What follows belongs to an exercise in optimizing a design on an open flow for small area; a production flow would make more cautious choices.
At most, simulation tests tie the RTL to the original design; equivalence was not proved.
Not every run is shown, and edits may drop behaviour that the tests do not exercise.
Function not checked in runs 6, 9 and 10: the RTL went through the layout flow alone.
Power and IR drop assume default switching activity.

Fig. 1: run 1, floorplan with the power grid
Scale: 1.5 px per um. Pins as bars on the die edge. Tap cells in gray.
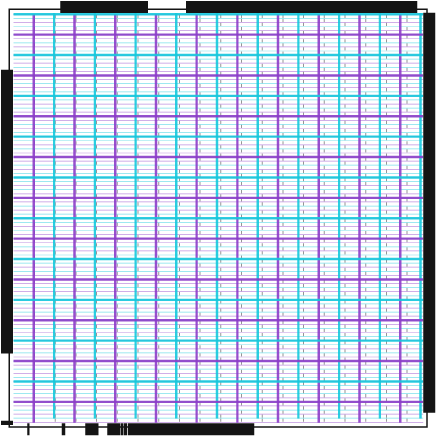
Fig. 2: run 1, placement by cell class
Scale: 1.5 px per um.
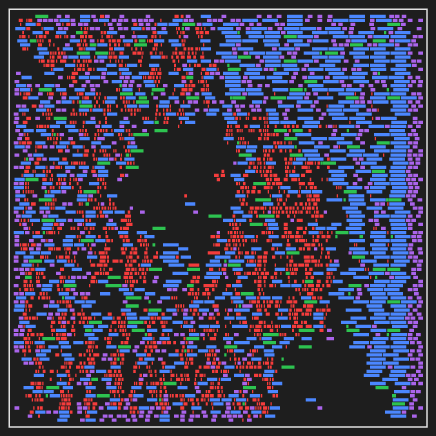
Fig. 3: run 1, routed clock nets over the placement
Scale: 1.5 px per um.
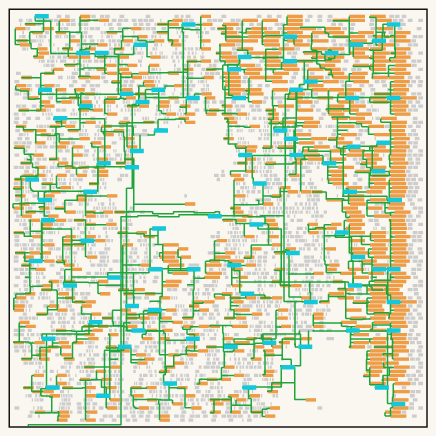
### config.mk
export PLATFORM = sky130hd
export DESIGN_NAME = asx_soupbintcp_itch
export DESIGN_NICKNAME = asx_soupbintcp_itch
export VERILOG_FILES = /design/flow/design.v
export SDC_FILE = /design/flow/constraint.sdc
export NUM_CORES = 4
export LEC_CHECK = 0
export CAP_MARGIN = 20
export CORE_MARGIN = 2
export CORE_UTILIZATION = 40
export SLEW_MARGIN = 20
### constraint.sdc
create_clock -name core_clock -period 5.0 [get_ports {clk}]
set_input_delay 1.0000 -clock core_clock [delete_from_list [all_inputs] [get_ports {clk}]]
set_output_delay 1.0000 -clock core_clock [all_outputs]
set_load 0.01 [all_outputs]
### design.v
module tcp_parser (
    input  wire        clk,
    input  wire        rst,
    input  wire        ip_payload_valid,
    input  wire [7:0]  ip_payload_data,
    input  wire        ip_payload_start,    
    input  wire        ip_payload_end,      
    output wire [15:0] tcp_src_port,
    output wire [15:0] tcp_dst_port,
    output wire [31:0] tcp_seq_num,
    output wire [31:0] tcp_ack_num,
    output wire [3:0]  tcp_data_offset,
    output wire [7:0]  tcp_flags,
    output wire [15:0] tcp_window,
    output wire        tcp_flag_syn,
    output wire        tcp_flag_ack,
    output wire        tcp_flag_fin,
    output wire        tcp_flag_rst,
    output wire        tcp_flag_psh,
    output reg         tcp_payload_valid,
    output reg  [7:0]  tcp_payload_data,
    output reg         tcp_payload_start,
    output reg         tcp_payload_end,
    output reg         tcp_header_valid,
    output reg         tcp_parse_error
);
    localparam [2:0] IDLE         = 3'd0,
                     PARSE_HEADER = 3'd1,
                     SKIP_OPTIONS = 3'd2,
                     PAYLOAD      = 3'd3,
                     ERROR_STATE  = 3'd4;
    reg [2:0]  state;
    reg [5:0]  byte_cnt;
    reg [15:0] src_port_reg;
    reg [15:0] dst_port_reg;
    reg [31:0] seq_num_reg;
    reg [31:0] ack_num_reg;
    reg [3:0]  data_offset_reg;
    reg [7:0]  flags_reg;
    reg [15:0] window_reg;
    reg [5:0]  header_len;
    reg        header_done;
    reg        payload_active;
    always @(posedge clk) begin
        if (rst) begin
            state           <= IDLE;
            byte_cnt        <= 6'd0;
            src_port_reg    <= 16'd0;
            dst_port_reg    <= 16'd0;
            seq_num_reg     <= 32'd0;
            ack_num_reg     <= 32'd0;
            data_offset_reg <= 4'd0;
            flags_reg       <= 8'd0;
            window_reg      <= 16'd0;
            header_len      <= 6'd0;
            header_done     <= 1'b0;
            payload_active  <= 1'b0;
            tcp_header_valid  <= 1'b0;
            tcp_parse_error   <= 1'b0;
            tcp_payload_start <= 1'b0;
            tcp_payload_end   <= 1'b0;
            tcp_payload_valid <= 1'b0;
        end else begin
            tcp_header_valid  <= 1'b0;
            tcp_parse_error   <= 1'b0;
            tcp_payload_start <= 1'b0;
            tcp_payload_end   <= 1'b0;
            tcp_payload_valid <= 1'b0;
            case (state)
                IDLE: begin
                    header_done    <= 1'b0;
                    payload_active <= 1'b0;
                    if (ip_payload_start && ip_payload_valid) begin
                        src_port_reg[15:8] <= ip_payload_data;
                        byte_cnt <= 6'd1;
                        state <= PARSE_HEADER;
                    end
                end
                PARSE_HEADER: begin
                    if (ip_payload_valid) begin
                        case (byte_cnt)
                            6'd1:  src_port_reg[7:0]   <= ip_payload_data;
                            6'd2:  dst_port_reg[15:8]  <= ip_payload_data;
                            6'd3:  dst_port_reg[7:0]   <= ip_payload_data;
                            6'd4:  seq_num_reg[31:24]  <= ip_payload_data;
                            6'd5:  seq_num_reg[23:16]  <= ip_payload_data;
                            6'd6:  seq_num_reg[15:8]   <= ip_payload_data;
                            6'd7:  seq_num_reg[7:0]    <= ip_payload_data;
                            6'd8:  ack_num_reg[31:24]  <= ip_payload_data;
                            6'd9:  ack_num_reg[23:16]  <= ip_payload_data;
                            6'd10: ack_num_reg[15:8]   <= ip_payload_data;
                            6'd11: ack_num_reg[7:0]    <= ip_payload_data;
                            6'd12: begin
                                data_offset_reg <= ip_payload_data[7:4];
                                header_len <= {ip_payload_data[7:4], 2'b00};
                            end
                            6'd13: flags_reg          <= ip_payload_data;
                            6'd14: window_reg[15:8]   <= ip_payload_data;
                            6'd15: window_reg[7:0]    <= ip_payload_data;
                            6'd19: begin
                                if (header_len > 6'd20) begin
                                    state <= SKIP_OPTIONS;
                                end else begin
                                    header_done <= 1'b1;
                                    tcp_header_valid <= 1'b1;
                                    state <= PAYLOAD;
                                end
                            end
                            default: ;
                        endcase
                        byte_cnt <= byte_cnt + 6'd1;
                        if (ip_payload_end && byte_cnt < 6'd19) begin
                            tcp_parse_error <= 1'b1;
                            state <= ERROR_STATE;
                        end
                    end
                end
                SKIP_OPTIONS: begin
                    if (ip_payload_valid) begin
                        byte_cnt <= byte_cnt + 6'd1;
                        if (byte_cnt >= header_len - 6'd1) begin
                            header_done <= 1'b1;
                            tcp_header_valid <= 1'b1;
                            state <= PAYLOAD;
                        end
                        if (ip_payload_end && byte_cnt < header_len - 6'd1) begin
                            tcp_parse_error <= 1'b1;
                            state <= ERROR_STATE;
                        end
                    end
                end
                PAYLOAD: begin
                    if (ip_payload_valid) begin
                        tcp_payload_valid <= 1'b1;
                        tcp_payload_data <= ip_payload_data;
                        if (!payload_active) begin
                            tcp_payload_start <= 1'b1;
                            payload_active <= 1'b1;
                        end
                        if (ip_payload_end) begin
                            tcp_payload_end <= 1'b1;
                            payload_active <= 1'b0;
                            state <= IDLE;
                        end
                    end
                end
                ERROR_STATE: begin
                    if (ip_payload_end)
                        state <= IDLE;
                end
                default: state <= IDLE;
            endcase
            if (ip_payload_end && state != IDLE && state != PAYLOAD) begin
                tcp_parse_error <= 1'b1;
                state <= IDLE;
            end
        end
    end
    assign tcp_src_port    = src_port_reg;
    assign tcp_dst_port    = dst_port_reg;
    assign tcp_seq_num     = seq_num_reg;
    assign tcp_ack_num     = ack_num_reg;
    assign tcp_data_offset = data_offset_reg;
    assign tcp_flags       = flags_reg;
    assign tcp_window      = window_reg;
    assign tcp_flag_fin = flags_reg[0];
    assign tcp_flag_syn = flags_reg[1];
    assign tcp_flag_rst = flags_reg[2];
    assign tcp_flag_psh = flags_reg[3];
    assign tcp_flag_ack = flags_reg[4];
endmodule
module soupbintcp_handler (
    input  wire        clk,
    input  wire        rst,
    input  wire        tcp_payload_valid,
    input  wire [7:0]  tcp_payload_data,
    input  wire        tcp_payload_start,
    input  wire        tcp_payload_end,
    output reg         itch_msg_valid,
    output reg  [7:0]  itch_msg_data,
    output reg         itch_msg_start,
    output reg         itch_msg_end,
    output wire        session_active,
    output wire [63:0] session_sequence,
    output wire [7:0]  pkt_type,
    output reg         pkt_type_valid,
    output reg         pkt_heartbeat,
    output reg         pkt_login_accepted,
    output reg         pkt_login_rejected,
    output reg         pkt_end_session,
    output wire [31:0] seq_data_count,
    output wire [31:0] heartbeat_count,
    output reg         parse_error
);
    localparam [7:0] SOUP_DEBUG          = 8'h2B;   
    localparam [7:0] SOUP_LOGIN_ACCEPTED = 8'h41;   
    localparam [7:0] SOUP_HEARTBEAT      = 8'h48;   
    localparam [7:0] SOUP_LOGIN_REJECTED = 8'h4A;   
    localparam [7:0] SOUP_SEQ_DATA       = 8'h53;   
    localparam [7:0] SOUP_UNSEQ_DATA     = 8'h55;   
    localparam [7:0] SOUP_END_SESSION    = 8'h5A;   
    localparam [2:0] IDLE            = 3'd0,
                     READ_LENGTH_MSB = 3'd1,
                     READ_LENGTH_LSB = 3'd2,
                     READ_TYPE       = 3'd3,
                     READ_PAYLOAD    = 3'd4,
                     SKIP_PAYLOAD    = 3'd5,
                     ERROR_STATE     = 3'd6;
    reg [2:0]  state;
    reg [15:0] pkt_length;
    reg [7:0]  pkt_type_reg;
    reg [15:0] payload_cnt;
    reg [15:0] payload_len;      
    reg        session_active_reg;
    reg [63:0] session_seq_reg;
    reg [31:0] seq_data_cnt;
    reg [31:0] heartbeat_cnt;
    reg        is_seq_data;
    reg        first_payload;
    always @(posedge clk) begin
        if (rst) begin
            state              <= IDLE;
            pkt_length         <= 16'd0;
            pkt_type_reg       <= 8'd0;
            payload_cnt        <= 16'd0;
            payload_len        <= 16'd0;
            session_active_reg <= 1'b0;
            session_seq_reg    <= 64'd0;
            seq_data_cnt       <= 32'd0;
            heartbeat_cnt      <= 32'd0;
            is_seq_data        <= 1'b0;
            first_payload      <= 1'b0;
            itch_msg_valid     <= 1'b0;
            itch_msg_start     <= 1'b0;
            itch_msg_end       <= 1'b0;
            pkt_type_valid     <= 1'b0;
            pkt_heartbeat      <= 1'b0;
            pkt_login_accepted <= 1'b0;
            pkt_login_rejected <= 1'b0;
            pkt_end_session    <= 1'b0;
            parse_error        <= 1'b0;
        end else begin
            itch_msg_valid     <= 1'b0;
            itch_msg_start     <= 1'b0;
            itch_msg_end       <= 1'b0;
            pkt_type_valid     <= 1'b0;
            pkt_heartbeat      <= 1'b0;
            pkt_login_accepted <= 1'b0;
            pkt_login_rejected <= 1'b0;
            pkt_end_session    <= 1'b0;
            parse_error        <= 1'b0;
            case (state)
                IDLE: begin
                    is_seq_data   <= 1'b0;
                    first_payload <= 1'b0;
                    if (tcp_payload_start && tcp_payload_valid) begin
                        pkt_length[15:8] <= tcp_payload_data;
                        state <= READ_LENGTH_LSB;
                    end else if (tcp_payload_valid) begin
                        pkt_length[15:8] <= tcp_payload_data;
                        state <= READ_LENGTH_LSB;
                    end
                end
                READ_LENGTH_MSB: begin
                    if (tcp_payload_valid) begin
                        pkt_length[15:8] <= tcp_payload_data;
                        state <= READ_LENGTH_LSB;
                    end
                end
                READ_LENGTH_LSB: begin
                    if (tcp_payload_valid) begin
                        pkt_length[7:0] <= tcp_payload_data;
                        state <= READ_TYPE;
                    end
                end
                READ_TYPE: begin
                    if (tcp_payload_valid) begin
                        pkt_type_reg <= tcp_payload_data;
                        pkt_type_valid <= 1'b1;
                        payload_len <= pkt_length - 16'd1;
                        payload_cnt <= 16'd0;
                        case (tcp_payload_data)
                            SOUP_HEARTBEAT: begin
                                pkt_heartbeat <= 1'b1;
                                heartbeat_cnt <= heartbeat_cnt + 32'd1;
                                state <= IDLE;
                            end
                            SOUP_LOGIN_ACCEPTED: begin
                                pkt_login_accepted <= 1'b1;
                                session_active_reg <= 1'b1;
                                if (pkt_length > 16'd1) state <= SKIP_PAYLOAD;
                                else                    state <= IDLE;
                            end
                            SOUP_LOGIN_REJECTED: begin
                                pkt_login_rejected <= 1'b1;
                                session_active_reg <= 1'b0;
                                if (pkt_length > 16'd1) state <= SKIP_PAYLOAD;
                                else                    state <= IDLE;
                            end
                            SOUP_END_SESSION: begin
                                pkt_end_session <= 1'b1;
                                session_active_reg <= 1'b0;
                                state <= IDLE;
                            end
                            SOUP_SEQ_DATA: begin
                                is_seq_data <= 1'b1;
                                first_payload <= 1'b1;
                                seq_data_cnt <= seq_data_cnt + 32'd1;
                                session_seq_reg <= session_seq_reg + 64'd1;
                                if (pkt_length > 16'd1) state <= READ_PAYLOAD;
                                else                    state <= IDLE;
                            end
                            SOUP_UNSEQ_DATA: begin
                                if (pkt_length > 16'd1) state <= SKIP_PAYLOAD;
                                else                    state <= IDLE;
                            end
                            SOUP_DEBUG: begin
                                if (pkt_length > 16'd1) state <= SKIP_PAYLOAD;
                                else                    state <= IDLE;
                            end
                            default: begin
                                parse_error <= 1'b1;
                                if (pkt_length > 16'd1) state <= SKIP_PAYLOAD;
                                else                    state <= IDLE;
                            end
                        endcase
                    end
                end
                READ_PAYLOAD: begin
                    if (tcp_payload_valid) begin
                        itch_msg_valid <= 1'b1;
                        itch_msg_data <= tcp_payload_data;
                        if (first_payload) begin
                            itch_msg_start <= 1'b1;
                            first_payload <= 1'b0;
                        end
                        payload_cnt <= payload_cnt + 16'd1;
                        if (payload_cnt >= payload_len - 16'd1) begin
                            itch_msg_end <= 1'b1;
                            state <= IDLE;
                        end
                        if (tcp_payload_end) begin
                            if (payload_cnt < payload_len - 16'd1)
                                itch_msg_end <= 1'b1;
                            state <= IDLE;
                        end
                    end
                end
                SKIP_PAYLOAD: begin
                    if (tcp_payload_valid) begin
                        payload_cnt <= payload_cnt + 16'd1;
                        if (payload_cnt >= payload_len - 16'd1)
                            state <= IDLE;
                        if (tcp_payload_end)
                            state <= IDLE;
                    end
                end
                ERROR_STATE: begin
                    if (tcp_payload_end)
                        state <= IDLE;
                end
                default: state <= IDLE;
            endcase
            if (tcp_payload_end && state != IDLE) begin
                if (state == READ_PAYLOAD && is_seq_data)
                    itch_msg_end <= 1'b1;
                state <= IDLE;
            end
        end
    end
    assign session_active   = session_active_reg;
    assign session_sequence = session_seq_reg;
    assign pkt_type         = pkt_type_reg;
    assign seq_data_count   = seq_data_cnt;
    assign heartbeat_count  = heartbeat_cnt;
endmodule
module asx_itch_parser (
    input  wire        clk,
    input  wire        rst,
    input  wire        itch_msg_valid,
    input  wire [7:0]  itch_msg_data,
    input  wire        itch_msg_start,
    input  wire        itch_msg_end,
    output reg         msg_valid,
    output wire [7:0]  msg_type,
    output reg         msg_error,
    output wire [31:0] timestamp,
    output wire [63:0] order_id,
    output wire [31:0] orderbook_id,
    output wire        side,
    output reg         add_order_valid,
    output reg         add_order_start,
    output wire [63:0] quantity,
    output wire [31:0] price,
    output wire [15:0] order_attributes,
    output reg         order_executed_valid,
    output wire [63:0] exec_quantity,
    output wire [63:0] match_id,
    output wire [31:0] combo_group_id,
    output reg         order_cancel_valid,
    output wire [63:0] cancel_quantity,
    output reg         order_delete_valid,
    output reg         order_replace_valid,
    output wire [63:0] new_order_id,
    output wire [63:0] new_quantity,
    output wire [31:0] new_price,
    output reg         directory_valid,
    output wire [63:0] symbol,
    output wire [95:0] isin,
    output wire [7:0]  price_decimals,
    output wire [31:0] round_lot_size,
    output reg         system_event_valid,
    output wire [7:0]  event_code,
    output wire [31:0] total_messages,
    output wire [31:0] parse_errors
);
    localparam [2:0] IDLE        = 3'd0,
                     READ_TYPE   = 3'd1,
                     COUNT_BYTES = 3'd2,
                     COMPLETE    = 3'd3,
                     ERROR_STATE = 3'd4;
    localparam [7:0] ASX_MSG_TIMESTAMP         = 8'h54;   
    localparam [7:0] ASX_MSG_SYSTEM_EVENT      = 8'h53;   
    localparam [7:0] ASX_MSG_ORDER_BOOK_DIR    = 8'h52;   
    localparam [7:0] ASX_MSG_COMBINATION_LEG   = 8'h4D;   
    localparam [7:0] ASX_MSG_TICK_SIZE         = 8'h4C;   
    localparam [7:0] ASX_MSG_ORDER_BOOK_STATE  = 8'h4F;   
    localparam [7:0] ASX_MSG_ADD_ORDER         = 8'h41;   
    localparam [7:0] ASX_MSG_ADD_ORDER_ATTRIB  = 8'h46;   
    localparam [7:0] ASX_MSG_ORDER_EXECUTED    = 8'h45;   
    localparam [7:0] ASX_MSG_ORDER_EXEC_PRICE  = 8'h43;   
    localparam [7:0] ASX_MSG_ORDER_CANCEL      = 8'h58;   
    localparam [7:0] ASX_MSG_ORDER_DELETE      = 8'h44;   
    localparam [7:0] ASX_MSG_ORDER_REPLACE     = 8'h55;   
    localparam [7:0] ASX_MSG_TRADE             = 8'h50;   
    localparam [7:0] ASX_MSG_CROSS_TRADE       = 8'h51;   
    localparam [7:0] ASX_MSG_BROKEN_TRADE      = 8'h42;   
    function [7:0] get_asx_msg_length;
        input [7:0] t;
        begin
            case (t)
                ASX_MSG_TIMESTAMP:        get_asx_msg_length = 8'd5;
                ASX_MSG_SYSTEM_EVENT:     get_asx_msg_length = 8'd6;
                ASX_MSG_ORDER_BOOK_DIR:   get_asx_msg_length = 8'd57;
                ASX_MSG_COMBINATION_LEG:  get_asx_msg_length = 8'd21;
                ASX_MSG_TICK_SIZE:        get_asx_msg_length = 8'd22;
                ASX_MSG_ORDER_BOOK_STATE: get_asx_msg_length = 8'd10;
                ASX_MSG_ADD_ORDER:        get_asx_msg_length = 8'd39;
                ASX_MSG_ADD_ORDER_ATTRIB: get_asx_msg_length = 8'd40;
                ASX_MSG_ORDER_EXECUTED:   get_asx_msg_length = 8'd31;
                ASX_MSG_ORDER_EXEC_PRICE: get_asx_msg_length = 8'd40;
                ASX_MSG_ORDER_CANCEL:     get_asx_msg_length = 8'd19;
                ASX_MSG_ORDER_DELETE:     get_asx_msg_length = 8'd15;
                ASX_MSG_ORDER_REPLACE:    get_asx_msg_length = 8'd45;
                ASX_MSG_TRADE:            get_asx_msg_length = 8'd37;
                ASX_MSG_CROSS_TRADE:      get_asx_msg_length = 8'd41;
                ASX_MSG_BROKEN_TRADE:     get_asx_msg_length = 8'd15;
                default:                  get_asx_msg_length = 8'd0;
            endcase
        end
    endfunction
    reg [2:0]  state;
    reg [7:0]  current_msg_type;
    reg [7:0]  expected_length;
    reg [7:0]  byte_counter;
    reg [31:0] timestamp_reg;
    reg [63:0] order_id_reg;
    reg [31:0] orderbook_id_reg;
    reg        side_reg;
    reg [63:0] quantity_reg;
    reg [31:0] price_reg;
    reg [15:0] order_attributes_reg;
    reg [63:0] exec_quantity_reg;
    reg [7:0]  event_code_reg;
    reg [31:0] msg_counter;
    reg [31:0] error_counter;
    wire [7:0] new_len = get_asx_msg_length(itch_msg_data);
    wire [8:0] byte_counter_p1 = {1'b0, byte_counter} + 9'd1;
    wire       last_byte       = byte_counter_p1 >= {1'b0, expected_length};
    always @(posedge clk) begin
        if (rst) begin
            state                <= IDLE;
            current_msg_type     <= 8'd0;
            expected_length      <= 8'd0;
            byte_counter         <= 8'd0;
            msg_counter          <= 32'd0;
            error_counter        <= 32'd0;
            msg_valid            <= 1'b0;
            msg_error            <= 1'b0;
            add_order_valid      <= 1'b0;
            add_order_start      <= 1'b0;
            order_executed_valid <= 1'b0;
            order_cancel_valid   <= 1'b0;
            order_delete_valid   <= 1'b0;
            order_replace_valid  <= 1'b0;
            directory_valid      <= 1'b0;
            system_event_valid   <= 1'b0;
        end else begin
            msg_valid            <= 1'b0;
            msg_error            <= 1'b0;
            add_order_valid      <= 1'b0;
            add_order_start      <= 1'b0;
            order_executed_valid <= 1'b0;
            order_cancel_valid   <= 1'b0;
            order_delete_valid   <= 1'b0;
            order_replace_valid  <= 1'b0;
            directory_valid      <= 1'b0;
            system_event_valid   <= 1'b0;
            case (state)
                IDLE: begin
                    if (itch_msg_start && itch_msg_valid) begin
                        current_msg_type <= itch_msg_data;
                        expected_length  <= new_len;
                        byte_counter     <= 8'd1;
                        if (itch_msg_data == ASX_MSG_ADD_ORDER)
                            add_order_start <= 1'b1;
                        if (new_len == 8'd0)
                            state <= ERROR_STATE;
                        else
                            state <= COUNT_BYTES;
                    end
                end
                READ_TYPE: begin
                    state <= IDLE;
                end
                COUNT_BYTES: begin
                    if (itch_msg_valid) begin
                        if (current_msg_type == ASX_MSG_ADD_ORDER) begin
                            case (byte_counter)
                            8'd1: timestamp_reg[31:24] <= itch_msg_data;
                            8'd2: timestamp_reg[23:16] <= itch_msg_data;
                            8'd3: timestamp_reg[15:8] <= itch_msg_data;
                            8'd4: timestamp_reg[7:0] <= itch_msg_data;
                            8'd5: order_id_reg[63:56] <= itch_msg_data;
                            8'd6: order_id_reg[55:48] <= itch_msg_data;
                            8'd7: order_id_reg[47:40] <= itch_msg_data;
                            8'd8: order_id_reg[39:32] <= itch_msg_data;
                            8'd9: order_id_reg[31:24] <= itch_msg_data;
                            8'd10: order_id_reg[23:16] <= itch_msg_data;
                            8'd11: order_id_reg[15:8] <= itch_msg_data;
                            8'd12: order_id_reg[7:0] <= itch_msg_data;
                            8'd13: orderbook_id_reg[31:24] <= itch_msg_data;
                            8'd14: orderbook_id_reg[23:16] <= itch_msg_data;
                            8'd15: orderbook_id_reg[15:8] <= itch_msg_data;
                            8'd16: orderbook_id_reg[7:0] <= itch_msg_data;
                            8'd17: side_reg <= (itch_msg_data == 8'h42);
                            8'd18: quantity_reg[63:56] <= itch_msg_data;
                            8'd19: quantity_reg[55:48] <= itch_msg_data;
                            8'd20: quantity_reg[47:40] <= itch_msg_data;
                            8'd21: quantity_reg[39:32] <= itch_msg_data;
                            8'd22: quantity_reg[31:24] <= itch_msg_data;
                            8'd23: quantity_reg[23:16] <= itch_msg_data;
                            8'd24: quantity_reg[15:8] <= itch_msg_data;
                            8'd25: quantity_reg[7:0] <= itch_msg_data;
                            8'd26: price_reg[31:24] <= itch_msg_data;
                            8'd27: price_reg[23:16] <= itch_msg_data;
                            8'd28: price_reg[15:8] <= itch_msg_data;
                            8'd29: price_reg[7:0] <= itch_msg_data;
                            8'd30: order_attributes_reg[15:8] <= itch_msg_data;
                            8'd31: order_attributes_reg[7:0] <= itch_msg_data;
                            default: ;
                            endcase
                        end else if (current_msg_type == ASX_MSG_ORDER_EXECUTED) begin
                            case (byte_counter)
                            8'd1: timestamp_reg[31:24] <= itch_msg_data;
                            8'd2: timestamp_reg[23:16] <= itch_msg_data;
                            8'd3: timestamp_reg[15:8] <= itch_msg_data;
                            8'd4: timestamp_reg[7:0] <= itch_msg_data;
                            8'd5: order_id_reg[63:56] <= itch_msg_data;
                            8'd6: order_id_reg[55:48] <= itch_msg_data;
                            8'd7: order_id_reg[47:40] <= itch_msg_data;
                            8'd8: order_id_reg[39:32] <= itch_msg_data;
                            8'd9: order_id_reg[31:24] <= itch_msg_data;
                            8'd10: order_id_reg[23:16] <= itch_msg_data;
                            8'd11: order_id_reg[15:8] <= itch_msg_data;
                            8'd12: order_id_reg[7:0] <= itch_msg_data;
                            8'd13: orderbook_id_reg[31:24] <= itch_msg_data;
                            8'd14: orderbook_id_reg[23:16] <= itch_msg_data;
                            8'd15: orderbook_id_reg[15:8] <= itch_msg_data;
                            8'd16: orderbook_id_reg[7:0] <= itch_msg_data;
                            8'd17: side_reg <= (itch_msg_data == 8'h42);
                            8'd18: exec_quantity_reg[63:56] <= itch_msg_data;
                            8'd19: exec_quantity_reg[55:48] <= itch_msg_data;
                            8'd20: exec_quantity_reg[47:40] <= itch_msg_data;
                            8'd21: exec_quantity_reg[39:32] <= itch_msg_data;
                            8'd22: exec_quantity_reg[31:24] <= itch_msg_data;
                            8'd23: exec_quantity_reg[23:16] <= itch_msg_data;
                            8'd24: exec_quantity_reg[15:8] <= itch_msg_data;
                            8'd25: exec_quantity_reg[7:0] <= itch_msg_data;
                            default: ;
                            endcase
                        end else if (current_msg_type == ASX_MSG_ORDER_DELETE) begin
                            case (byte_counter)
                            8'd1: timestamp_reg[31:24] <= itch_msg_data;
                            8'd2: timestamp_reg[23:16] <= itch_msg_data;
                            8'd3: timestamp_reg[15:8] <= itch_msg_data;
                            8'd4: timestamp_reg[7:0] <= itch_msg_data;
                            8'd5: order_id_reg[63:56] <= itch_msg_data;
                            8'd6: order_id_reg[55:48] <= itch_msg_data;
                            8'd7: order_id_reg[47:40] <= itch_msg_data;
                            8'd8: order_id_reg[39:32] <= itch_msg_data;
                            8'd9: order_id_reg[31:24] <= itch_msg_data;
                            8'd10: order_id_reg[23:16] <= itch_msg_data;
                            8'd11: order_id_reg[15:8] <= itch_msg_data;
                            8'd12: order_id_reg[7:0] <= itch_msg_data;
                            8'd13: orderbook_id_reg[31:24] <= itch_msg_data;
                            8'd14: orderbook_id_reg[23:16] <= itch_msg_data;
                            default: ;
                            endcase
                        end else if (current_msg_type == ASX_MSG_SYSTEM_EVENT) begin
                            case (byte_counter)
                            8'd1: timestamp_reg[31:24] <= itch_msg_data;
                            8'd2: timestamp_reg[23:16] <= itch_msg_data;
                            8'd3: timestamp_reg[15:8] <= itch_msg_data;
                            8'd4: timestamp_reg[7:0] <= itch_msg_data;
                            8'd5: event_code_reg <= itch_msg_data;
                            default: ;
                            endcase
                        end
                        if (last_byte)
                            state <= COMPLETE;
                        byte_counter <= byte_counter + 8'd1;
                        if (itch_msg_end) begin
                            if (!last_byte)
                                state <= ERROR_STATE;
                            else
                                state <= COMPLETE;
                        end
                    end
                end
                COMPLETE: begin
                    msg_counter <= msg_counter + 32'd1;
                    msg_valid <= 1'b1;
                    case (current_msg_type)
                        ASX_MSG_ADD_ORDER:      add_order_valid <= 1'b1;
                        ASX_MSG_ORDER_EXECUTED: order_executed_valid <= 1'b1;
                        ASX_MSG_ORDER_CANCEL:   order_cancel_valid <= 1'b1;
                        ASX_MSG_ORDER_DELETE:   order_delete_valid <= 1'b1;
                        ASX_MSG_ORDER_REPLACE:  order_replace_valid <= 1'b1;
                        ASX_MSG_ORDER_BOOK_DIR: directory_valid <= 1'b1;
                        ASX_MSG_SYSTEM_EVENT:   system_event_valid <= 1'b1;
                        default: ;
                    endcase
                    state <= IDLE;
                end
                ERROR_STATE: begin
                    msg_error <= 1'b1;
                    error_counter <= error_counter + 32'd1;
                    state <= IDLE;
                end
                default: state <= IDLE;
            endcase
        end
    end
    assign msg_type         = current_msg_type;
    assign timestamp        = timestamp_reg;
    assign order_id         = order_id_reg;
    assign orderbook_id     = orderbook_id_reg;
    assign side             = side_reg;
    assign quantity         = quantity_reg;
    assign price            = price_reg;
    assign order_attributes = order_attributes_reg;
    assign exec_quantity    = exec_quantity_reg;
    assign match_id         = 64'd0;
    assign combo_group_id   = 32'd0;
    assign cancel_quantity  = 64'd0;
    assign new_order_id     = 64'd0;
    assign new_quantity     = 64'd0;
    assign new_price        = 32'd0;
    assign symbol           = 64'd0;
    assign isin             = 96'd0;
    assign price_decimals   = 8'd0;
    assign round_lot_size   = 32'd0;
    assign event_code       = event_code_reg;
    assign total_messages   = msg_counter;
    assign parse_errors     = error_counter;
endmodule
module asx_soupbintcp_itch (
    input  wire        clk,
    input  wire        rst,
    input  wire        ip_payload_valid,
    input  wire [7:0]  ip_payload_data,
    input  wire        ip_payload_start,
    input  wire        ip_payload_end,
    output wire [15:0] tcp_src_port,
    output wire [15:0] tcp_dst_port,
    output wire [31:0] tcp_seq_num,
    output wire [31:0] tcp_ack_num,
    output wire [3:0] tcp_data_offset,
    output wire [7:0] tcp_flags,
    output wire [15:0] tcp_window,
    output wire tcp_flag_syn,
    output wire tcp_flag_ack,
    output wire tcp_flag_fin,
    output wire tcp_flag_rst,
    output wire tcp_flag_psh,
    output wire tcp_header_valid,
    output wire tcp_parse_error,
    output wire session_active,
    output wire [63:0] session_sequence,
    output wire [7:0] pkt_type,
    output wire pkt_type_valid,
    output wire pkt_heartbeat,
    output wire pkt_login_accepted,
    output wire pkt_login_rejected,
    output wire pkt_end_session,
    output wire [31:0] seq_data_count,
    output wire [31:0] heartbeat_count,
    output wire parse_error,
    output wire msg_valid,
    output wire [7:0] msg_type,
    output wire msg_error,
    output wire [31:0] timestamp,
    output wire [63:0] order_id,
    output wire [31:0] orderbook_id,
    output wire side,
    output wire add_order_valid,
    output wire add_order_start,
    output wire [63:0] quantity,
    output wire [31:0] price,
    output wire [15:0] order_attributes,
    output wire order_executed_valid,
    output wire [63:0] exec_quantity,
    output wire order_cancel_valid,
    output wire order_delete_valid,
    output wire order_replace_valid,
    output wire directory_valid,
    output wire system_event_valid,
    output wire [7:0] event_code,
    output wire [31:0] total_messages,
    output wire [31:0] parse_errors
);
    wire       tcp_payload_valid;
    wire [7:0] tcp_payload_data;
    wire       tcp_payload_start;
    wire       tcp_payload_end;
    wire       itch_tcp_valid;
    wire [7:0] itch_tcp_data;
    wire       itch_tcp_start;
    wire       itch_tcp_end;
    wire [63:0] unused_match_id;
    wire [31:0] unused_combo_group_id;
    wire [63:0] unused_cancel_quantity;
    wire [63:0] unused_new_order_id;
    wire [63:0] unused_new_quantity;
    wire [31:0] unused_new_price;
    wire [63:0] unused_symbol;
    wire [95:0] unused_isin;
    wire [7:0] unused_price_decimals;
    wire [31:0] unused_round_lot_size;
    tcp_parser tcp_parser_inst (
        .clk               (clk),
        .rst               (rst),
        .ip_payload_valid  (ip_payload_valid),
        .ip_payload_data   (ip_payload_data),
        .ip_payload_start  (ip_payload_start),
        .ip_payload_end    (ip_payload_end),
        .tcp_src_port      (tcp_src_port),
        .tcp_dst_port      (tcp_dst_port),
        .tcp_seq_num       (tcp_seq_num),
        .tcp_ack_num       (tcp_ack_num),
        .tcp_data_offset   (tcp_data_offset),
        .tcp_flags         (tcp_flags),
        .tcp_window        (tcp_window),
        .tcp_flag_syn      (tcp_flag_syn),
        .tcp_flag_ack      (tcp_flag_ack),
        .tcp_flag_fin      (tcp_flag_fin),
        .tcp_flag_rst      (tcp_flag_rst),
        .tcp_flag_psh      (tcp_flag_psh),
        .tcp_header_valid  (tcp_header_valid),
        .tcp_parse_error   (tcp_parse_error),
        .tcp_payload_valid (tcp_payload_valid),
        .tcp_payload_data  (tcp_payload_data),
        .tcp_payload_start (tcp_payload_start),
        .tcp_payload_end   (tcp_payload_end)
    );
    soupbintcp_handler soupbintcp_inst (
        .clk                (clk),
        .rst                (rst),
        .tcp_payload_valid  (tcp_payload_valid),
        .tcp_payload_data   (tcp_payload_data),
        .tcp_payload_start  (tcp_payload_start),
        .tcp_payload_end    (tcp_payload_end),
        .itch_msg_valid     (itch_tcp_valid),
        .itch_msg_data      (itch_tcp_data),
        .itch_msg_start     (itch_tcp_start),
        .itch_msg_end       (itch_tcp_end),
        .session_active     (session_active),
        .session_sequence   (session_sequence),
        .pkt_type           (pkt_type),
        .pkt_type_valid     (pkt_type_valid),
        .pkt_heartbeat      (pkt_heartbeat),
        .pkt_login_accepted (pkt_login_accepted),
        .pkt_login_rejected (pkt_login_rejected),
        .pkt_end_session    (pkt_end_session),
        .seq_data_count     (seq_data_count),
        .heartbeat_count    (heartbeat_count),
        .parse_error        (parse_error)
    );
    asx_itch_parser asx_itch_inst (
        .clk                  (clk),
        .rst                  (rst),
        .itch_msg_valid       (itch_tcp_valid),
        .itch_msg_data        (itch_tcp_data),
        .itch_msg_start       (itch_tcp_start),
        .itch_msg_end         (itch_tcp_end),
        .msg_valid            (msg_valid),
        .msg_type             (msg_type),
        .msg_error            (msg_error),
        .timestamp            (timestamp),
        .order_id             (order_id),
        .orderbook_id         (orderbook_id),
        .side                 (side),
        .add_order_valid      (add_order_valid),
        .add_order_start      (add_order_start),
        .quantity             (quantity),
        .price                (price),
        .order_attributes     (order_attributes),
        .order_executed_valid (order_executed_valid),
        .exec_quantity        (exec_quantity),
        .order_cancel_valid   (order_cancel_valid),
        .order_delete_valid   (order_delete_valid),
        .order_replace_valid  (order_replace_valid),
        .directory_valid      (directory_valid),
        .system_event_valid   (system_event_valid),
        .event_code           (event_code),
        .total_messages       (total_messages),
        .parse_errors         (parse_errors),
        .match_id             (unused_match_id),
        .combo_group_id       (unused_combo_group_id),
        .cancel_quantity      (unused_cancel_quantity),
        .new_order_id         (unused_new_order_id),
        .new_quantity         (unused_new_quantity),
        .new_price            (unused_new_price),
        .symbol               (unused_symbol),
        .isin                 (unused_isin),
        .price_decimals       (unused_price_decimals),
        .round_lot_size       (unused_round_lot_size)
    );
endmodule
### run.sh
#!/bin/bash
# synth_recipe.tcl (not shown) runs the flow's synth.tcl, then flattens the netlist and writes it again
# the make line also repeats each setting of config.mk as NAME=value (left out here)
make -C /OpenROAD-flow-scripts/flow DESIGN_CONFIG=/design/flow/config.mk WORK_HOME=/design/flow/orfs CLKGATE_MAP_FILE= SYNTH_SCRIPT=/design/flow/synth_recipe.tcl finish
==> results.sh, run 1 <==
export IMPL_cts_tree="done"
export IMPL_cp_depth=7
export IMPL_cts_sinks=764
export IMPL_startpoint="tcp_parser_inst.tcp_payload_valid$_SDFF_PP0_"
export IMPL_slew_violations=0
export IMPL_fillers=6454
export IMPL_final_clk_cell_share_pct=6.78
export IMPL_diodes=3
export IMPL_drive_above_1_share_pct=5.48
export IMPL_hold_end="soupbintcp_inst.pkt_type_reg[3]$_SDFFE_PP0P_"
export IMPL_dr_first_iter_drc_count=1714
export IMPL_synth_most_common_cell="dfxtp_1"
export IMPL_register_area_um2=18600
export IMPL_ys_seq_elements=764
export IMPL_min_period_ns=3.60
export IMPL_synthXorXnorAreaFrac_pct=6.09
export IMPL_synthMuxAreaShare_pct=2.07
export IMPL_slowest_delay_ns=0.74
export IMPL_yosys_area_top_type="edfxtp_1"
export IMPL_path_max_fanout=40
export IMPL_signal_buffers=703
export IMPL_multi_input_area_um2=10500
export IMPL_grt_overflow=0
export IMPL_nWellTaps=969
export IMPL_final_common_cell="clkdlybuf4s50_1"
export IMPL_path_buf_inv=1
export IMPL_crit_type="reg2reg"
export IMPL_remaining_drc_errors=0
export IMPL_finalSetupTns_ns=0
export IMPL_multi_input_cells=1787
export IMPL_initial_core_util_pct=40.3
export IMPL_grt_start_max_net_pins=165
export IMPL_cts_max_path_buffers=3
export IMPL_num_nonclk_inverters=61
export IMPL_port_buffers=681
export IMPL_cts_inserted_buffers=82
export IMPL_r2r_slack_ns=1.40
export IMPL_worst_setup_path_end_kind="flop"
export IMPL_setup_slack_ns=1.40
export IMPL_p_total_w=0.0127
export IMPL_status="finished clean"
export IMPL_cp_required_ns=5.49
export IMPL_netlist_area_um2=29900
export IMPL_place_ws_ns=0.911
export IMPL_p_per_area_nw_per_um2=316
export IMPL_multi_input_area_share_pct=26.1
export IMPL_synth_edf_count=329
export IMPL_grtUsageTotal_pct=24.3
export IMPL_synth_ff_type="dfxtp_1"
export IMPL_final_cell_mix="clkdlybuf4s50_1 (680), dfxtp_1 (435), nor2_1 (361)"
export IMPL_ir_worst_vdd_v=0.000250
export IMPL_worstSetupEndpoint="soupbintcp_inst.session_seq_reg[34]$_SDFFE_PP0P_"
export IMPL_synth_distinct_cells=77
export IMPL_cts_resized=0
export IMPL_synthAdderAreaFrac_pct=1.88
export IMPL_hp_class="reg2reg"
export IMPL_clock_fmax_mhz=278
export IMPL_area_growth_pct=34.5
export IMPL_synth_area_leaders="edfxtp_1 (33%), dfxtp_1 (29%), nor2_1 (4.5%)"
-- Fig. 1 (at the start) --
Purple shows VSS. Cyan shows VDD.
20 straps on met5. 101 met1 rails follow the rows. 969 tap cells.

-- Fig. 2 (at the start) --
Red shows combinational and other logic, cells 1848. Green shows clock drivers and dummy loads, cells 151. Purple shows remaining buffers and delay cells, cells 703. Blue shows sequential cells, cells 764.
core area: 74300 um2
FP Rows: 100
post-route cell area: 40300 um2
Seq/total area: 46.2%
Final Util: 54.2%

-- Fig. 3 (at the start) --
Cyan shows clock drivers, count 82. Green shows clock wires, length 9280 um. Orange shows flip-flops, count 764.
Position of the flops: widely spread. There are 83 routed clock nets.
worst skew pair latency: 0.63 ns
Clk. pwr: 0.00607 W
Post-Route Skew: 0.0205 ns

-- run 1: metal layers --
metal	global-route usage (%)	up-vias	routed length, um
met5	0	-	0
met4	8.39	0	2830
met3	6.77	142	7360
met2	42.4	825	48100
met1	28.6	11500	38000
li1	-	11000	-
-- run 1: stage by stage --
| step | std cells | hold WS [ns] | utilization (%) |
|---|---|---|---|
| 3_3_place_gp | 4283 | 0.440 | 50.4 |
| 6_report | 4438 | 0.453 | 54.2 |
| 3_5_place_dp | 4284 | 0.437 | 50.5 |
| 4_1_cts | 4435 | 0.454 | 54.2 |
| 2_1_floorplan | 2758 | 0.423 | - |
| 5_1_grt | 4437 | 0.471 | 54.2 |
-- run 1: report_power, final --
group | switching (W) | internal (W) | leakage [nW]
logic | 0.000130 | 0.0000440 | 6.07
clock network | 0.00260 | 0.00347 | 1.32
registers | 0.0000150 | 0.00646 | 6.46
total | 0.00274 | 0.00998 | 13.8
-- run 1: cells by family (layout without fill, tap and decap cells) --
group / after synthesis / in the layout
simple gates: 1167 / 1167
flops: 764 / 764
compound gates: 305 / 305
xor+xnor: 208 / 208
buf+inv: 207 / 915
mux: 62 / 62
fa+ha+maj: 45 / 45
other cells: 0 / 3
## Run 2: what changed since run 1
--- a/config.mk
+++ b/config.mk
@@ -8,4 +8,5 @@
 export CAP_MARGIN = 20
 export CORE_MARGIN = 2
 export CORE_UTILIZATION = 40
+export CTS_BUF_LIST = sky130_fd_sc_hd__clkbuf_4 sky130_fd_sc_hd__clkbuf_8
 export SLEW_MARGIN = 20
Fig. 4: run 2, wiring by layer
Scale: 2 px per um.
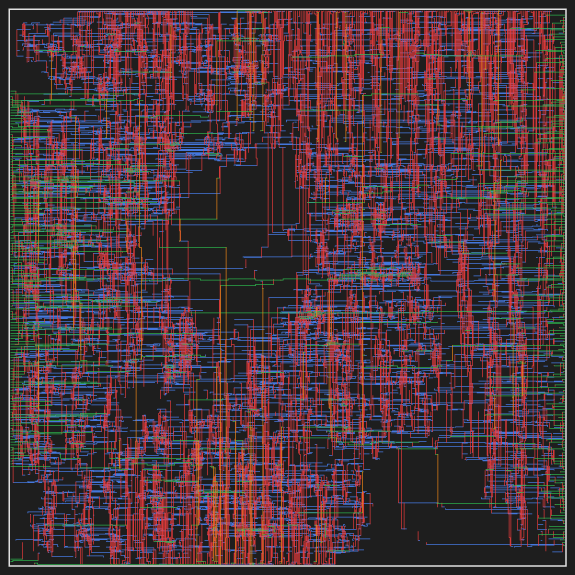
Orange shows metal 4, wire length 2940 um. Red shows metal 2, wire length 48.2 mm. Blue shows metal 1, wire length 37.8 mm. Green shows metal 3, wire length 7620 um.

Fig. 5: run 2, full-chip view from the flow's report step
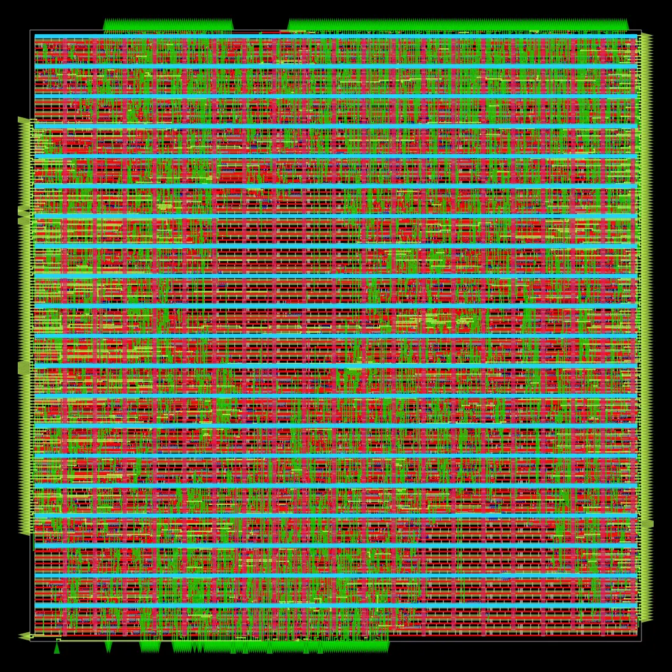
Final Util: 54.3%
post-route cell area: 40300 um2
height of the die: 278 um
die width: 278 um

==> results.sh, run 2 <==
export IMPL_yosys_area_top_type="edfxtp_1"
export IMPL_multi_input_area_share_pct=26.0
export IMPL_slew_violations=0
export IMPL_register_area_um2=18600
export IMPL_cts_resized=0
export IMPL_grtUsageTotal_pct=24.5
export IMPL_drive_above_1_share_pct=8.19
export IMPL_min_period_ns=3.55
export IMPL_cts_tree="done"
export IMPL_met2_length_mm=48.2
export IMPL_multi_input_area_um2=10500
export IMPL_placed_cells=4284
export IMPL_synthAdderAreaFrac_pct=1.88
export IMPL_signal_buffers=703
export IMPL_holdPathStages=2
export IMPL_remaining_drc_errors=0
export IMPL_rows=100
export IMPL_grt_busiest_layer="met2"
export IMPL_finalSetupTns_ns=0
export IMPL_synthXorXnorAreaFrac_pct=6.09
export IMPL_via_per_inst=5.22
export IMPL_area_growth_pct=34.7
export IMPL_nWellTaps=969
export IMPL_ys_seq_elements=764
export IMPL_finalHoldWorstSlack_ns=0.453
export IMPL_skew_ns=0.0419
export IMPL_port_buffers=681
export IMPL_tightest_slew_ns=1.16
export IMPL_cts_inserted_buffers=131
export IMPL_synth_area_leaders="edfxtp_1 (33%), dfxtp_1 (29%), nor2_1 (4.5%)"
export IMPL_dr_first_iter_drc_count=1657
export IMPL_cp_depth=7
export IMPL_diodes=3
export IMPL_clock_fmax_mhz=282
export IMPL_wl_met1_mm=37.8
export IMPL_met3_usage_pct=7.72
export IMPL_synthMuxAreaShare_pct=2.07
export IMPL_final_common_cell="clkdlybuf4s50_1"
export IMPL_final_clk_cell_share_pct=6.93
export IMPL_path_max_fanout=40
export IMPL_seq_area_share_pct=46.1
export IMPL_p_per_area_nw_per_um2=312
export IMPL_cp_required_ns=5.62
export IMPL_use_met1_pct=28.0
export IMPL_worst_setup_path_end_kind="flop"
export IMPL_status="finished clean"
export IMPL_clkLatencyLatePin_ns=0.78
export IMPL_synth_edf_count=329
export IMPL_num_nonclk_inverters=61
export IMPL_netlist_area_um2=29900
export IMPL_final_cell_mix="clkdlybuf4s50_1 (680), dfxtp_1 (435), nor2_1 (361)"
export IMPL_grt_start_max_net_pins=165
export IMPL_core_area_um2=74300
export IMPL_multi_input_cells=1787
export IMPL_cts_sinks=764
export IMPL_crit_type="reg2reg"
export IMPL_hp_class="reg2reg"
export IMPL_ir_worst_vdd_v=0.000201
export IMPL_layoutNonFillerInstCount=4523
export IMPL_path_buf_inv=1
export IMPL_r2r_slack_ns=1.45
export IMPL_place_ws_ns=0.911
export IMPL_synth_ff_type="dfxtp_1"
export IMPL_synth_most_common_cell="dfxtp_1"
export IMPL_fillers=6460
export IMPL_met2_usage_pct=42.8
export IMPL_grt_overflow=0
export IMPL_setup_slack_ns=1.45
export IMPL_yosys_warnings=3
export IMPL_top_layer="met4"
export IMPL_cts_max_path_buffers=3
[run 2: cell counts after synthesis]
No cell type changed its count.
[run 2: power breakdown]
group | switching, W | leakage [nW] | internal [W]
Clock | 0.00265 | 1.48 | 0.00328
Combinational | 0.000130 | 6.07 | 0.0000440
Sequential | 0.0000149 | 6.46 | 0.00646
Total | 0.00279 | 14.0 | 0.00979
[run 2: worst max path at each step]
stage	start	endpoint
after detailed placement	ip_payload_valid	tcp_parser_inst.flags_reg[7]$_SDFFE_PP0P_
after floorplan	rst	asx_itch_inst.price_reg[24]$_DFFE_PP_
final	tcp_parser_inst.tcp_payload_valid$_SDFF_PP0_	soupbintcp_inst.session_seq_reg[38]$_SDFFE_PP0P_
after global routing	tcp_parser_inst.tcp_payload_valid$_SDFF_PP0_	soupbintcp_inst.session_seq_reg[34]$_SDFFE_PP0P_
after global placement	ip_payload_valid	tcp_parser_inst.window_reg[2]$_SDFFE_PP0P_
after CTS	tcp_parser_inst.tcp_payload_valid$_SDFF_PP0_	soupbintcp_inst.session_seq_reg[35]$_SDFFE_PP0P_
## Run 3: what changed since run 2
==> flow/run.sh (new file) <==
#!/bin/bash
# Standard layout, but with the smallest buffer cell on the ports.
set -euo pipefail
export BUFFER_PORTS_ARGS="-buffer_cell sky130_fd_sc_hd__buf_1"
bash standard.sh > standard_flow.log 2>&1
==> standard.sh (new file) <==
#!/bin/bash
# synth_recipe.tcl (not shown) runs the flow's synth.tcl, then flattens the netlist and writes it again
# the make line also repeats each setting of config.mk as NAME=value (left out here)
make -C /OpenROAD-flow-scripts/flow DESIGN_CONFIG=/design/flow/config.mk WORK_HOME=/design/flow/orfs CLKGATE_MAP_FILE= SYNTH_SCRIPT=/design/flow/synth_recipe.tcl "${@:-finish}"
removed: run.sh
Fig. 6: run 3, full-chip view from the flow's report step
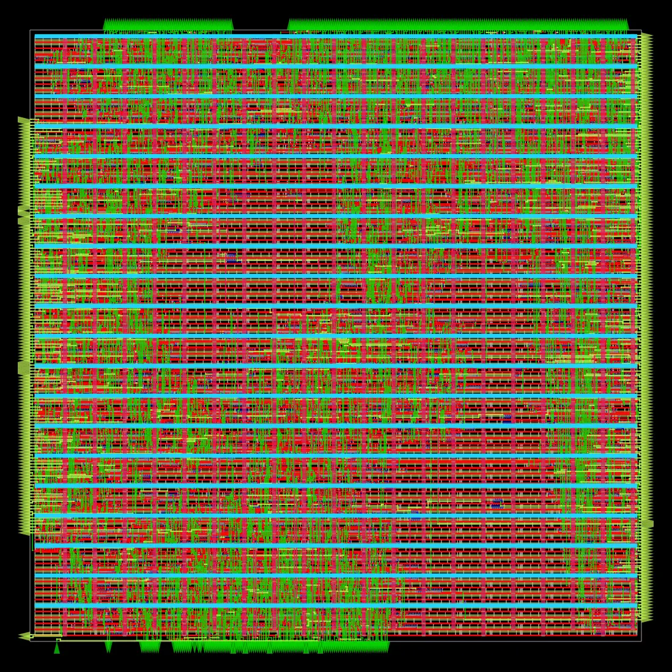
Final Util: 48.6%
WL final: 89.7 mm

Fig. 7: run 3, wiring by layer
Scale: 2 px per um.
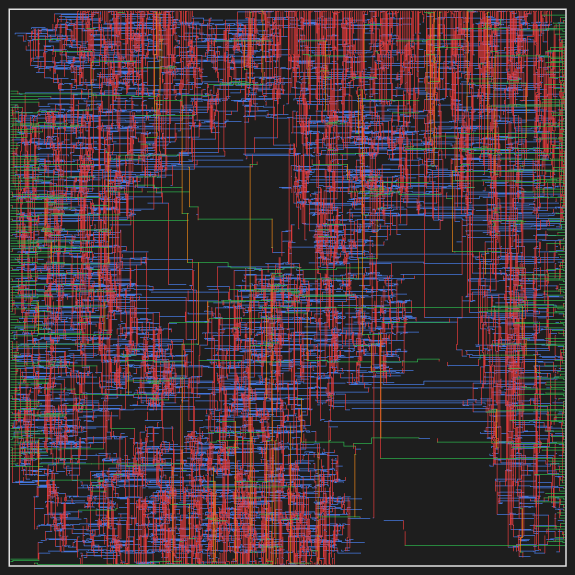
Blue shows metal 1, wire length 36.5 mm. Red shows metal 2, wire length 43.9 mm. Green shows metal 3, wire length 6860 um. Orange shows metal 4, wire length 2470 um.
vias: 23300
total track usage: 22.8%
drt wl/cell: 19.8 um

==> results.sh, run 3 <==
export IMPL_status="finished clean"
export IMPL_die_area_um2=77000
export IMPL_final_common_cell="buf_1"
export IMPL_yosys_area_top_type="edfxtp_1"
export IMPL_cap_violations=0
export IMPL_cp_required_ns=5.64
export IMPL_htree_num_levels=4
export IMPL_cts_tree="done"
export IMPL_remaining_drc_errors=0
export IMPL_die_h_um=278
export IMPL_grt_overflow=0
export IMPL_finalSetupTns_ns=0
export IMPL_final_cell_mix="buf_1 (680), dfxtp_1 (435), nor2_1 (361)"
export IMPL_core_area_um2=74300
export IMPL_cts_resized=0
export IMPL_synthXorXnorAreaFrac_pct=6.09
export IMPL_path_max_fanout=17
export IMPL_area_growth_pct=20.7
export IMPL_hp_class="reg2reg"
export IMPL_fin_nets=3523
export IMPL_layoutNonFillerInstCount=4531
export IMPL_synth_common_cells="dfxtp_1 (435), nor2_1 (362), edfxtp_1 (329)"
export IMPL_final_area_um2=36100
export IMPL_clock_fmax_mhz=295
export IMPL_dr_first_iter_drc_count=1604
export IMPL_synth_most_common_cell="dfxtp_1"
export IMPL_rr_worst_depth=6
export IMPL_grt_start_max_net_pins=142
export IMPL_ys_seq_elements=764
export IMPL_synthMuxAreaShare_pct=2.07
export IMPL_synth_top_cell_area_share_pct=33.0
export IMPL_synthAdderAreaFrac_pct=1.88
export IMPL_die_w_um=278
export IMPL_antenna_left=0
export IMPL_rows=100
export IMPL_post_cts_buffers=0
export IMPL_place_ws_ns=1.10
export IMPL_grt_antenna_before_repair=2
export IMPL_cp_arrival_ns=4.03
export IMPL_p_total_w=0.0125
export IMPL_cts_root_buf="clkbuf_8"
export IMPL_gp_congestion=0.867
export IMPL_setup_violations=0
export IMPL_r2r_slack_ns=1.61
export IMPL_hpwl_mm=62.1
export IMPL_cts_sinks=764
export IMPL_synth_avg_cell_area_um2=10.9
export IMPL_via_per_inst=5.14
export IMPL_slew_violations=0
export IMPL_worst_setup_path_end_kind="flop"
export IMPL_cts_max_path_buffers=3
export IMPL_synth_area_leaders="edfxtp_1 (33%), dfxtp_1 (29%), nor2_1 (4.5%)"
export IMPL_setup_slack_ns=1.61
export IMPL_startpoint="tcp_parser_inst.tcp_payload_valid$_SDFF_PP0_"
export IMPL_r2r_start="tcp_parser_inst.tcp_payload_valid$_SDFF_PP0_"
export IMPL_finalHoldViolations=0
export IMPL_hold_end="tcp_parser_inst.seq_num_reg[5]$_SDFFE_PP0P_"
export IMPL_placed_cells=4300
export IMPL_holdPathStages=2
export IMPL_dpl_instance_area_um2=33400
export IMPL_clkLatencyLatePin_ns=0.80
export IMPL_crit_type="reg2reg"
export IMPL_netlist_area_um2=29900
export IMPL_critPathLaunchType="flop"
export IMPL_ir_worst_vdd_v=0.000223
export IMPL_synth_compound_area_share_pct=6.08
export IMPL_tightest_slew_ns=1.06
export IMPL_drive_above_1_share_pct=8.29
export IMPL_min_from="tcp_parser_inst.seq_num_reg[5]$_SDFFE_PP0P_"
export IMPL_post_route_period_util_pct=67.9
export IMPL_synth_ff_type="dfxtp_1"
export IMPL_cts_hold_buffers=0
export IMPL_worstSetupEndpoint="soupbintcp_inst.session_seq_reg[54]$_SDFFE_PP0P_"
export IMPL_cts_inserted_buffers=132
export IMPL_yosys_warnings=3
export IMPL_io_pin_count=682
export IMPL_initial_core_util_pct=40.3
export IMPL_finalHoldWorstSlack_ns=0.451
export IMPL_port_buffers=681
export IMPL_p_per_area_nw_per_um2=347
export IMPL_synth_distinct_cells=77
export IMPL_synth_seq_area_share_pct=62.1
export IMPL_min_period_ns=3.39
export IMPL_skew_ns=0.0557
export IMPL_synth_edf_count=329
[run 3: changes by cell type in the layout (fill, tap and decap cells not counted), sizes merged]
cell	previous run	this run
clkdlybuf4s50	680	0
clkinvlp	2	0
clkinv	34	24
buf	23	718
inv	68	74
bufinv	4	3
diode	3	4
clkbuf	189	188
[run 3: power breakdown]
group	internal (W)	total [W]	leakage [nW]	switching (W)
logic	0.0000366	0.000168	4.46	0.000131
clock network	0.00321	0.00589	1.45	0.00268
registers	0.00647	0.00648	6.46	0.0000147
[run 3: metal layers]
layer / vias to the layer above / track usage [%] / share of wire [%]
met3: 154 / 6.48 / 7.6
met1: 11200 / 27.7 / 41
met5: - / 0 / 0
met2: 843 / 38.4 / 49
li1: 11200 / - / -
met4: 0 / 8.48 / 2.7
[run 3: layout make-up]
type	count	area, um2
Inverter	61	229
Fill cell	6964	38200
Tap cell	969	1210
Sequential cell	764	18600
Clock inverter	40	424
Antenna cell	4	10.0
Multi-Input combinational cell	1787	10500
Timing Repair Buffer	719	2870
Clock buffer	187	2310
[run 3: critical path: stages, from the launching register on]
cell and delay [ns]:
dfxtp_1 0.74, nand4b_4 0.38, nor4_4 0.74, nand3_1 0.66, nor4_1 0.52, xnor2_1 0.17
nor2_1 0.05
## Run 4: files that changed since run 3, shown whole
==> design.v <==
module asx_soupbintcp_itch (
    input  wire        clk,
    input  wire        rst,
    input  wire        ip_payload_valid,
    input  wire [7:0]  ip_payload_data,
    input  wire        ip_payload_start,
    input  wire        ip_payload_end,
    output wire [15:0] tcp_src_port,
    output wire [15:0] tcp_dst_port,
    output wire [31:0] tcp_seq_num,
    output wire [31:0] tcp_ack_num,
    output wire [3:0] tcp_data_offset,
    output wire [7:0] tcp_flags,
    output wire [15:0] tcp_window,
    output wire tcp_flag_syn,
    output wire tcp_flag_ack,
    output wire tcp_flag_fin,
    output wire tcp_flag_rst,
    output wire tcp_flag_psh,
    output wire tcp_header_valid,
    output wire tcp_parse_error,
    output wire session_active,
    output wire [63:0] session_sequence,
    output wire [7:0] pkt_type,
    output wire pkt_type_valid,
    output wire pkt_heartbeat,
    output wire pkt_login_accepted,
    output wire pkt_login_rejected,
    output wire pkt_end_session,
    output wire [31:0] seq_data_count,
    output wire [31:0] heartbeat_count,
    output wire parse_error,
    output wire msg_valid,
    output wire [7:0] msg_type,
    output wire msg_error,
    output wire [31:0] timestamp,
    output wire [63:0] order_id,
    output wire [31:0] orderbook_id,
    output wire side,
    output wire add_order_valid,
    output wire add_order_start,
    output wire [63:0] quantity,
    output wire [31:0] price,
    output wire [15:0] order_attributes,
    output wire order_executed_valid,
    output wire [63:0] exec_quantity,
    output wire order_cancel_valid,
    output wire order_delete_valid,
    output wire order_replace_valid,
    output wire directory_valid,
    output wire system_event_valid,
    output wire [7:0] event_code,
    output wire [31:0] total_messages,
    output wire [31:0] parse_errors
);
    reg [7:0] d1, d2;
    always @(posedge clk) begin
        d1 <= ip_payload_data;
        d2 <= d1;
    end
    localparam [1:0] T_IDLE = 2'd0, T_HDR = 2'd1, T_OPT = 2'd2, T_PAY = 2'd3;
    reg [1:0] t_state;
    reg [5:0] byte_cnt;
    reg       hw1;       
    reg       v1, e1;    
    reg       hdr_valid_r, tcp_err_r;
    wire [7:0] fb12;     
    wire [3:0] doff = fb12[7:4];
    wire [5:0] byte_cnt_inc = byte_cnt + 6'd1;
    always @(posedge clk) begin
        if (rst) begin
            t_state     <= T_IDLE;
            hw1         <= 1'b0;
            v1          <= 1'b0;
            e1          <= 1'b0;
            hdr_valid_r <= 1'b0;
            tcp_err_r   <= 1'b0;
        end else begin
            hw1         <= 1'b0;
            v1          <= 1'b0;
            e1          <= 1'b0;
            hdr_valid_r <= 1'b0;
            tcp_err_r   <= 1'b0;
            case (t_state)
                T_IDLE:
                    if (ip_payload_valid && ip_payload_start) begin
                        hw1     <= 1'b1;
                        t_state <= T_HDR;
                    end
                T_HDR:
                    if (ip_payload_valid) begin
                        hw1 <= 1'b1;
                        if (byte_cnt == 6'd19) begin
                            if (doff > 4'd5) begin
                                t_state <= T_OPT;
                            end else begin
                                hdr_valid_r <= 1'b1;
                                t_state     <= T_PAY;
                            end
                        end
                        if (ip_payload_end) begin
                            tcp_err_r <= 1'b1;
                            t_state   <= T_IDLE;
                        end
                    end
                T_OPT:
                    if (ip_payload_valid) begin
                        if (byte_cnt_inc == {doff, 2'b00}) begin
                            hdr_valid_r <= 1'b1;
                            t_state     <= T_PAY;
                        end
                        if (ip_payload_end) begin
                            tcp_err_r <= 1'b1;
                            t_state   <= T_IDLE;
                        end
                    end
                default:
                    if (ip_payload_valid) begin
                        v1 <= 1'b1;
                        e1 <= ip_payload_end;
                        if (ip_payload_end)
                            t_state <= T_IDLE;
                    end
            endcase
        end
    end
    always @(posedge clk) begin
        if (t_state == T_IDLE)
            byte_cnt <= 6'd1;
        else if (ip_payload_valid)
            byte_cnt <= byte_cnt_inc;
    end
    assign tcp_header_valid = hdr_valid_r;
    assign tcp_parse_error  = tcp_err_r;
    localparam [2:0] S_IDLE = 3'd0, S_LSB = 3'd1, S_TYPE = 3'd2,
                     S_PAYF = 3'd3, S_PAY = 3'd4, S_SKIP = 3'd5;
    reg [2:0]  s_state;
    reg [15:0] cnt;      
    reg        sa;
    reg        v2, s2, e2;
    reg        ptv;
    reg [63:0] seq_cnt;
    reg [31:0] hb_cnt;
    wire s_pay    = (s_state == S_PAYF) || (s_state == S_PAY);
    wire cnt_last = (cnt == 16'd2);
    wire gt1      = |cnt[15:1];
    wire d1_H = (d1 == 8'h48);
    wire d1_A = (d1 == 8'h41);
    wire d1_J = (d1 == 8'h4A);
    wire d1_Z = (d1 == 8'h5A);
    wire d1_S = (d1 == 8'h53);
    always @(posedge clk) begin
        if (rst) begin
            s_state <= S_IDLE;
            sa      <= 1'b0;
            v2      <= 1'b0;
            s2      <= 1'b0;
            e2      <= 1'b0;
            ptv     <= 1'b0;
        end else begin
            v2  <= v1 && s_pay;
            s2  <= v1 && (s_state == S_PAYF);
            e2  <= v1 && s_pay && (cnt_last || e1);
            ptv <= v1 && (s_state == S_TYPE);
            if (v1) begin
                case (s_state)
                    S_IDLE: s_state <= S_LSB;
                    S_LSB:  s_state <= e1 ? S_IDLE : S_TYPE;
                    S_TYPE: begin
                        if (d1_A)
                            sa <= 1'b1;
                        else if (d1_J || d1_Z)
                            sa <= 1'b0;
                        if (e1 || d1_H || d1_Z || !gt1)
                            s_state <= S_IDLE;
                        else if (d1_S)
                            s_state <= S_PAYF;
                        else
                            s_state <= S_SKIP;
                    end
                    S_PAYF, S_PAY, S_SKIP:
                        if (cnt_last || e1)
                            s_state <= S_IDLE;
                        else if (s_state == S_PAYF)
                            s_state <= S_PAY;
                    default: s_state <= S_IDLE;
                endcase
            end
        end
    end
    always @(posedge clk) begin
        if (v1) begin
            if (s_state == S_IDLE)
                cnt[15:8] <= d1;
            else if (s_state == S_LSB)
                cnt[7:0] <= d1;
            else if (s_state != S_TYPE)
                cnt <= cnt - 16'd1;
        end
    end
    always @(posedge clk) begin
        if (rst)
            seq_cnt <= 64'd0;
        else if (v1 && (s_state == S_TYPE) && d1_S)
            seq_cnt <= seq_cnt + 64'd1;
    end
    always @(posedge clk) begin
        if (rst)
            hb_cnt <= 32'd0;
        else if (v1 && (s_state == S_TYPE) && d1_H)
            hb_cnt <= hb_cnt + 32'd1;
    end
    assign session_active     = sa;
    assign session_sequence   = seq_cnt;
    assign seq_data_count     = seq_cnt[31:0];
    assign heartbeat_count    = hb_cnt;
    assign pkt_type           = d2;
    assign pkt_type_valid     = ptv;
    assign pkt_heartbeat      = ptv && (d2 == 8'h48);
    assign pkt_login_accepted = ptv && (d2 == 8'h41);
    assign pkt_login_rejected = ptv && (d2 == 8'h4A);
    assign pkt_end_session    = ptv && (d2 == 8'h5A);
    assign parse_error        = ptv && !((d2 == 8'h48) || (d2 == 8'h41) ||
                                         (d2 == 8'h4A) || (d2 == 8'h5A) ||
                                         (d2 == 8'h53) || (d2 == 8'h55) ||
                                         (d2 == 8'h2B));
    localparam [1:0] I_IDLE = 2'd0, I_COUNT = 2'd1, I_DONE = 2'd2, I_ERR = 2'd3;
    reg [1:0]  i_state;
    reg [5:0]  bc;       
    reg [7:0]  mt;       
    reg        msg_valid_r, msg_error_r, aos_r;
    reg [31:0] msg_cnt, err_cnt;
    reg [5:0] len_m1;
    always @* begin
        case (mt)
            8'h54: len_m1 = 6'd4;
            8'h53: len_m1 = 6'd5;
            8'h52: len_m1 = 6'd56;
            8'h4D: len_m1 = 6'd20;
            8'h4C: len_m1 = 6'd21;
            8'h4F: len_m1 = 6'd9;
            8'h41: len_m1 = 6'd38;
            8'h46: len_m1 = 6'd39;
            8'h45: len_m1 = 6'd30;
            8'h43: len_m1 = 6'd39;
            8'h58: len_m1 = 6'd18;
            8'h44: len_m1 = 6'd14;
            8'h55: len_m1 = 6'd44;
            8'h50: len_m1 = 6'd36;
            8'h51: len_m1 = 6'd40;
            8'h42: len_m1 = 6'd14;
            default: len_m1 = 6'd0;
        endcase
    end
    wire known = (len_m1 != 6'd0);
    wire last  = (bc == len_m1);
    reg [1:0] i_next;
    reg [5:0] bc_next;
    always @* begin
        i_next  = i_state;
        bc_next = bc;
        case (i_state)
            I_IDLE:
                if (s2) begin
                    bc_next = 6'd1;
                    i_next  = known ? I_COUNT : I_ERR;
                end
            I_COUNT:
                if (v2) begin
                    bc_next = bc + 6'd1;
                    if (last)
                        i_next = I_DONE;
                    else if (e2)
                        i_next = I_ERR;
                end
            default: i_next = I_IDLE;
        endcase
    end
    always @(posedge clk) begin
        bc <= bc_next;
        if (rst) begin
            i_state     <= I_IDLE;
            msg_valid_r <= 1'b0;
            msg_error_r <= 1'b0;
            aos_r       <= 1'b0;
        end else begin
            i_state     <= i_next;
            msg_valid_r <= (i_state == I_DONE);
            msg_error_r <= (i_state == I_ERR);
            aos_r       <= (i_state == I_IDLE) && s2 && (mt == 8'h41);
        end
    end
    always @(posedge clk) begin
        if ((i_next == I_IDLE) && v1 && (s_state == S_PAYF))
            mt <= d1;
    end
    always @(posedge clk) begin
        if (rst)
            msg_cnt <= 32'd0;
        else if (i_state == I_DONE)
            msg_cnt <= msg_cnt + 32'd1;
    end
    always @(posedge clk) begin
        if (rst)
            err_cnt <= 32'd0;
        else if (i_state == I_ERR)
            err_cnt <= err_cnt + 32'd1;
    end
    assign msg_valid            = msg_valid_r;
    assign msg_error            = msg_error_r;
    assign msg_type             = mt;
    assign add_order_start      = aos_r;
    assign add_order_valid      = msg_valid_r && (mt == 8'h41);
    assign order_executed_valid = msg_valid_r && (mt == 8'h45);
    assign order_cancel_valid   = msg_valid_r && (mt == 8'h58);
    assign order_delete_valid   = msg_valid_r && (mt == 8'h44);
    assign order_replace_valid  = msg_valid_r && (mt == 8'h55);
    assign directory_valid      = msg_valid_r && (mt == 8'h52);
    assign system_event_valid   = msg_valid_r && (mt == 8'h53);
    assign total_messages       = msg_cnt;
    assign parse_errors         = err_cnt;
    wire       wi = (i_next == I_COUNT) && v1 && s_pay;   
    reg [7:0]  fb [0:31];
    reg        side_r;
    genvar k;
    generate
        for (k = 0; k < 32; k = k + 1) begin : g_fb
            if (k != 17) begin : g_byte
                wire we_t = (k < 16) && (k != 1) && hw1 && (byte_cnt == k + 1);
                wire we_i = (k > 0) && wi && (bc_next == k);
                always @(posedge clk)
                    if (we_t || we_i)
                        fb[k] <= d1;
            end
        end
    endgenerate
    reg [7:0] src_lo;
    always @(posedge clk)
        if (hw1 && (byte_cnt == 6'd2))
            src_lo <= d1;
    always @(posedge clk)
        if (wi && (bc_next == 6'd17))
            side_r <= (d1 == 8'h42);
    assign fb12 = fb[12];
    assign tcp_src_port    = {fb[0], src_lo};
    assign tcp_dst_port    = {fb[2], fb[3]};
    assign tcp_seq_num     = {fb[4], fb[5], fb[6], fb[7]};
    assign tcp_ack_num     = {fb[8], fb[9], fb[10], fb[11]};
    assign tcp_data_offset = fb[12][7:4];
    assign tcp_flags       = fb[13];
    assign tcp_window      = {fb[14], fb[15]};
    assign tcp_flag_fin    = fb[13][0];
    assign tcp_flag_syn    = fb[13][1];
    assign tcp_flag_rst    = fb[13][2];
    assign tcp_flag_psh    = fb[13][3];
    assign tcp_flag_ack    = fb[13][4];
    assign timestamp        = {fb[1], fb[2], fb[3], fb[4]};
    assign order_id         = {fb[5], fb[6], fb[7], fb[8], fb[9], fb[10], fb[11], fb[12]};
    assign orderbook_id     = {fb[13], fb[14], fb[15], fb[16]};
    assign side             = side_r;
    assign quantity         = {fb[18], fb[19], fb[20], fb[21], fb[22], fb[23], fb[24], fb[25]};
    assign exec_quantity    = {fb[18], fb[19], fb[20], fb[21], fb[22], fb[23], fb[24], fb[25]};
    assign price            = {fb[26], fb[27], fb[28], fb[29]};
    assign order_attributes = {fb[30], fb[31]};
    assign event_code       = fb[5];
endmodule
==> flow/run.sh <==
#!/bin/bash
# The standard layout (standard.sh), with the smallest buffer cell on the
# ports and no dummy loads in the clock tree.
set -euo pipefail
export BUFFER_PORTS_ARGS="-buffer_cell sky130_fd_sc_hd__buf_1"
export CTS_ARGS="-sink_clustering_enable -repair_clock_nets -dont_use_dummy_load"
bash standard.sh > standard_flow.log 2>&1
==> config.mk <==
export PLATFORM = sky130hd
export DESIGN_NAME = asx_soupbintcp_itch
export DESIGN_NICKNAME = asx_soupbintcp_itch
export VERILOG_FILES = /design/flow/design.v
export SDC_FILE = /design/flow/constraint.sdc
export NUM_CORES = 4
export LEC_CHECK = 0
export ABC_AREA = 1
export CAP_MARGIN = 20
export CORE_MARGIN = 2
export CORE_UTILIZATION = 40
export SLEW_MARGIN = 20
Fig. 8: run 4, floorplan with the power grid
Scale: 2 px per um. Pins as bars on the die edge. Tap cells in gray.
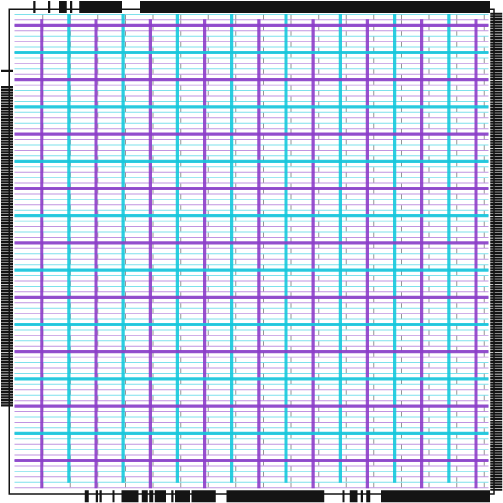
die width: 242 um
core area: 56100 um2

Fig. 9: run 4, full-chip view from the flow's report step
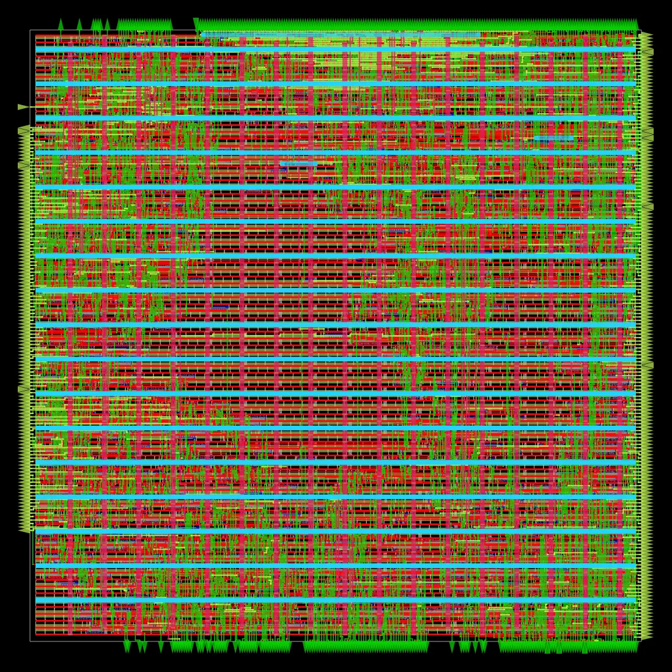
die area: 58400 um2
WL final: 75.1 mm
Finished Layout Cells: 3678

==> results.sh, run 4 <==
export IMPL_rr_worst_depth=15
export IMPL_p_total_w=0.00811
export IMPL_cts_inserted_buffers=53
export IMPL_final_common_cell="buf_1"
export IMPL_finalSetupTns_ns=0
export IMPL_worst_path_max_delay_cell="nor2_1"
export IMPL_clk_power_w=0.00331
export IMPL_synth_most_common_cell="nand2_1"
export IMPL_synth_top_cell_area_share_pct=37.4
export IMPL_use_met1_pct=30.7
export IMPL_multi_input_cells=1398
export IMPL_synth_compound_area_share_pct=6.15
export IMPL_setup_violations=0
export IMPL_vias=18900
export IMPL_met3_usage_pct=6.02
export IMPL_finalHoldViolations=0
export IMPL_fillers=5445
export IMPL_skew_ns=0.0666
export IMPL_crit_top_cell="nand2_1"
export IMPL_cp_required_ns=5.18
export IMPL_synthAdderAreaFrac_pct=0.831
export IMPL_synthMuxAreaShare_pct=0
export IMPL_met2_usage_pct=42.4
export IMPL_tightest_slew_ns=1.06
export IMPL_initial_core_util_pct=40.3
export IMPL_remaining_drc_errors=0
export IMPL_synth_seq_area_share_pct=55.8
export IMPL_status="finished clean"
export IMPL_switching_share_pct=22.6
export IMPL_fin_nets=2949
export IMPL_clock_buffers=53
export IMPL_finalHoldWorstSlack_ns=0.462
export IMPL_r2r_start="mt[5]$_DFFE_PP_"
export IMPL_nWellTaps=756
export IMPL_ir_worst_vdd_v=0.000251
export IMPL_final_clk_cell_share_pct=5.14
export IMPL_top_layer="met5"
export IMPL_slowest_delay_ns=0.65
export IMPL_synth_edf_count=281
export IMPL_wl_met1_mm=30.3
export IMPL_internal_power_w=0.00628
export IMPL_synth_distinct_cells=53
export IMPL_port_buffers=681
export IMPL_path_cells="inv_1, nand2_1, nor2_2, nand2_1, nand2_1, inv_1, nand2_1, nand2_1, nand2_1, nor2_2, nand3_2, nand3_2, inv_2, nand3_1, nor2_1"
export IMPL_yosys_area_top_type="edfxtp_1"
export IMPL_num_nonclk_inverters=282
export IMPL_placed_cells=3622
export IMPL_place_ws_ns=1.57
export IMPL_seq_area_share_pct=48.9
export IMPL_clkLatencyLatePin_ns=0.61
export IMPL_min_from="s_state[0]$_SDFFE_PP0P_"
export IMPL_synth_area_leaders="edfxtp_1 (37%), dfxtp_1 (18%), buf_4 (7.2%)"
export IMPL_via_per_inst=5.15
export IMPL_ys_seq_elements=489
export IMPL_gp_congestion=0.981
export IMPL_post_route_period_util_pct=70.8
export IMPL_htree_num_levels=2
export IMPL_crit_type="reg2reg"
export IMPL_register_area_um2=12600
export IMPL_hold_end="s_state[0]$_SDFFE_PP0P_"
export IMPL_hp_class="reg2reg"
export IMPL_min_period_ns=3.54
export IMPL_multi_input_area_um2=7160
export IMPL_final_util_pct=46.0
export IMPL_worst_setup_path_end_kind="flop"
export IMPL_cts_max_path_buffers=3
export IMPL_p_per_area_nw_per_um2=315
export IMPL_antenna_left=0
export IMPL_cts_tree="done"
export IMPL_clkPwrFrac_pct=40.8
export IMPL_grt_busiest_layer="met2"
export IMPL_pg_comb_w=0.000427
export IMPL_cts_root_buf="clkbuf_16"
export IMPL_holdPathStages=2
export IMPL_clock_fmax_mhz=282
export IMPL_grt_antenna_before_repair=4
export IMPL_hpwl_mm=56.2
export IMPL_slew_violations=0
export IMPL_post_cts_buffers=0
export IMPL_path_buf_inv=3
export IMPL_cts_sinks=489
export IMPL_wl_met3_mm=5.94
export IMPL_cap_violations=0
export IMPL_io_pin_count=682
export IMPL_met2_length_mm=36.5
export IMPL_final_area_um2=25800
export IMPL_diodes=3
export IMPL_area_growth_pct=14.2
run 4: cell count changes in the layout (fill, tap and decap cells not counted), sizes merged, moves of 30 or more:
cell	delta
nand2	+124
edfxtp	-48
nor2	-60
nand3	-52
nor3	+60
inv	+206
ha	-30
xor2	-42
xnor2	-93
and3	-33
dfxtp	-227
o21ai	+41
clkbuf	-134
mux2i	-62
run 4: how the worst max path moves through the flow:
| stage | start | to | depth (start not counted) |
|---|---|---|---|
| final | mt[5]$_DFFE_PP_ | fb[1][2]$_DFFE_PP_ | 15 |
| after global routing | mt[7]$_DFFE_PP_ | fb[1][6]$_DFFE_PP_ | 15 |
| after CTS | mt[5]$_DFFE_PP_ | fb[1][6]$_DFFE_PP_ | 15 |
| after detailed placement | mt[7]$_DFFE_PP_ | fb[1][6]$_DFFE_PP_ | 15 |
| after global placement | mt[7]$_DFFE_PP_ | fb[1][2]$_DFFE_PP_ | 15 |
| after floorplan | mt[7]$_DFFE_PP_ | fb[16][0]$_DFFE_PP_ | 14 |
run 4: kinds of logic after synthesis:
logic type	after synthesis
AO/OA/AOI/OAI	254
XOR/XNOR	73
adder cells (fa/ha/maj)	15
buffers and inverters	536
flip-flops	489
AND/OR/NAND/NOR	1056
## Run 5: what changed since run 4
==> flow/run.sh (replaced) <==
#!/bin/bash
# The standard layout (standard.sh), with the smallest buffer cell on the
# ports instead of the one buffer_ports picks by default.
set -euo pipefail
export BUFFER_PORTS_ARGS="-buffer_cell sky130_fd_sc_hd__buf_1"
bash standard.sh > standard_flow.log 2>&1
--- a/config.mk
+++ b/config.mk
@@ -5,7 +5,6 @@
 export SDC_FILE = /design/flow/constraint.sdc
 export NUM_CORES = 4
 export LEC_CHECK = 0
-export ABC_AREA = 1
 export CAP_MARGIN = 20
 export CORE_MARGIN = 2
 export CORE_UTILIZATION = 40
Fig. 10: run 5, full-chip view from the flow's report step
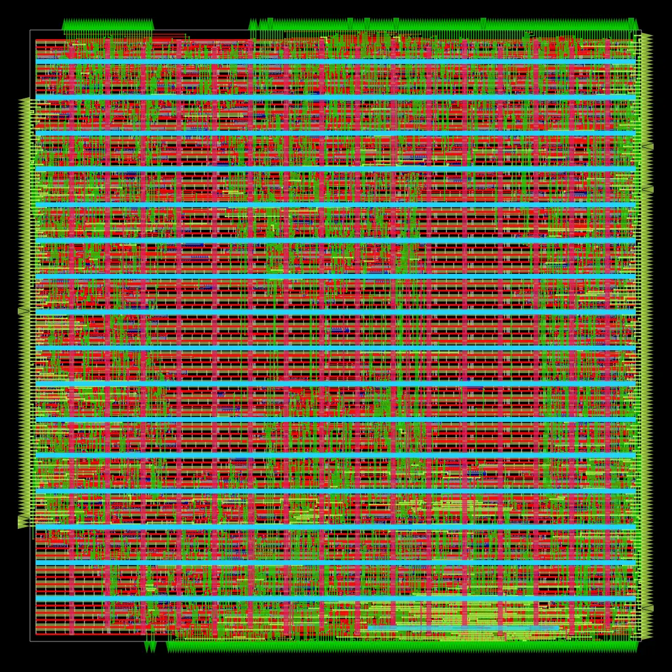
WL final: 63.5 mm
FP Rows: 83

Fig. 11: run 5, routed clock nets over the placement
Scale: 2 px per um.
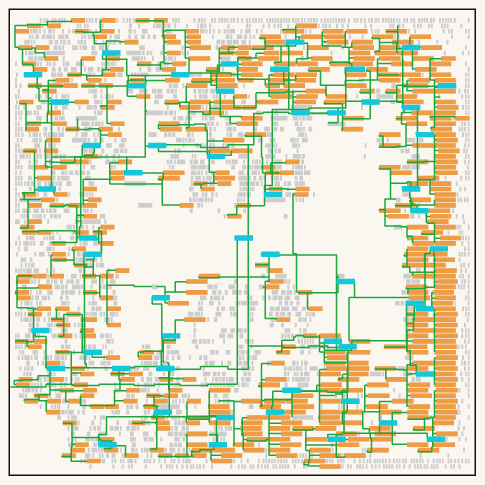
Clk. pwr: 0.00418 W
power share of the clock group: 48.4%
worst skew pair latency: 0.60 ns
Post-Route Skew: 0.0258 ns

==> results.sh, run 5 <==
export IMPL_min_period_ns=4.09
export IMPL_p_per_area_nw_per_um2=350
export IMPL_crit_type="reg2reg"
export IMPL_worstSetupEndpoint="fb[21][4]$_DFFE_PP_"
export IMPL_register_area_um2=12600
export IMPL_die_h_um=232
export IMPL_synthCells=1834
export IMPL_diodes=0
export IMPL_ys_seq_elements=489
export IMPL_final_area_um2=24600
export IMPL_post_cts_buffers=0
export IMPL_dr_first_iter_drc_count=1121
export IMPL_r2r_slack_ns=0.91
export IMPL_cp_arrival_ns=4.31
export IMPL_cap_violations=0
export IMPL_htree_num_levels=2
export IMPL_rr_worst_depth=8
export IMPL_cts_root_buf="clkbuf_16"
export IMPL_netlist_area_um2=20800
export IMPL_tightest_slew_ns=1.11
export IMPL_cts_hold_buffers=0
export IMPL_cts_sinks=489
export IMPL_r2r_start="mt[2]$_DFFE_PP_"
export IMPL_cp_required_ns=5.21
export IMPL_core_area_um2=51400
export IMPL_yosys_warnings=2
export IMPL_cts_max_path_buffers=3
export IMPL_gp_congestion=0.966
export IMPL_vias=15700
export IMPL_max_slew_margin_rel_pct=25.5
export IMPL_synth_area_leaders="edfxtp_1 (40%), dfxtp_1 (20%), buf_4 (7.8%)"
export IMPL_hold_end="sa$_SDFFE_PP0P_"
export IMPL_grt_antenna_before_repair=1
export IMPL_synth_most_common_cell="edfxtp_1"
export IMPL_synth_common_cells="edfxtp_1 (281), nor2_1 (221), buf_4 (218)"
export IMPL_drive_above_1_share_pct=7.36
export IMPL_path_max_fanout=24
export IMPL_final_cell_mix="buf_1 (680), edfxtp_1 (281), nor2_1 (221)"
export IMPL_grt_start_max_net_pins=99
export IMPL_fin_nets=2350
export IMPL_grtUsageTotal_pct=22.2
export IMPL_finalSetupTns_ns=0
export IMPL_critPathLaunchType="flop"
export IMPL_die_area_um2=54000
export IMPL_path_cells="nor2b_1, nor3_1, or4_1, nand4_1, nor4_1, o21a_1, buf_4, nor4_2"
export IMPL_dpl_instance_area_um2=22700
export IMPL_synth_seq_area_share_pct=60.4
export IMPL_area_growth_pct=18.2
export IMPL_post_route_period_util_pct=81.9
export IMPL_synth_edf_count=281
export IMPL_multi_input_area_um2=6370
export IMPL_slowest_delay_ns=0.77
export IMPL_startpoint="mt[2]$_DFFE_PP_"
export IMPL_worst_setup_path_end_kind="flop"
export IMPL_layoutNonFillerInstCount=3045
export IMPL_worst_path_max_delay_cell="nor4_2"
export IMPL_cts_inserted_buffers=53
export IMPL_hp_class="reg2reg"
export IMPL_io_pin_count=682
export IMPL_cts_tree="done"
export IMPL_fillers=4784
export IMPL_final_common_cell="buf_1"
export IMPL_setup_slack_ns=0.906
export IMPL_placed_cells=2947
export IMPL_holdPathStages=2
export IMPL_remaining_drc_errors=0
export IMPL_clock_fmax_mhz=244
export IMPL_port_buffers=681
export IMPL_cp_depth=8
export IMPL_p_total_w=0.00863
export IMPL_hpwl_mm=46.1
export IMPL_ir_worst_vdd_v=0.000259
export IMPL_synth_ff_type="edfxtp_1"
export IMPL_synth_top_cell_area_share_pct=40.5
export IMPL_status="finished clean"
export IMPL_initial_core_util_pct=40.6
export IMPL_die_w_um=232
export IMPL_synth_avg_cell_area_um2=11.4
export IMPL_synth_distinct_cells=74
export IMPL_min_from="sa$_SDFFE_PP0P_"
export IMPL_place_ws_ns=0.900
export IMPL_cts_resized=0
export IMPL_finalHoldViolations=0
export IMPL_antenna_left=0
export IMPL_via_per_inst=5.15
export IMPL_grt_pass1_wl_mm=90.0
export IMPL_cp_top_family="simple AND/OR/NAND/NOR gates"
export IMPL_setup_violations=0
-- run 5: changes by cell type after synthesis, moves of 43 or more --
cell / delta
inv_1: -218
a21oi_1: -69
nor3_1: -74
nand3_1: -46
xor2_1: +43
nor2_1: -51
nand2_1: -270
-- run 5: routing by layer --
metal / track usage [%] / wire length, um / share of wire, %
met1: 27.2 / 25400 / 40
met2: 38.7 / 32000 / 50
met3: 5.62 / 4750 / 7.5
met4: 5.41 / 1260 / 2.0
met5: 1.01 / 70 / 0.11
-- run 5: cells by family after synthesis --
family          after synthesis  synth area share, %
compound gates              164                 4.86
xor+xnor                    155                 6.58
fa+ha+maj                    15                0.900
buf+inv                     313                 9.61
flops                       489                 60.4
mux                           7                0.348
simple gates                691                 17.3
-- run 5: layout make-up --
cell class / instances / area share [%]
tap: 680 / 3.45
inverter: 36 / 0.549
clock inverter: 36 / 1.75
timing repair buffer: 710 / 11.3
sequential: 489 / 51.2
multi-input combinational: 1032 / 25.8
clock buffer: 62 / 5.90
-- run 5: power by group --
part | switching [W] | internal, W
combinational | 0.000128 | 0.0000378
clock | 0.00163 | 0.00255
sequential | 0.0000236 | 0.00427
total | 0.00178 | 0.00685
## Run 6: what changed since run 5
--- a/design.v
+++ b/design.v
@@ -53,17 +53,16 @@
     output wire [31:0] total_messages,
     output wire [31:0] parse_errors
 );
-    reg [7:0] d1, d2;
-    always @(posedge clk) begin
+    reg [7:0] d1;
+    always @(posedge clk)
         d1 <= ip_payload_data;
-        d2 <= d1;
-    end
     localparam [1:0] T_IDLE = 2'd0, T_HDR = 2'd1, T_OPT = 2'd2, T_PAY = 2'd3;
     reg [1:0] t_state;
     reg [5:0] byte_cnt;
     reg       hw1;       
     reg       v1, e1;    
     reg       hdr_valid_r, tcp_err_r;
+    wire [7:0] fb0;      
     wire [7:0] fb12;     
     wire [3:0] doff = fb12[7:4];
     wire [5:0] byte_cnt_inc = byte_cnt + 6'd1;
@@ -127,7 +126,7 @@
     always @(posedge clk) begin
         if (t_state == T_IDLE)
             byte_cnt <= 6'd1;
-        else if (ip_payload_valid)
+        else if (ip_payload_valid && (t_state != T_PAY))
             byte_cnt <= byte_cnt_inc;
     end
     assign tcp_header_valid = hdr_valid_r;
@@ -214,16 +213,17 @@
     assign session_sequence   = seq_cnt;
     assign seq_data_count     = seq_cnt[31:0];
     assign heartbeat_count    = hb_cnt;
-    assign pkt_type           = d2;
+    wire [7:0] pt = fb0;
+    assign pkt_type           = pt;
     assign pkt_type_valid     = ptv;
-    assign pkt_heartbeat      = ptv && (d2 == 8'h48);
-    assign pkt_login_accepted = ptv && (d2 == 8'h41);
-    assign pkt_login_rejected = ptv && (d2 == 8'h4A);
-    assign pkt_end_session    = ptv && (d2 == 8'h5A);
-    assign parse_error        = ptv && !((d2 == 8'h48) || (d2 == 8'h41) ||
-                                         (d2 == 8'h4A) || (d2 == 8'h5A) ||
-                                         (d2 == 8'h53) || (d2 == 8'h55) ||
-                                         (d2 == 8'h2B));
+    assign pkt_heartbeat      = ptv && (pt == 8'h48);
+    assign pkt_login_accepted = ptv && (pt == 8'h41);
+    assign pkt_login_rejected = ptv && (pt == 8'h4A);
+    assign pkt_end_session    = ptv && (pt == 8'h5A);
+    assign parse_error        = ptv && !((pt == 8'h48) || (pt == 8'h41) ||
+                                         (pt == 8'h4A) || (pt == 8'h5A) ||
+                                         (pt == 8'h53) || (pt == 8'h55) ||
+                                         (pt == 8'h2B));
     localparam [1:0] I_IDLE = 2'd0, I_COUNT = 2'd1, I_DONE = 2'd2, I_ERR = 2'd3;
     reg [1:0]  i_state;
     reg [5:0]  bc;       
@@ -328,8 +328,9 @@
             if (k != 17) begin : g_byte
                 wire we_t = (k < 16) && (k != 1) && hw1 && (byte_cnt == k + 1);
                 wire we_i = (k > 0) && wi && (bc_next == k);
+                wire we_p = (k == 0) && v1 && (s_state == S_TYPE);
                 always @(posedge clk)
-                    if (we_t || we_i)
+                    if (we_t || we_i || we_p)
                         fb[k] <= d1;
             end
         end
@@ -341,6 +342,7 @@
     always @(posedge clk)
         if (wi && (bc_next == 6'd17))
             side_r <= (d1 == 8'h42);
+    assign fb0  = fb[0];
     assign fb12 = fb[12];
     assign tcp_src_port    = {fb[0], src_lo};
     assign tcp_dst_port    = {fb[2], fb[3]};
==> flow/run.sh (replaced) <==
#!/bin/bash
# The standard layout (standard.sh) with: the smallest buffer cell on the
# ports, synthesis buffers removed at floorplan, no dummy clock-tree loads.
set -euo pipefail
export BUFFER_PORTS_ARGS="-buffer_cell sky130_fd_sc_hd__buf_1"
export REMOVE_ABC_BUFFERS=1
export CTS_ARGS="-sink_clustering_enable -repair_clock_nets -dont_use_dummy_load"
bash standard.sh > standard_flow.log 2>&1
Fig. 12: run 6, placed standard cells
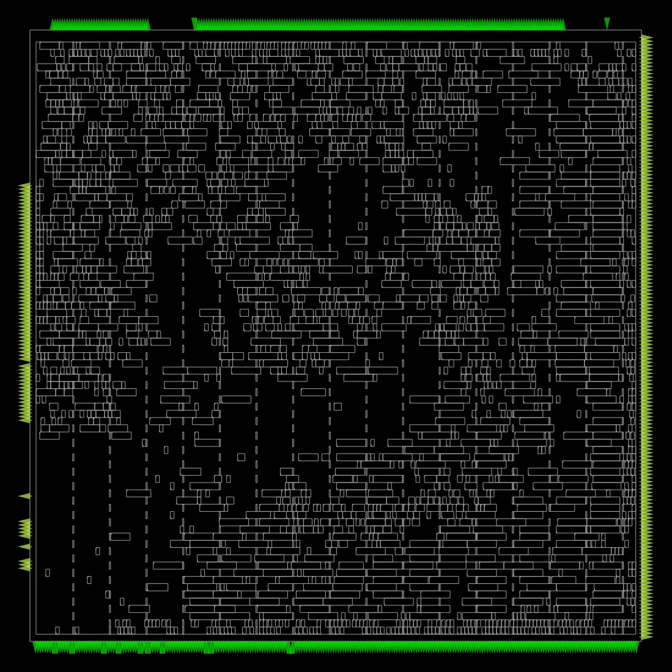
n_taps: 672
number of flip-flops and latches: 481
fillers: 4716
FP Rows: 82
core area: 50400 um2

Fig. 13: run 6, routed clock nets over the placement
Scale: 2 px per um.
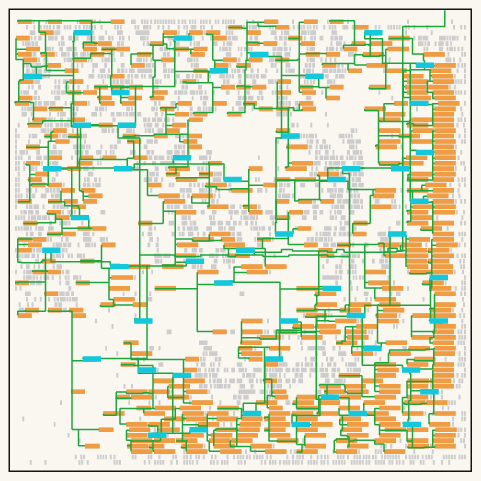
Green shows clock wires, length 6010 um. Cyan shows clock drivers, count 50. Orange shows flip-flops, count 481.
Position of the flops: widely spread. There are 51 routed clock nets.
Post-Route Skew: 0.104 ns
Clk. pwr: 0.00316 W
power share of the clock group: 41.7%
worst skew pair latency: 0.63 ns

==> results.sh, run 6 <==
export IMPL_status="finished clean"
export IMPL_multi_input_area_um2=6130
export IMPL_rr_worst_depth=8
export IMPL_final_util_pct=46.7
export IMPL_switching_share_pct=21.0
export IMPL_yosys_area_top_type="edfxtp_1"
export IMPL_pg_seq_w=0.00425
export IMPL_vias=15400
export IMPL_met3_usage_pct=7.81
export IMPL_hpwl_mm=56.3
export IMPL_grtUsageTotal_pct=26.3
export IMPL_met2_usage_pct=42.4
export IMPL_wire_per_inst_um=24.6
export IMPL_cap_violations=0
export IMPL_cts_resized=0
export IMPL_remaining_drc_errors=0
export IMPL_port_buffers=681
export IMPL_use_met1_pct=33.4
export IMPL_critPathLaunchType="flop"
export IMPL_pg_comb_w=0.000182
export IMPL_hold_end="seq_cnt[63]$_SDFFE_PP0P_"
export IMPL_initial_core_util_pct=40.7
export IMPL_setup_violations=0
export IMPL_holdPathStages=2
export IMPL_cts_tree="done"
export IMPL_cts_hold_buffers=0
export IMPL_crit_type="reg2reg"
export IMPL_final_cell_mix="buf_1 (680), edfxtp_1 (281), nor2_1 (229)"
export IMPL_layoutNonFillerInstCount=2956
export IMPL_min_from="seq_cnt[63]$_SDFFE_PP0P_"
export IMPL_final_common_cell="buf_1"
export IMPL_fin_nets=2310
export IMPL_setup_slack_ns=1.38
export IMPL_grt_antenna_before_repair=4
export IMPL_ys_seq_elements=481
export IMPL_met2_length_mm=34.3
export IMPL_seqPwrFrac_pct=55.9
export IMPL_synth_avg_cell_area_um2=11.4
export IMPL_synth_ff_type="edfxtp_1"
export IMPL_netlist_area_um2=20500
export IMPL_synth_most_common_cell="edfxtp_1"
export IMPL_finalHoldWorstSlack_ns=0.496
export IMPL_die_h_um=230
export IMPL_synth_top_cell_area_share_pct=41.2
export IMPL_wirelength_mm=72.6
export IMPL_antenna_left=0
export IMPL_register_area_um2=12500
export IMPL_min_period_ns=3.62
export IMPL_p_total_w=0.00759
export IMPL_final_area_um2=23500
export IMPL_yosys_warnings=2
export IMPL_top_layer="met5"
export IMPL_synth_seq_area_share_pct=60.7
export IMPL_cp_required_ns=5.18
export IMPL_placed_cells=2902
export IMPL_cts_sinks=481
export IMPL_cts_max_path_buffers=3
export IMPL_post_cts_buffers=0
export IMPL_grt_busiest_layer="met2"
export IMPL_p_per_area_nw_per_um2=323
export IMPL_dpl_instance_area_um2=22200
export IMPL_drive_above_1_share_pct=5.22
export IMPL_hp_class="reg2reg"
export IMPL_synth_distinct_cells=70
export IMPL_htree_num_levels=2
export IMPL_finalHoldViolations=0
==> run 6: changes by cell type in the layout (fill, tap and decap cells not counted), sizes merged, moves of 13 or more <==
| cell | before | now |
|---|---|---|
| clkinv | 17 | 0 |
| nor4 | 33 | 18 |
| inv | 40 | 27 |
| nand3 | 60 | 73 |
| nand4 | 52 | 39 |
==> run 6: layout make-up <==
cell class | instances | share of cell area (%)
Sequential cell | 481 | 52.9
Multi-Input combinational cell | 1016 | 26.0
Timing Repair Buffer | 706 | 11.7
Clock buffer | 50 | 5.31
Tap cell | 672 | 3.57
Inverter | 27 | 0.430
Antenna cell | 4 | 0.0425
==> run 6: cell families after synthesis <==
kind of cell / after synthesis / synth area share (%)
muxes: 6 / 0.312
xor gates and xnor gates: 159 / 6.87
adders and majority gates: 15 / 0.916
AOI/OAI and AO/OA: 154 / 4.66
DFF: 481 / 60.7
buffers and inverters: 307 / 9.77
and+or+nand+nor: 682 / 16.7
==> run 6: critical path: stages (launching register included) <==
cell      delay (ns)
edfxtp_1        0.70
mux2_2          0.39
a21oi_1         0.24
nand2_1         0.10
xor2_1          0.16
a32oi_1         0.28
nor4_2          0.08
buf_4           0.26
nor4b_2         1.00
## Run 7: what changed since run 6
--- a/design.v
+++ b/design.v
@@ -138,8 +138,8 @@
     reg        sa;
     reg        v2, s2, e2;
     reg        ptv;
-    reg [63:0] seq_cnt;
-    reg [31:0] hb_cnt;
+    wire [63:0] seq_cnt;
+    wire [31:0] hb_cnt;
     wire s_pay    = (s_state == S_PAYF) || (s_state == S_PAY);
     wire cnt_last = (cnt == 16'd2);
     wire gt1      = |cnt[15:1];
@@ -197,18 +197,10 @@
                 cnt <= cnt - 16'd1;
         end
     end
-    always @(posedge clk) begin
-        if (rst)
-            seq_cnt <= 64'd0;
-        else if (v1 && (s_state == S_TYPE) && d1_S)
-            seq_cnt <= seq_cnt + 64'd1;
-    end
-    always @(posedge clk) begin
-        if (rst)
-            hb_cnt <= 32'd0;
-        else if (v1 && (s_state == S_TYPE) && d1_H)
-            hb_cnt <= hb_cnt + 32'd1;
-    end
+    event_counter #(.W(64)) seq_counter (
+        .clk(clk), .rst(rst), .inc(v1 && (s_state == S_TYPE) && d1_S), .count(seq_cnt));
+    event_counter #(.W(32)) hb_counter (
+        .clk(clk), .rst(rst), .inc(v1 && (s_state == S_TYPE) && d1_H), .count(hb_cnt));
     assign session_active     = sa;
     assign session_sequence   = seq_cnt;
     assign seq_data_count     = seq_cnt[31:0];
@@ -229,7 +221,7 @@
     reg [5:0]  bc;       
     reg [7:0]  mt;       
     reg        msg_valid_r, msg_error_r, aos_r;
-    reg [31:0] msg_cnt, err_cnt;
+    wire [31:0] msg_cnt, err_cnt;
     reg [5:0] len_m1;
     always @* begin
         case (mt)
@@ -294,18 +286,10 @@
         if ((i_next == I_IDLE) && v1 && (s_state == S_PAYF))
             mt <= d1;
     end
-    always @(posedge clk) begin
-        if (rst)
-            msg_cnt <= 32'd0;
-        else if (i_state == I_DONE)
-            msg_cnt <= msg_cnt + 32'd1;
-    end
-    always @(posedge clk) begin
-        if (rst)
-            err_cnt <= 32'd0;
-        else if (i_state == I_ERR)
-            err_cnt <= err_cnt + 32'd1;
-    end
+    event_counter #(.W(32)) msg_counter (
+        .clk(clk), .rst(rst), .inc(i_state == I_DONE), .count(msg_cnt));
+    event_counter #(.W(32)) err_counter (
+        .clk(clk), .rst(rst), .inc(i_state == I_ERR), .count(err_cnt));
     assign msg_valid            = msg_valid_r;
     assign msg_error            = msg_error_r;
     assign msg_type             = mt;
@@ -366,3 +350,27 @@
     assign order_attributes = {fb[30], fb[31]};
     assign event_code       = fb[5];
 endmodule
+module event_counter #(
+    parameter W = 32
+) (
+    input  wire         clk,
+    input  wire         rst,
+    input  wire         inc,
+    output reg  [W-1:0] count
+);
+    wire [W-1:0] carry;
+    genvar i;
+    generate
+        for (i = 0; i < W; i = i + 1) begin : g_bit
+            if (i == 0) begin : g_first
+                assign carry[i] = inc;
+            end else if (i % 8 == 0) begin : g_byte
+                assign carry[i] = inc & (&count[i-1:0]);
+            end else begin : g_ripple
+                assign carry[i] = carry[i-1] & count[i-1];
+            end
+            always @(posedge clk)
+                count[i] <= ~rst & (count[i] ^ carry[i]);
+        end
+    endgenerate
+endmodule
Fig. 14: run 7, placed standard cells
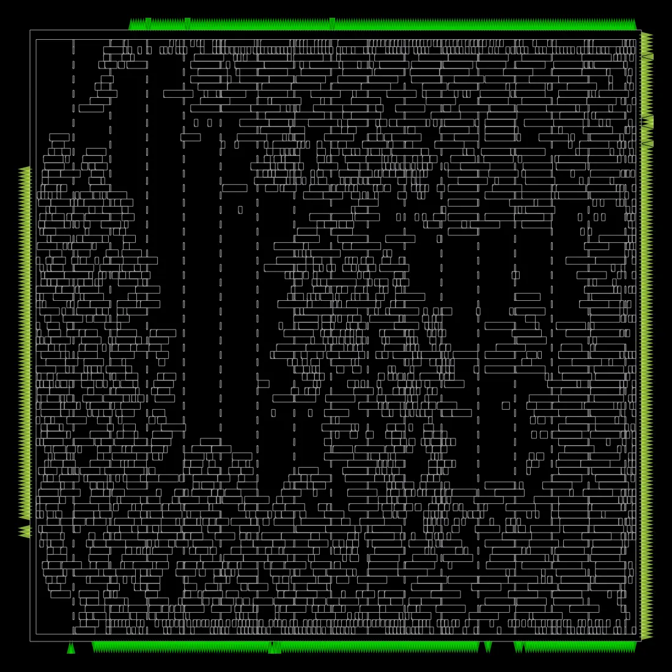
Finished Layout Cells: 2767
core area: 50200 um2

Fig. 15: run 7, full-chip view from the flow's report step
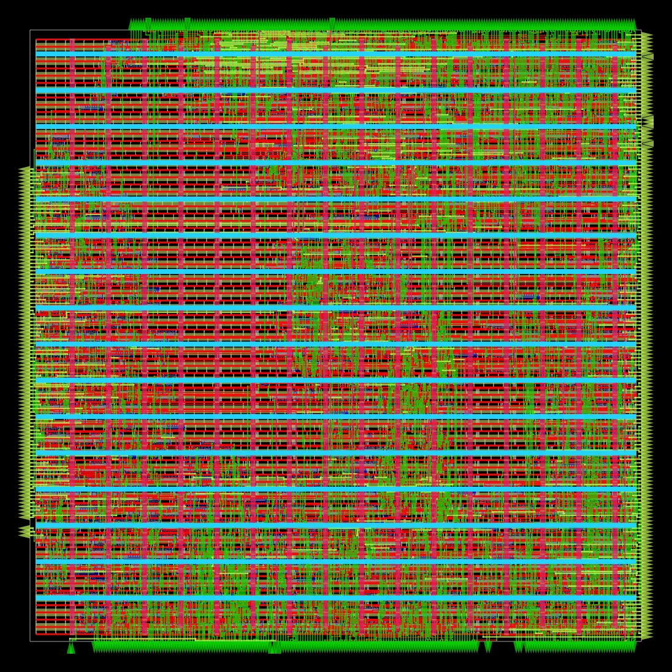
Top Ports: 682
die area: 52600 um2
WL final: 64.1 mm

==> results.sh, run 7 <==
export IMPL_min_period_ns=3.97
export IMPL_antenna_left=0
export IMPL_final_cell_mix="buf_1 (680), edfxtp_1 (281), dfxtp_1 (192)"
export IMPL_r2r_start="s_state[1]$_SDFFE_PP0P_"
export IMPL_min_from="sa$_SDFFE_PP0P_"
export IMPL_setup_slack_ns=1.03
export IMPL_synth_distinct_cells=72
export IMPL_cts_tree="done"
export IMPL_wire_per_inst_um=23.2
export IMPL_r2r_slack_ns=1.03
export IMPL_synth_most_common_cell="edfxtp_1"
export IMPL_rr_worst_depth=16
export IMPL_grt_overflow=0
export IMPL_clkPwrFrac_pct=41.7
export IMPL_crit_type="reg2reg"
export IMPL_drive_above_1_share_pct=5.92
export IMPL_slowest_delay_ns=0.58
export IMPL_final_common_cell="buf_1"
export IMPL_status="finished clean"
export IMPL_p_switching_w=0.00156
export IMPL_cp_top_family="simple AND/OR/NAND/NOR gates"
export IMPL_htree_num_levels=2
export IMPL_critPathLaunchType="flop"
export IMPL_yosys_warnings=4
export IMPL_startpoint="s_state[1]$_SDFFE_PP0P_"
export IMPL_grtUsageTotal_pct=23.3
export IMPL_worstSetupEndpoint="seq_counter.count[62]$_DFF_P_"
export IMPL_synthCells=1606
export IMPL_grt_antenna_before_repair=0
export IMPL_place_ws_ns=1.04
export IMPL_cts_resized=0
export IMPL_slew_violations=0
export IMPL_clock_fmax_mhz=252
export IMPL_grt_start_max_net_pins=68
export IMPL_final_util_pct=46.5
export IMPL_grt_pass1_wl_mm=89.6
export IMPL_synth_ff_type="edfxtp_1"
export IMPL_die_h_um=229
export IMPL_dr_first_iter_drc_count=1003
export IMPL_netlist_area_um2=20300
export IMPL_via_per_inst=5.06
export IMPL_yosys_area_top_type="edfxtp_1"
export IMPL_rows=82
export IMPL_cp_required_ns=5.46
export IMPL_cts_root_buf="clkbuf_16"
export IMPL_power_group_top="registers"
export IMPL_dpl_instance_area_um2=22100
export IMPL_path_cells="and4bb_1, nand3_1, or4_4, nor3_4, nand2_1, nor3_2, nand3_1, nor3_1, ha_1, ha_1, ha_1, ha_1, ha_1, ha_1, ha_1, nor2b_1"
export IMPL_placed_cells=2717
## run 7: cell count changes after synthesis, moves of 18 or more
cell	before	now
nor2b_1	11	153
ha_1	15	151
nor2_1	229	102
xor2_1	98	10
nand3_1	73	18
nand2_1	122	81
or3_1	35	5
and3_1	32	7
xnor2_1	60	38
clkbuf_1	50	31
a21oi_1	52	34
## run 7: kinds of logic after synthesis
kind of cell	share of synthesized area, %
buffers and inverters	10.1
multiplexers	0.0986
AO/OA/AOI/OAI	3.27
XOR/XNOR	2.15
AND/OR/NAND/NOR	13.8
adder cells (fa/ha/maj)	9.30
flip-flops	61.3
## run 7: cell type report
cell class                 instances  area [um2]
clock buffer                      50        1250
fill                            4728       26800
inverter                          28         105
multi-input combinational        822        5870
sequential                       481       12500
tap                              672         841
timing repair buffer             714        2820
## run 7: routing by layer
layer  vias to the layer above  GRT usage (%)  wire length [um]
met2                       592           38.5             30900
li1                       6354              -                 -
met3                        94           7.32              5440
met1                      6954           29.5             26200
met5                         -              0                 0
met4                         0           6.43              1590
## Run 8: what changed since run 7
--- a/flow/run.sh
+++ b/flow/run.sh
@@ -4,5 +4,5 @@
 set -euo pipefail
 export BUFFER_PORTS_ARGS="-buffer_cell sky130_fd_sc_hd__buf_1"
 export REMOVE_ABC_BUFFERS=1
-export CTS_ARGS="-sink_clustering_enable -repair_clock_nets -dont_use_dummy_load"
+export CTS_ARGS="-sink_clustering_enable -repair_clock_nets -dont_use_dummy_load -sink_clustering_size 25 -sink_clustering_max_diameter 100"
 bash standard.sh > standard_flow.log 2>&1
Fig. 16: run 8, placed standard cells
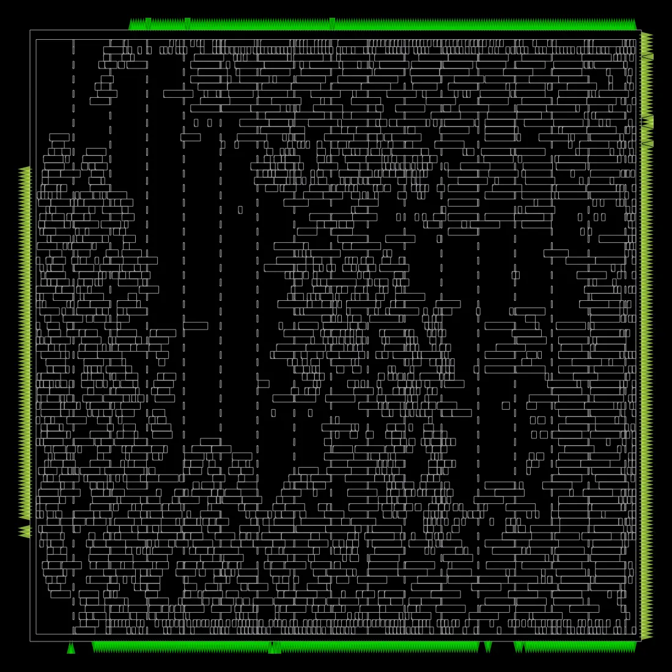
Seq/total area: 55.0%
Final Util: 45.2%

Fig. 17: run 8, routed clock nets over the placement
Scale: 2 px per um.
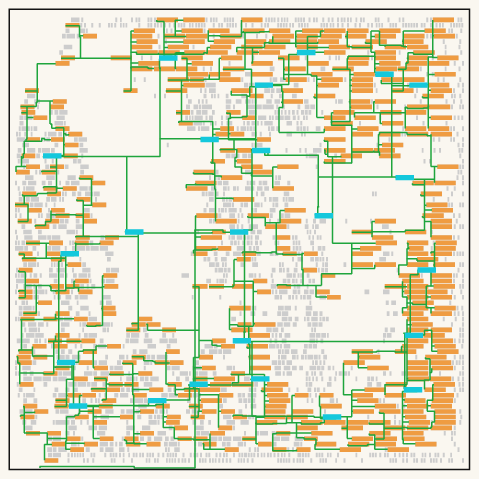
Cyan shows clock drivers, count 23. Orange shows flip-flops, count 481. Green shows clock wires, length 5350 um.
Position of the flops: widely spread.

==> results.sh, run 8 <==
export IMPL_io_pin_count=682
export IMPL_remaining_drc_errors=0
export IMPL_rows=82
export IMPL_core_area_um2=50200
export IMPL_p_per_area_nw_per_um2=283
export IMPL_cp_arrival_ns=4.45
export IMPL_die_w_um=229
export IMPL_synth_common_cells="edfxtp_1 (281), buf_4 (227), dfxtp_1 (200)"
export IMPL_port_buffers=681
export IMPL_cts_resized=0
export IMPL_yosys_warnings=4
export IMPL_nWellTaps=672
export IMPL_cp_top_family="simple AND/OR/NAND/NOR gates"
export IMPL_synth_ff_type="edfxtp_1"
export IMPL_dpl_instance_area_um2=22100
export IMPL_cp_required_ns=5.44
export IMPL_cts_tree="done"
export IMPL_synthCells=1606
export IMPL_clock_fmax_mhz=249
export IMPL_synth_seq_area_share_pct=61.3
export IMPL_cap_violations=0
export IMPL_ir_worst_vdd_v=0.000227
export IMPL_synth_avg_cell_area_um2=12.6
export IMPL_final_cell_mix="buf_1 (680), edfxtp_1 (281), dfxtp_1 (192)"
export IMPL_min_period_ns=4.01
export IMPL_final_clk_cell_share_pct=2.54
export IMPL_pg_seq_w=0.00423
export IMPL_fillers=4792
export IMPL_die_area_um2=52600
export IMPL_combPwrFrac_pct=2.7
export IMPL_finalHoldWorstSlack_ns=0.490
export IMPL_critPathLaunchType="flop"
export IMPL_register_area_um2=12500
export IMPL_place_ws_ns=1.04
export IMPL_layoutNonFillerInstCount=2740
export IMPL_signal_buffers=714
export IMPL_wire_per_inst_um=23.2
export IMPL_seqPwrFrac_pct=65.8
export IMPL_antenna_left=0
export IMPL_clkLatencyLatePin_ns=0.58
export IMPL_synth_distinct_cells=72
export IMPL_slowest_delay_ns=0.61
export IMPL_max_slew_margin_rel_pct=28.9
export IMPL_gp_congestion=0.886
export IMPL_grt_overflow=0
export IMPL_status="finished clean"
export IMPL_synth_edf_count=281
export IMPL_cts_inserted_buffers=23
export IMPL_finalHoldViolations=0
export IMPL_placed_cells=2717
export IMPL_grt_pass1_wl_mm=88.0
export IMPL_grt_antenna_before_repair=1
export IMPL_vias=13800
export IMPL_grtUsageTotal_pct=22.8
export IMPL_yosys_area_top_type="edfxtp_1"
export IMPL_r2r_slack_ns=0.99
export IMPL_num_nonclk_inverters=28
export IMPL_worst_path_max_delay_cell="dfxtp_1"
export IMPL_setup_violations=0
export IMPL_nFlopsAndLatches=481
export IMPL_path_cells="and4bb_1, nand3_1, or4_4, nor3_4, nand2_1, nor3_2, nand3_1, nor3_1, ha_1, ha_1, ha_1, ha_1, ha_1, ha_1, ha_1, nor2b_1"
export IMPL_path_buf_inv=0
export IMPL_skew_ns=0.0451
export IMPL_cts_sinks=481
export IMPL_multi_input_area_um2=5870
export IMPL_clk_power_w=0.00203
export IMPL_wirelength_mm=63.5
export IMPL_synth_area_leaders="edfxtp_1 (42%), dfxtp_1 (20%), ha_1 (9.3%)"
export IMPL_multi_input_cells=822
export IMPL_dr_first_iter_drc_count=1065
export IMPL_internal_power_w=0.00506
export IMPL_clock_buffers=23
export IMPL_cts_root_buf="clkbuf_16"
export IMPL_cts_max_path_buffers=3
export IMPL_largest_cell_class="flip-flops and latches"
export IMPL_grt_start_max_net_pins=68
export IMPL_p_total_w=0.00642
export IMPL_final_common_cell="buf_1"
export IMPL_crit_type="reg2reg"
export IMPL_ys_seq_elements=481
export IMPL_tightest_slew_ns=1.06
export IMPL_worst_setup_path_end_kind="flop"
export IMPL_final_area_um2=22700
export IMPL_die_h_um=229
export IMPL_cts_hold_buffers=0
export IMPL_area_growth_pct=11.6
run 8: per-layer routing:
metal | up-vias | share of wire, % | global-route usage, %
li1 | 6296 | - | -
met1 | 6844 | 40 | 29.0
met2 | 599 | 48 | 37.9
met3 | 84 | 9.0 | 6.56
met4 | 0 | 2.7 | 6.53
met5 | - | 0 | 0
run 8: final timing paths:
path | end | depth (start not counted) | startpoint
worst max-delay path | seq_counter.count[62]$_DFF_P_ | 16 | s_state[1]$_SDFFE_PP0P_
worst min-delay path | sa$_SDFFE_PP0P_ | 2 | sa$_SDFFE_PP0P_
worst max register to register | seq_counter.count[62]$_DFF_P_ | 16 | s_state[1]$_SDFFE_PP0P_
worst min register to register | sa$_SDFFE_PP0P_ | 2 | sa$_SDFFE_PP0P_
run 8: worst reg2reg max path: cells and delay by family, from the launching register on:
family	cells	cell delay [ns]
and+or+nand+nor	9	2.19
adders and majority gates	7	1.11
DFF	1	0.61
run 8: cells by family (layout without fill, tap and decap cells):
family	count (synthesis)	after routing	share of synthesized area (%)
compound gates	103	103	3.27
xor+xnor	49	49	2.15
fa+ha+maj	151	151	9.30
buf+inv	303	765	10.1
flops	481	481	61.3
mux	2	2	0.0986
simple gates	517	517	13.8
## Run 9: what changed since run 8
--- a/design.v
+++ b/design.v
@@ -58,14 +58,13 @@
         d1 <= ip_payload_data;
     localparam [1:0] T_IDLE = 2'd0, T_HDR = 2'd1, T_OPT = 2'd2, T_PAY = 2'd3;
     reg [1:0] t_state;
-    reg [5:0] byte_cnt;
+    reg [5:0] tpos;      
     reg       hw1;       
     reg       v1, e1;    
     reg       hdr_valid_r, tcp_err_r;
     wire [7:0] fb0;      
     wire [7:0] fb12;     
     wire [3:0] doff = fb12[7:4];
-    wire [5:0] byte_cnt_inc = byte_cnt + 6'd1;
     always @(posedge clk) begin
         if (rst) begin
             t_state     <= T_IDLE;
@@ -89,7 +88,7 @@
                 T_HDR:
                     if (ip_payload_valid) begin
                         hw1 <= 1'b1;
-                        if (byte_cnt == 6'd19) begin
+                        if (tpos == 6'd18) begin
                             if (doff > 4'd5) begin
                                 t_state <= T_OPT;
                             end else begin
@@ -104,7 +103,7 @@
                     end
                 T_OPT:
                     if (ip_payload_valid) begin
-                        if (byte_cnt_inc == {doff, 2'b00}) begin
+                        if (tpos == {doff - 4'd1, 2'b10}) begin
                             hdr_valid_r <= 1'b1;
                             t_state     <= T_PAY;
                         end
@@ -125,9 +124,9 @@
     end
     always @(posedge clk) begin
         if (t_state == T_IDLE)
-            byte_cnt <= 6'd1;
+            tpos <= 6'd0;
         else if (ip_payload_valid && (t_state != T_PAY))
-            byte_cnt <= byte_cnt_inc;
+            tpos <= tpos + 6'd1;
     end
     assign tcp_header_valid = hdr_valid_r;
     assign tcp_parse_error  = tcp_err_r;
@@ -303,28 +302,30 @@
     assign system_event_valid   = msg_valid_r && (mt == 8'h53);
     assign total_messages       = msg_cnt;
     assign parse_errors         = err_cnt;
-    wire       wi = (i_next == I_COUNT) && v1 && s_pay;   
+    wire       wi  = (i_next == I_COUNT) && v1 && s_pay;   
+    wire       wr  = hw1 || wi;
+    wire [5:0] pos = hw1 ? tpos : bc_next;
     reg [7:0]  fb [0:31];
     reg        side_r;
     genvar k;
     generate
         for (k = 0; k < 32; k = k + 1) begin : g_fb
             if (k != 17) begin : g_byte
-                wire we_t = (k < 16) && (k != 1) && hw1 && (byte_cnt == k + 1);
-                wire we_i = (k > 0) && wi && (bc_next == k);
-                wire we_p = (k == 0) && v1 && (s_state == S_TYPE);
+                wire we = (k == 1) ? (wi && (pos == 6'd1))
+                        : (k == 0) ? ((hw1 && (pos == 6'd0)) || (v1 && (s_state == S_TYPE)))
+                        : (wr && (pos == k));
                 always @(posedge clk)
-                    if (we_t || we_i || we_p)
+                    if (we)
                         fb[k] <= d1;
             end
         end
     endgenerate
     reg [7:0] src_lo;
     always @(posedge clk)
-        if (hw1 && (byte_cnt == 6'd2))
+        if (hw1 && (pos == 6'd1))
             src_lo <= d1;
     always @(posedge clk)
-        if (wi && (bc_next == 6'd17))
+        if (wr && (pos == 6'd17))
             side_r <= (d1 == 8'h42);
     assign fb0  = fb[0];
     assign fb12 = fb[12];
Fig. 18: run 9, full-chip view from the flow's report step
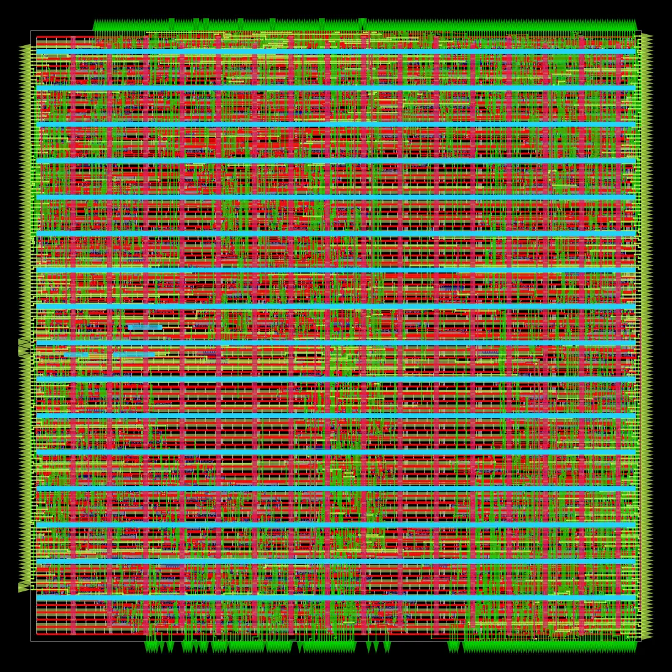
die width: 228 um
die area: 52000 um2
post-route cell area: 22400 um2
Final Util: 44.9%

Fig. 19: run 9, floorplan with the power grid
Scale: 2 px per um. Pins as bars on the die edge. Tap cells in gray.
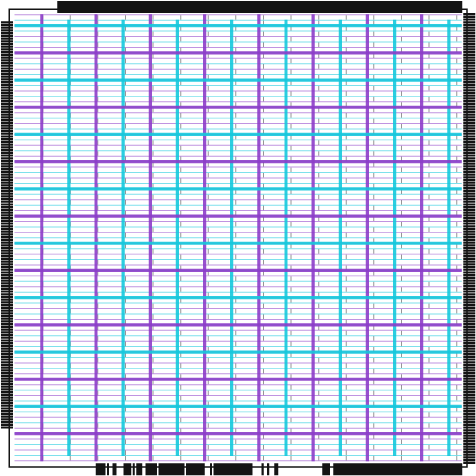
Cyan shows VDD. Purple shows VSS.
16 straps on met5. 83 met1 rails follow the rows.

==> results.sh, run 9 <==
export IMPL_status="finished clean"
export IMPL_grt_overflow=0
export IMPL_antenna_left=0
export IMPL_netlist_area_um2=20100
export IMPL_p_per_area_nw_per_um2=289
export IMPL_max_slew_margin_rel_pct=27.4
export IMPL_startpoint="mt[0]$_DFFE_PP_"
export IMPL_initial_core_util_pct=40.3
export IMPL_seqPwrFrac_pct=65.3
export IMPL_synth_most_common_cell="edfxtp_1"
export IMPL_core_area_um2=49900
export IMPL_wire_per_inst_um=24.9
export IMPL_drive_above_1_share_pct=3.58
export IMPL_grt_start_max_net_pins=121
export IMPL_cp_arrival_ns=4.48
export IMPL_cts_sinks=481
export IMPL_pg_seq_w=0.00423
export IMPL_power_group_top="registers"
export IMPL_critPathLaunchType="flop"
export IMPL_setup_slack_ns=0.851
export IMPL_rows=82
export IMPL_r2r_slack_ns=0.85
export IMPL_met2_usage_pct=42.4
export IMPL_cts_hold_buffers=0
export IMPL_grt_antenna_before_repair=5
export IMPL_place_ws_ns=0.852
export IMPL_dpl_instance_area_um2=21800
export IMPL_synth_top_family_by_area="simple AND/OR/NAND/NOR gates"
export IMPL_hp_class="reg2reg"
export IMPL_grt_busiest_layer="met2"
export IMPL_clock_fmax_mhz=241
export IMPL_cts_inserted_buffers=23
export IMPL_wl_met3_mm=7.05
export IMPL_diodes=0
export IMPL_wirelength_mm=66.7
export IMPL_ys_seq_elements=481
export IMPL_cp_required_ns=5.33
export IMPL_yosys_area_share_simple_pct=13.1
export IMPL_p_total_w=0.00647
export IMPL_combPwrFrac_pct=3.1
export IMPL_post_cts_buffers=0
export IMPL_rr_worst_depth=9
export IMPL_htree_num_levels=1
export IMPL_cts_tree="done"
export IMPL_synthAdderAreaFrac_pct=9.40
export IMPL_synthXorXnorAreaFrac_pct=2.14
export IMPL_min_period_ns=4.15
export IMPL_finalHoldViolations=0
export IMPL_synth_top_cell_area_share_pct=42.0
export IMPL_final_cell_mix="buf_1 (680), edfxtp_1 (281), dfxtp_1 (192)"
export IMPL_p_switching_w=0.00139
export IMPL_finalSetupTns_ns=0
export IMPL_synth_area_leaders="edfxtp_1 (42%), dfxtp_1 (20%), ha_1 (9.4%)"
export IMPL_worstSetupEndpoint="fb[12][4]$_DFFE_PP_"
export IMPL_internal_power_w=0.00508
export IMPL_slew_violations=0
export IMPL_yosys_area_top_type="edfxtp_1"
export IMPL_io_pin_count=682
export IMPL_layoutNonFillerInstCount=2682
export IMPL_synth_edf_count=281
export IMPL_path_cells="nor3b_1, nand2_1, o2111a_1, or4_1, nor4_2, a21oi_1, a21oi_2, nor2_1, buf_4"
export IMPL_fin_nets=2176
export IMPL_wl_met1_mm=25.4
==> run 9: changes by cell type after synthesis, moves of 7 or more <==
cell,delta
nand2_1,-40
nor3_1,-20
o21ai_0,-14
nor2_1,+10
buf_2,-9
nand4_1,-7
nor4_1,+7
o21ai_1,+7
==> run 9: final cells by class <==
class                   instances  area (um2)  share of cell area [%]
clock buffers                  23         576                    2.57
inverters                      29         109                   0.486
multi-input cells             781        5710                    25.5
flip-flops and latches        481       12500                    55.7
well taps                     672         841                    3.76
repair buffers                696        2690                    12.0
==> run 9: worst min path at each step <==
| stage | from | endpoint | depth (start not counted) |
|---|---|---|---|
| after floorplan | s2$_SDFF_PP0_ | i_state[1]$_SDFF_PP0_ | 2 |
| after global placement | s2$_SDFF_PP0_ | i_state[1]$_SDFF_PP0_ | 2 |
| after detailed placement | s2$_SDFF_PP0_ | i_state[1]$_SDFF_PP0_ | 2 |
| after CTS | ip_payload_data[6] | d1[6]$_DFF_P_ | 1 |
| after global routing | ip_payload_data[6] | d1[6]$_DFF_P_ | 1 |
| final | s2$_SDFF_PP0_ | i_state[1]$_SDFF_PP0_ | 2 |
## Run 10: what changed since run 9
--- a/config.mk
+++ b/config.mk
@@ -5,7 +5,7 @@
 export SDC_FILE = /design/flow/constraint.sdc
 export NUM_CORES = 4
 export LEC_CHECK = 0
-export CAP_MARGIN = 20
+export CAP_MARGIN = 10
 export CORE_MARGIN = 2
 export CORE_UTILIZATION = 40
-export SLEW_MARGIN = 20
+export SLEW_MARGIN = 10
Fig. 20: run 10, wiring by layer
Scale: 2 px per um.
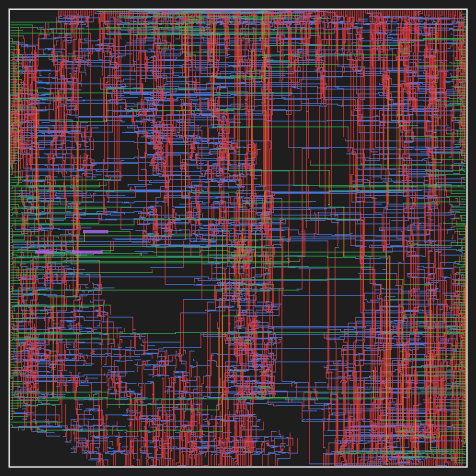
Purple shows metal 5, wire length 32.2 um. Green shows metal 3, wire length 7050 um. Blue shows metal 1, wire length 25.4 mm. Orange shows metal 4, wire length 1710 um. Red shows metal 2, wire length 32.5 mm.

Fig. 21: run 10, routed clock nets over the placement
Scale: 2 px per um.
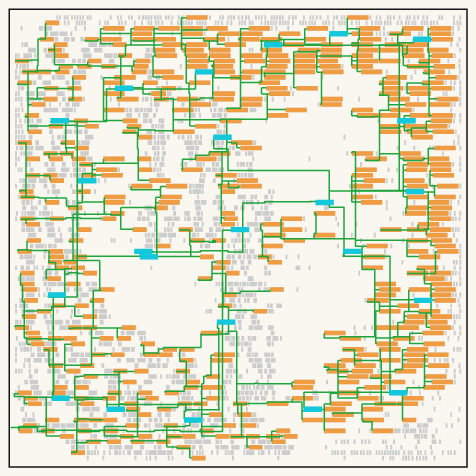
Clk. pwr: 0.00205 W
Post-Route Skew: 0.0251 ns
worst skew pair latency: 0.58 ns
power share of the clock group: 31.6%

==> results.sh, run 10 <==
export IMPL_slowest_delay_ns=0.71
export IMPL_dr_first_iter_drc_count=817
export IMPL_met3_usage_pct=10.2
export IMPL_ir_worst_vdd_v=0.000201
export IMPL_yosys_area_top_type="edfxtp_1"
export IMPL_cts_resized=0
export IMPL_met2_length_mm=32.5
export IMPL_wirelength_mm=66.7
export IMPL_cp_arrival_ns=4.48
export IMPL_critPathLaunchType="flop"
export IMPL_die_w_um=228
export IMPL_crit_type="reg2reg"
export IMPL_initial_core_util_pct=40.3
export IMPL_htree_num_levels=1
export IMPL_port_buffers=681
export IMPL_grt_start_max_net_pins=121
export IMPL_synth_top_cell_area_share_pct=42.0
export IMPL_wl_met1_mm=25.4
export IMPL_vias=13400
export IMPL_p_total_w=0.00647
export IMPL_fillers=4699
export IMPL_fin_nets=2176
export IMPL_worst_setup_path_end_kind="flop"
export IMPL_status="finished clean"
export IMPL_synthCells=1558
export IMPL_synth_distinct_cells=70
export IMPL_via_per_inst=4.99
export IMPL_internal_power_w=0.00508
export IMPL_path_cells="nor3b_1, nand2_1, o2111a_1, or4_1, nor4_2, a21oi_1, a21oi_2, nor2_1, buf_4"
export IMPL_wl_met3_mm=7.05
export IMPL_final_common_cell="buf_1"
export IMPL_grt_antenna_before_repair=5
export IMPL_cts_hold_buffers=0
export IMPL_path_max_fanout=23
export IMPL_placed_cells=2659
export IMPL_finalHoldViolations=0
export IMPL_die_h_um=228
export IMPL_p_per_area_nw_per_um2=289
export IMPL_final_area_um2=22400
export IMPL_synth_ff_type="edfxtp_1"
export IMPL_wire_per_inst_um=24.9
export IMPL_dpl_instance_area_um2=21800
export IMPL_synth_common_cells="edfxtp_1 (281), buf_4 (225), dfxtp_1 (200)"
export IMPL_grt_overflow=0
export IMPL_switching_share_pct=21.5
export IMPL_finalHoldWorstSlack_ns=0.504
export IMPL_seqPwrFrac_pct=65.3
export IMPL_hpwl_mm=50.7
export IMPL_io_pin_count=682
export IMPL_top_layer="met5"
export IMPL_use_met1_pct=28.4
export IMPL_yosys_warnings=4
export IMPL_diodes=0
export IMPL_core_area_um2=49900
export IMPL_max_slew_margin_rel_pct=27.4
export IMPL_remaining_drc_errors=0
export IMPL_ys_seq_elements=481
## run 10: cell counts after synthesis
No cell type changed its count.
## run 10: worst paths after layout
check | start | endpoint | slack (ns) | cells after the start
hold / removal | s2$_SDFF_PP0_ | i_state[1]$_SDFF_PP0_ | 0.50 | 2
setup / recovery | mt[0]$_DFFE_PP_ | fb[12][4]$_DFFE_PP_ | 0.85 | 9
hold reg to reg | s2$_SDFF_PP0_ | i_state[1]$_SDFF_PP0_ | 0.50 | 2
setup reg to reg | mt[0]$_DFFE_PP_ | fb[12][4]$_DFFE_PP_ | 0.85 | 9
## run 10: logic make-up (layout without fill, tap and decap cells)
logic type               after synthesis  count (layout)  synth area share (%)
multiplexers                           9               9                 0.461
XOR/XNOR                              49              49                  2.14
adder cells (fa/ha/maj)              151             151                  9.40
buffers and inverters                296             748                  9.75
flip-flops                           481             481                  61.9
AND/OR/NAND/NOR                      472             472                  13.1
AO/OA/AOI/OAI                        100             100                  3.21
## run 10: layout make-up
type	instances	area (um2)	area share [%]
flip-flops and latches	481	12500	55.7
multi-input cells	781	5710	25.5
repair buffers	696	2690	12.0
well taps	672	841	3.76
clock buffers	23	576	2.57
inverters	29	109	0.486

## Gallery

Placement by cell class.
Plate I
Scale: 2 px per um.
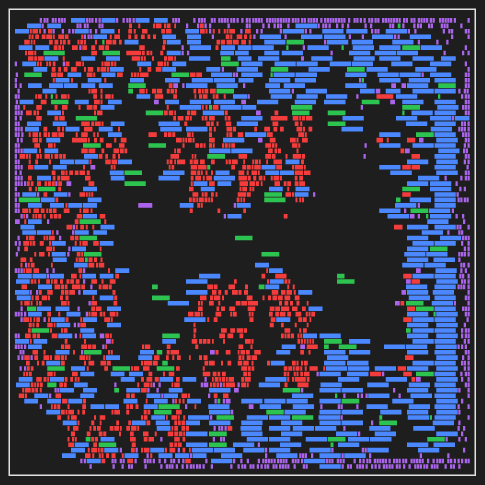
Plate II
Scale: 1.5 px per um.
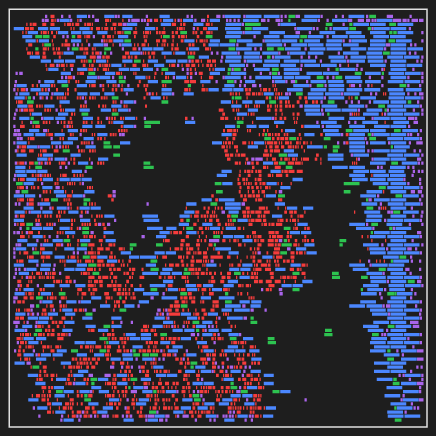
Plate III
Scale: 2 px per um.
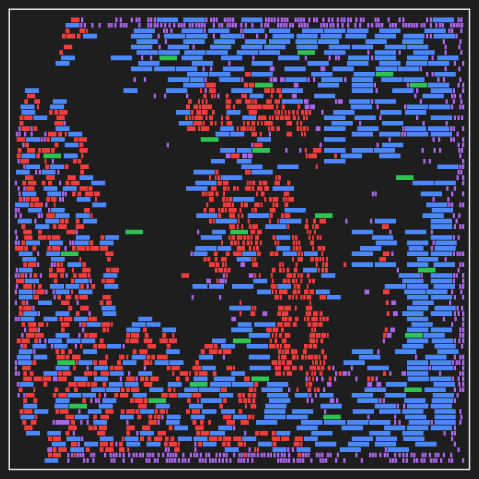
Plate IV
Scale: 2 px per um.
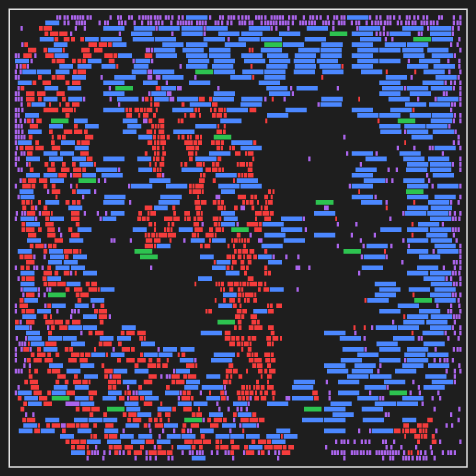
Plate V
Scale: 2 px per um.
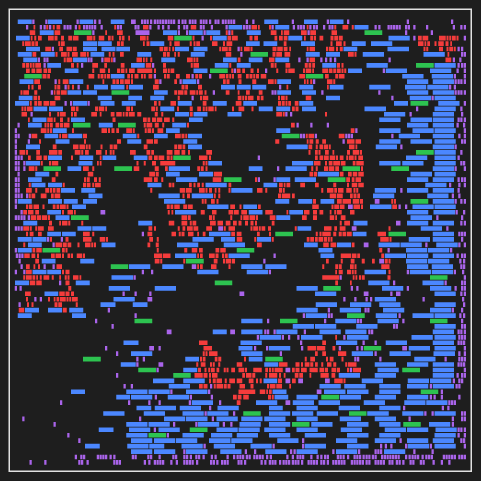
Plate VI
Scale: 2 px per um.
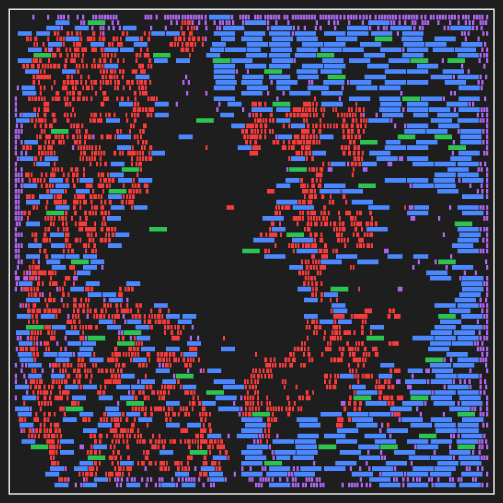
Plate VI -> run 4
Plate IV -> run 9
Plate I -> run 5
Plate V -> run 6
Plate III -> run 8
Plate II -> run 3


==> screenshots <==
Wiring by layer.
Scale: 2 px per um.
picture 1
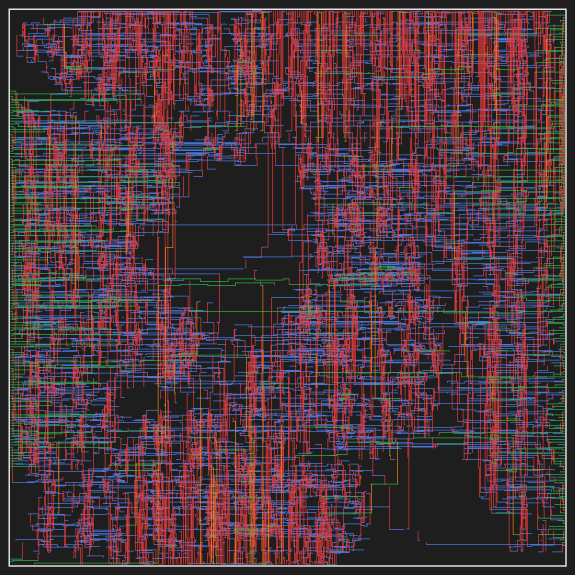
picture 2
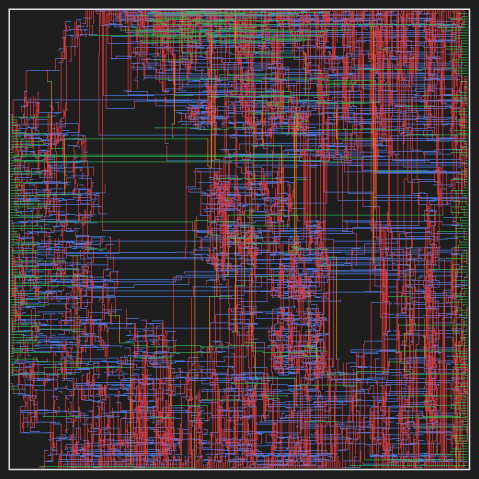
picture 3
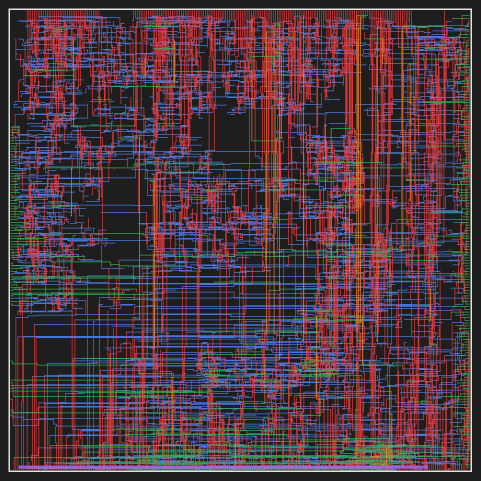
picture 4
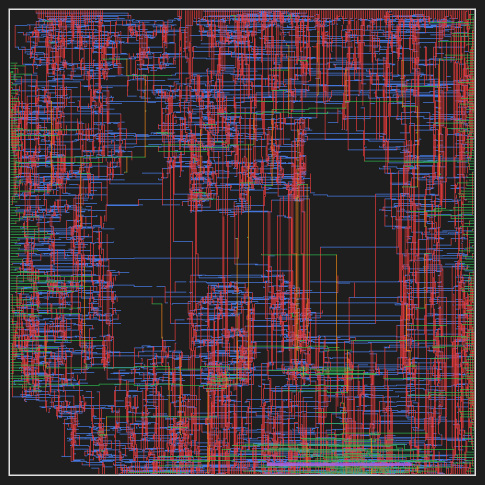
picture 5
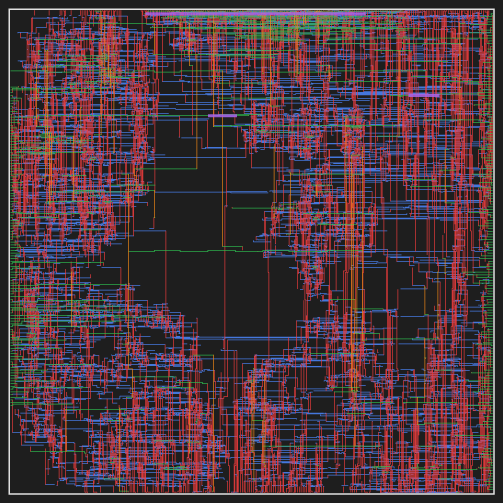
The one with the largest die is picture 1.
The one with the most wire is picture 1.
run 5: picture 4
run 1: picture 1
run 7: picture 2
run 4: picture 5
run 6: picture 3

Key to picture 1:
Green shows metal 3, wire length 7360 um. Red shows metal 2, wire length 48.1 mm. Blue shows metal 1, wire length 38.0 mm. Orange shows metal 4, wire length 2830 um.

[what the ideal ports hide]
No port has a modelled driver above. Below, the same layouts with a new extraction and two added sets of constraints. Step 1 (the two cells are an assumption about what drives the block):
set clk [get_ports {clk}]
set_driving_cell -lib_cell sky130_fd_sc_hd__clkbuf_16 $clk
set_driving_cell -lib_cell sky130_fd_sc_hd__buf_2 [delete_from_list [all_inputs] $clk]
Step 2 also shifts input and output timing later by t, the mid clock arrival at the registers, as if the neighbouring blocks saw the same clock. Three values: ideal, step 1, step 2; two values: the first two.
run	t (ns)	setup slack, ns	clock arrival spread, ns	pins driven straight from the clock port
run 1	0.695	1.397 / 1.397 / 0.861	0.033 / 0.032	1
run 2	0.820	1.453 / 1.453 / 0.831	0.049 / 0.049	1
run 3	0.829	1.606 / 1.606 / 1.033	0.061 / 0.061	1
run 4	0.635	1.460 / 1.460 / 1.460	0.067 / 0.067	1
run 5	0.645	0.906 / 0.906 / 0.906	0.027 / 0.027	1
run 6	0.637	1.384 / 1.384 / 1.384	0.105 / 0.104	1
run 7	0.621	1.032 / 1.032 / 1.032	0.073 / 0.072	1
run 8	0.611	0.990 / 0.990 / 0.990	0.046 / 0.045	1
run 9	0.623	0.851 / 0.851 / 0.851	0.027 / 0.027	1
run 10	0.623	0.851 / 0.851 / 0.851	0.027 / 0.027	1
After both steps setup and hold are still met in every run listed. For run 2, which loses most, drivers alone change the setup slack by 0.000 ns; drivers and shift together by -0.622 ns.
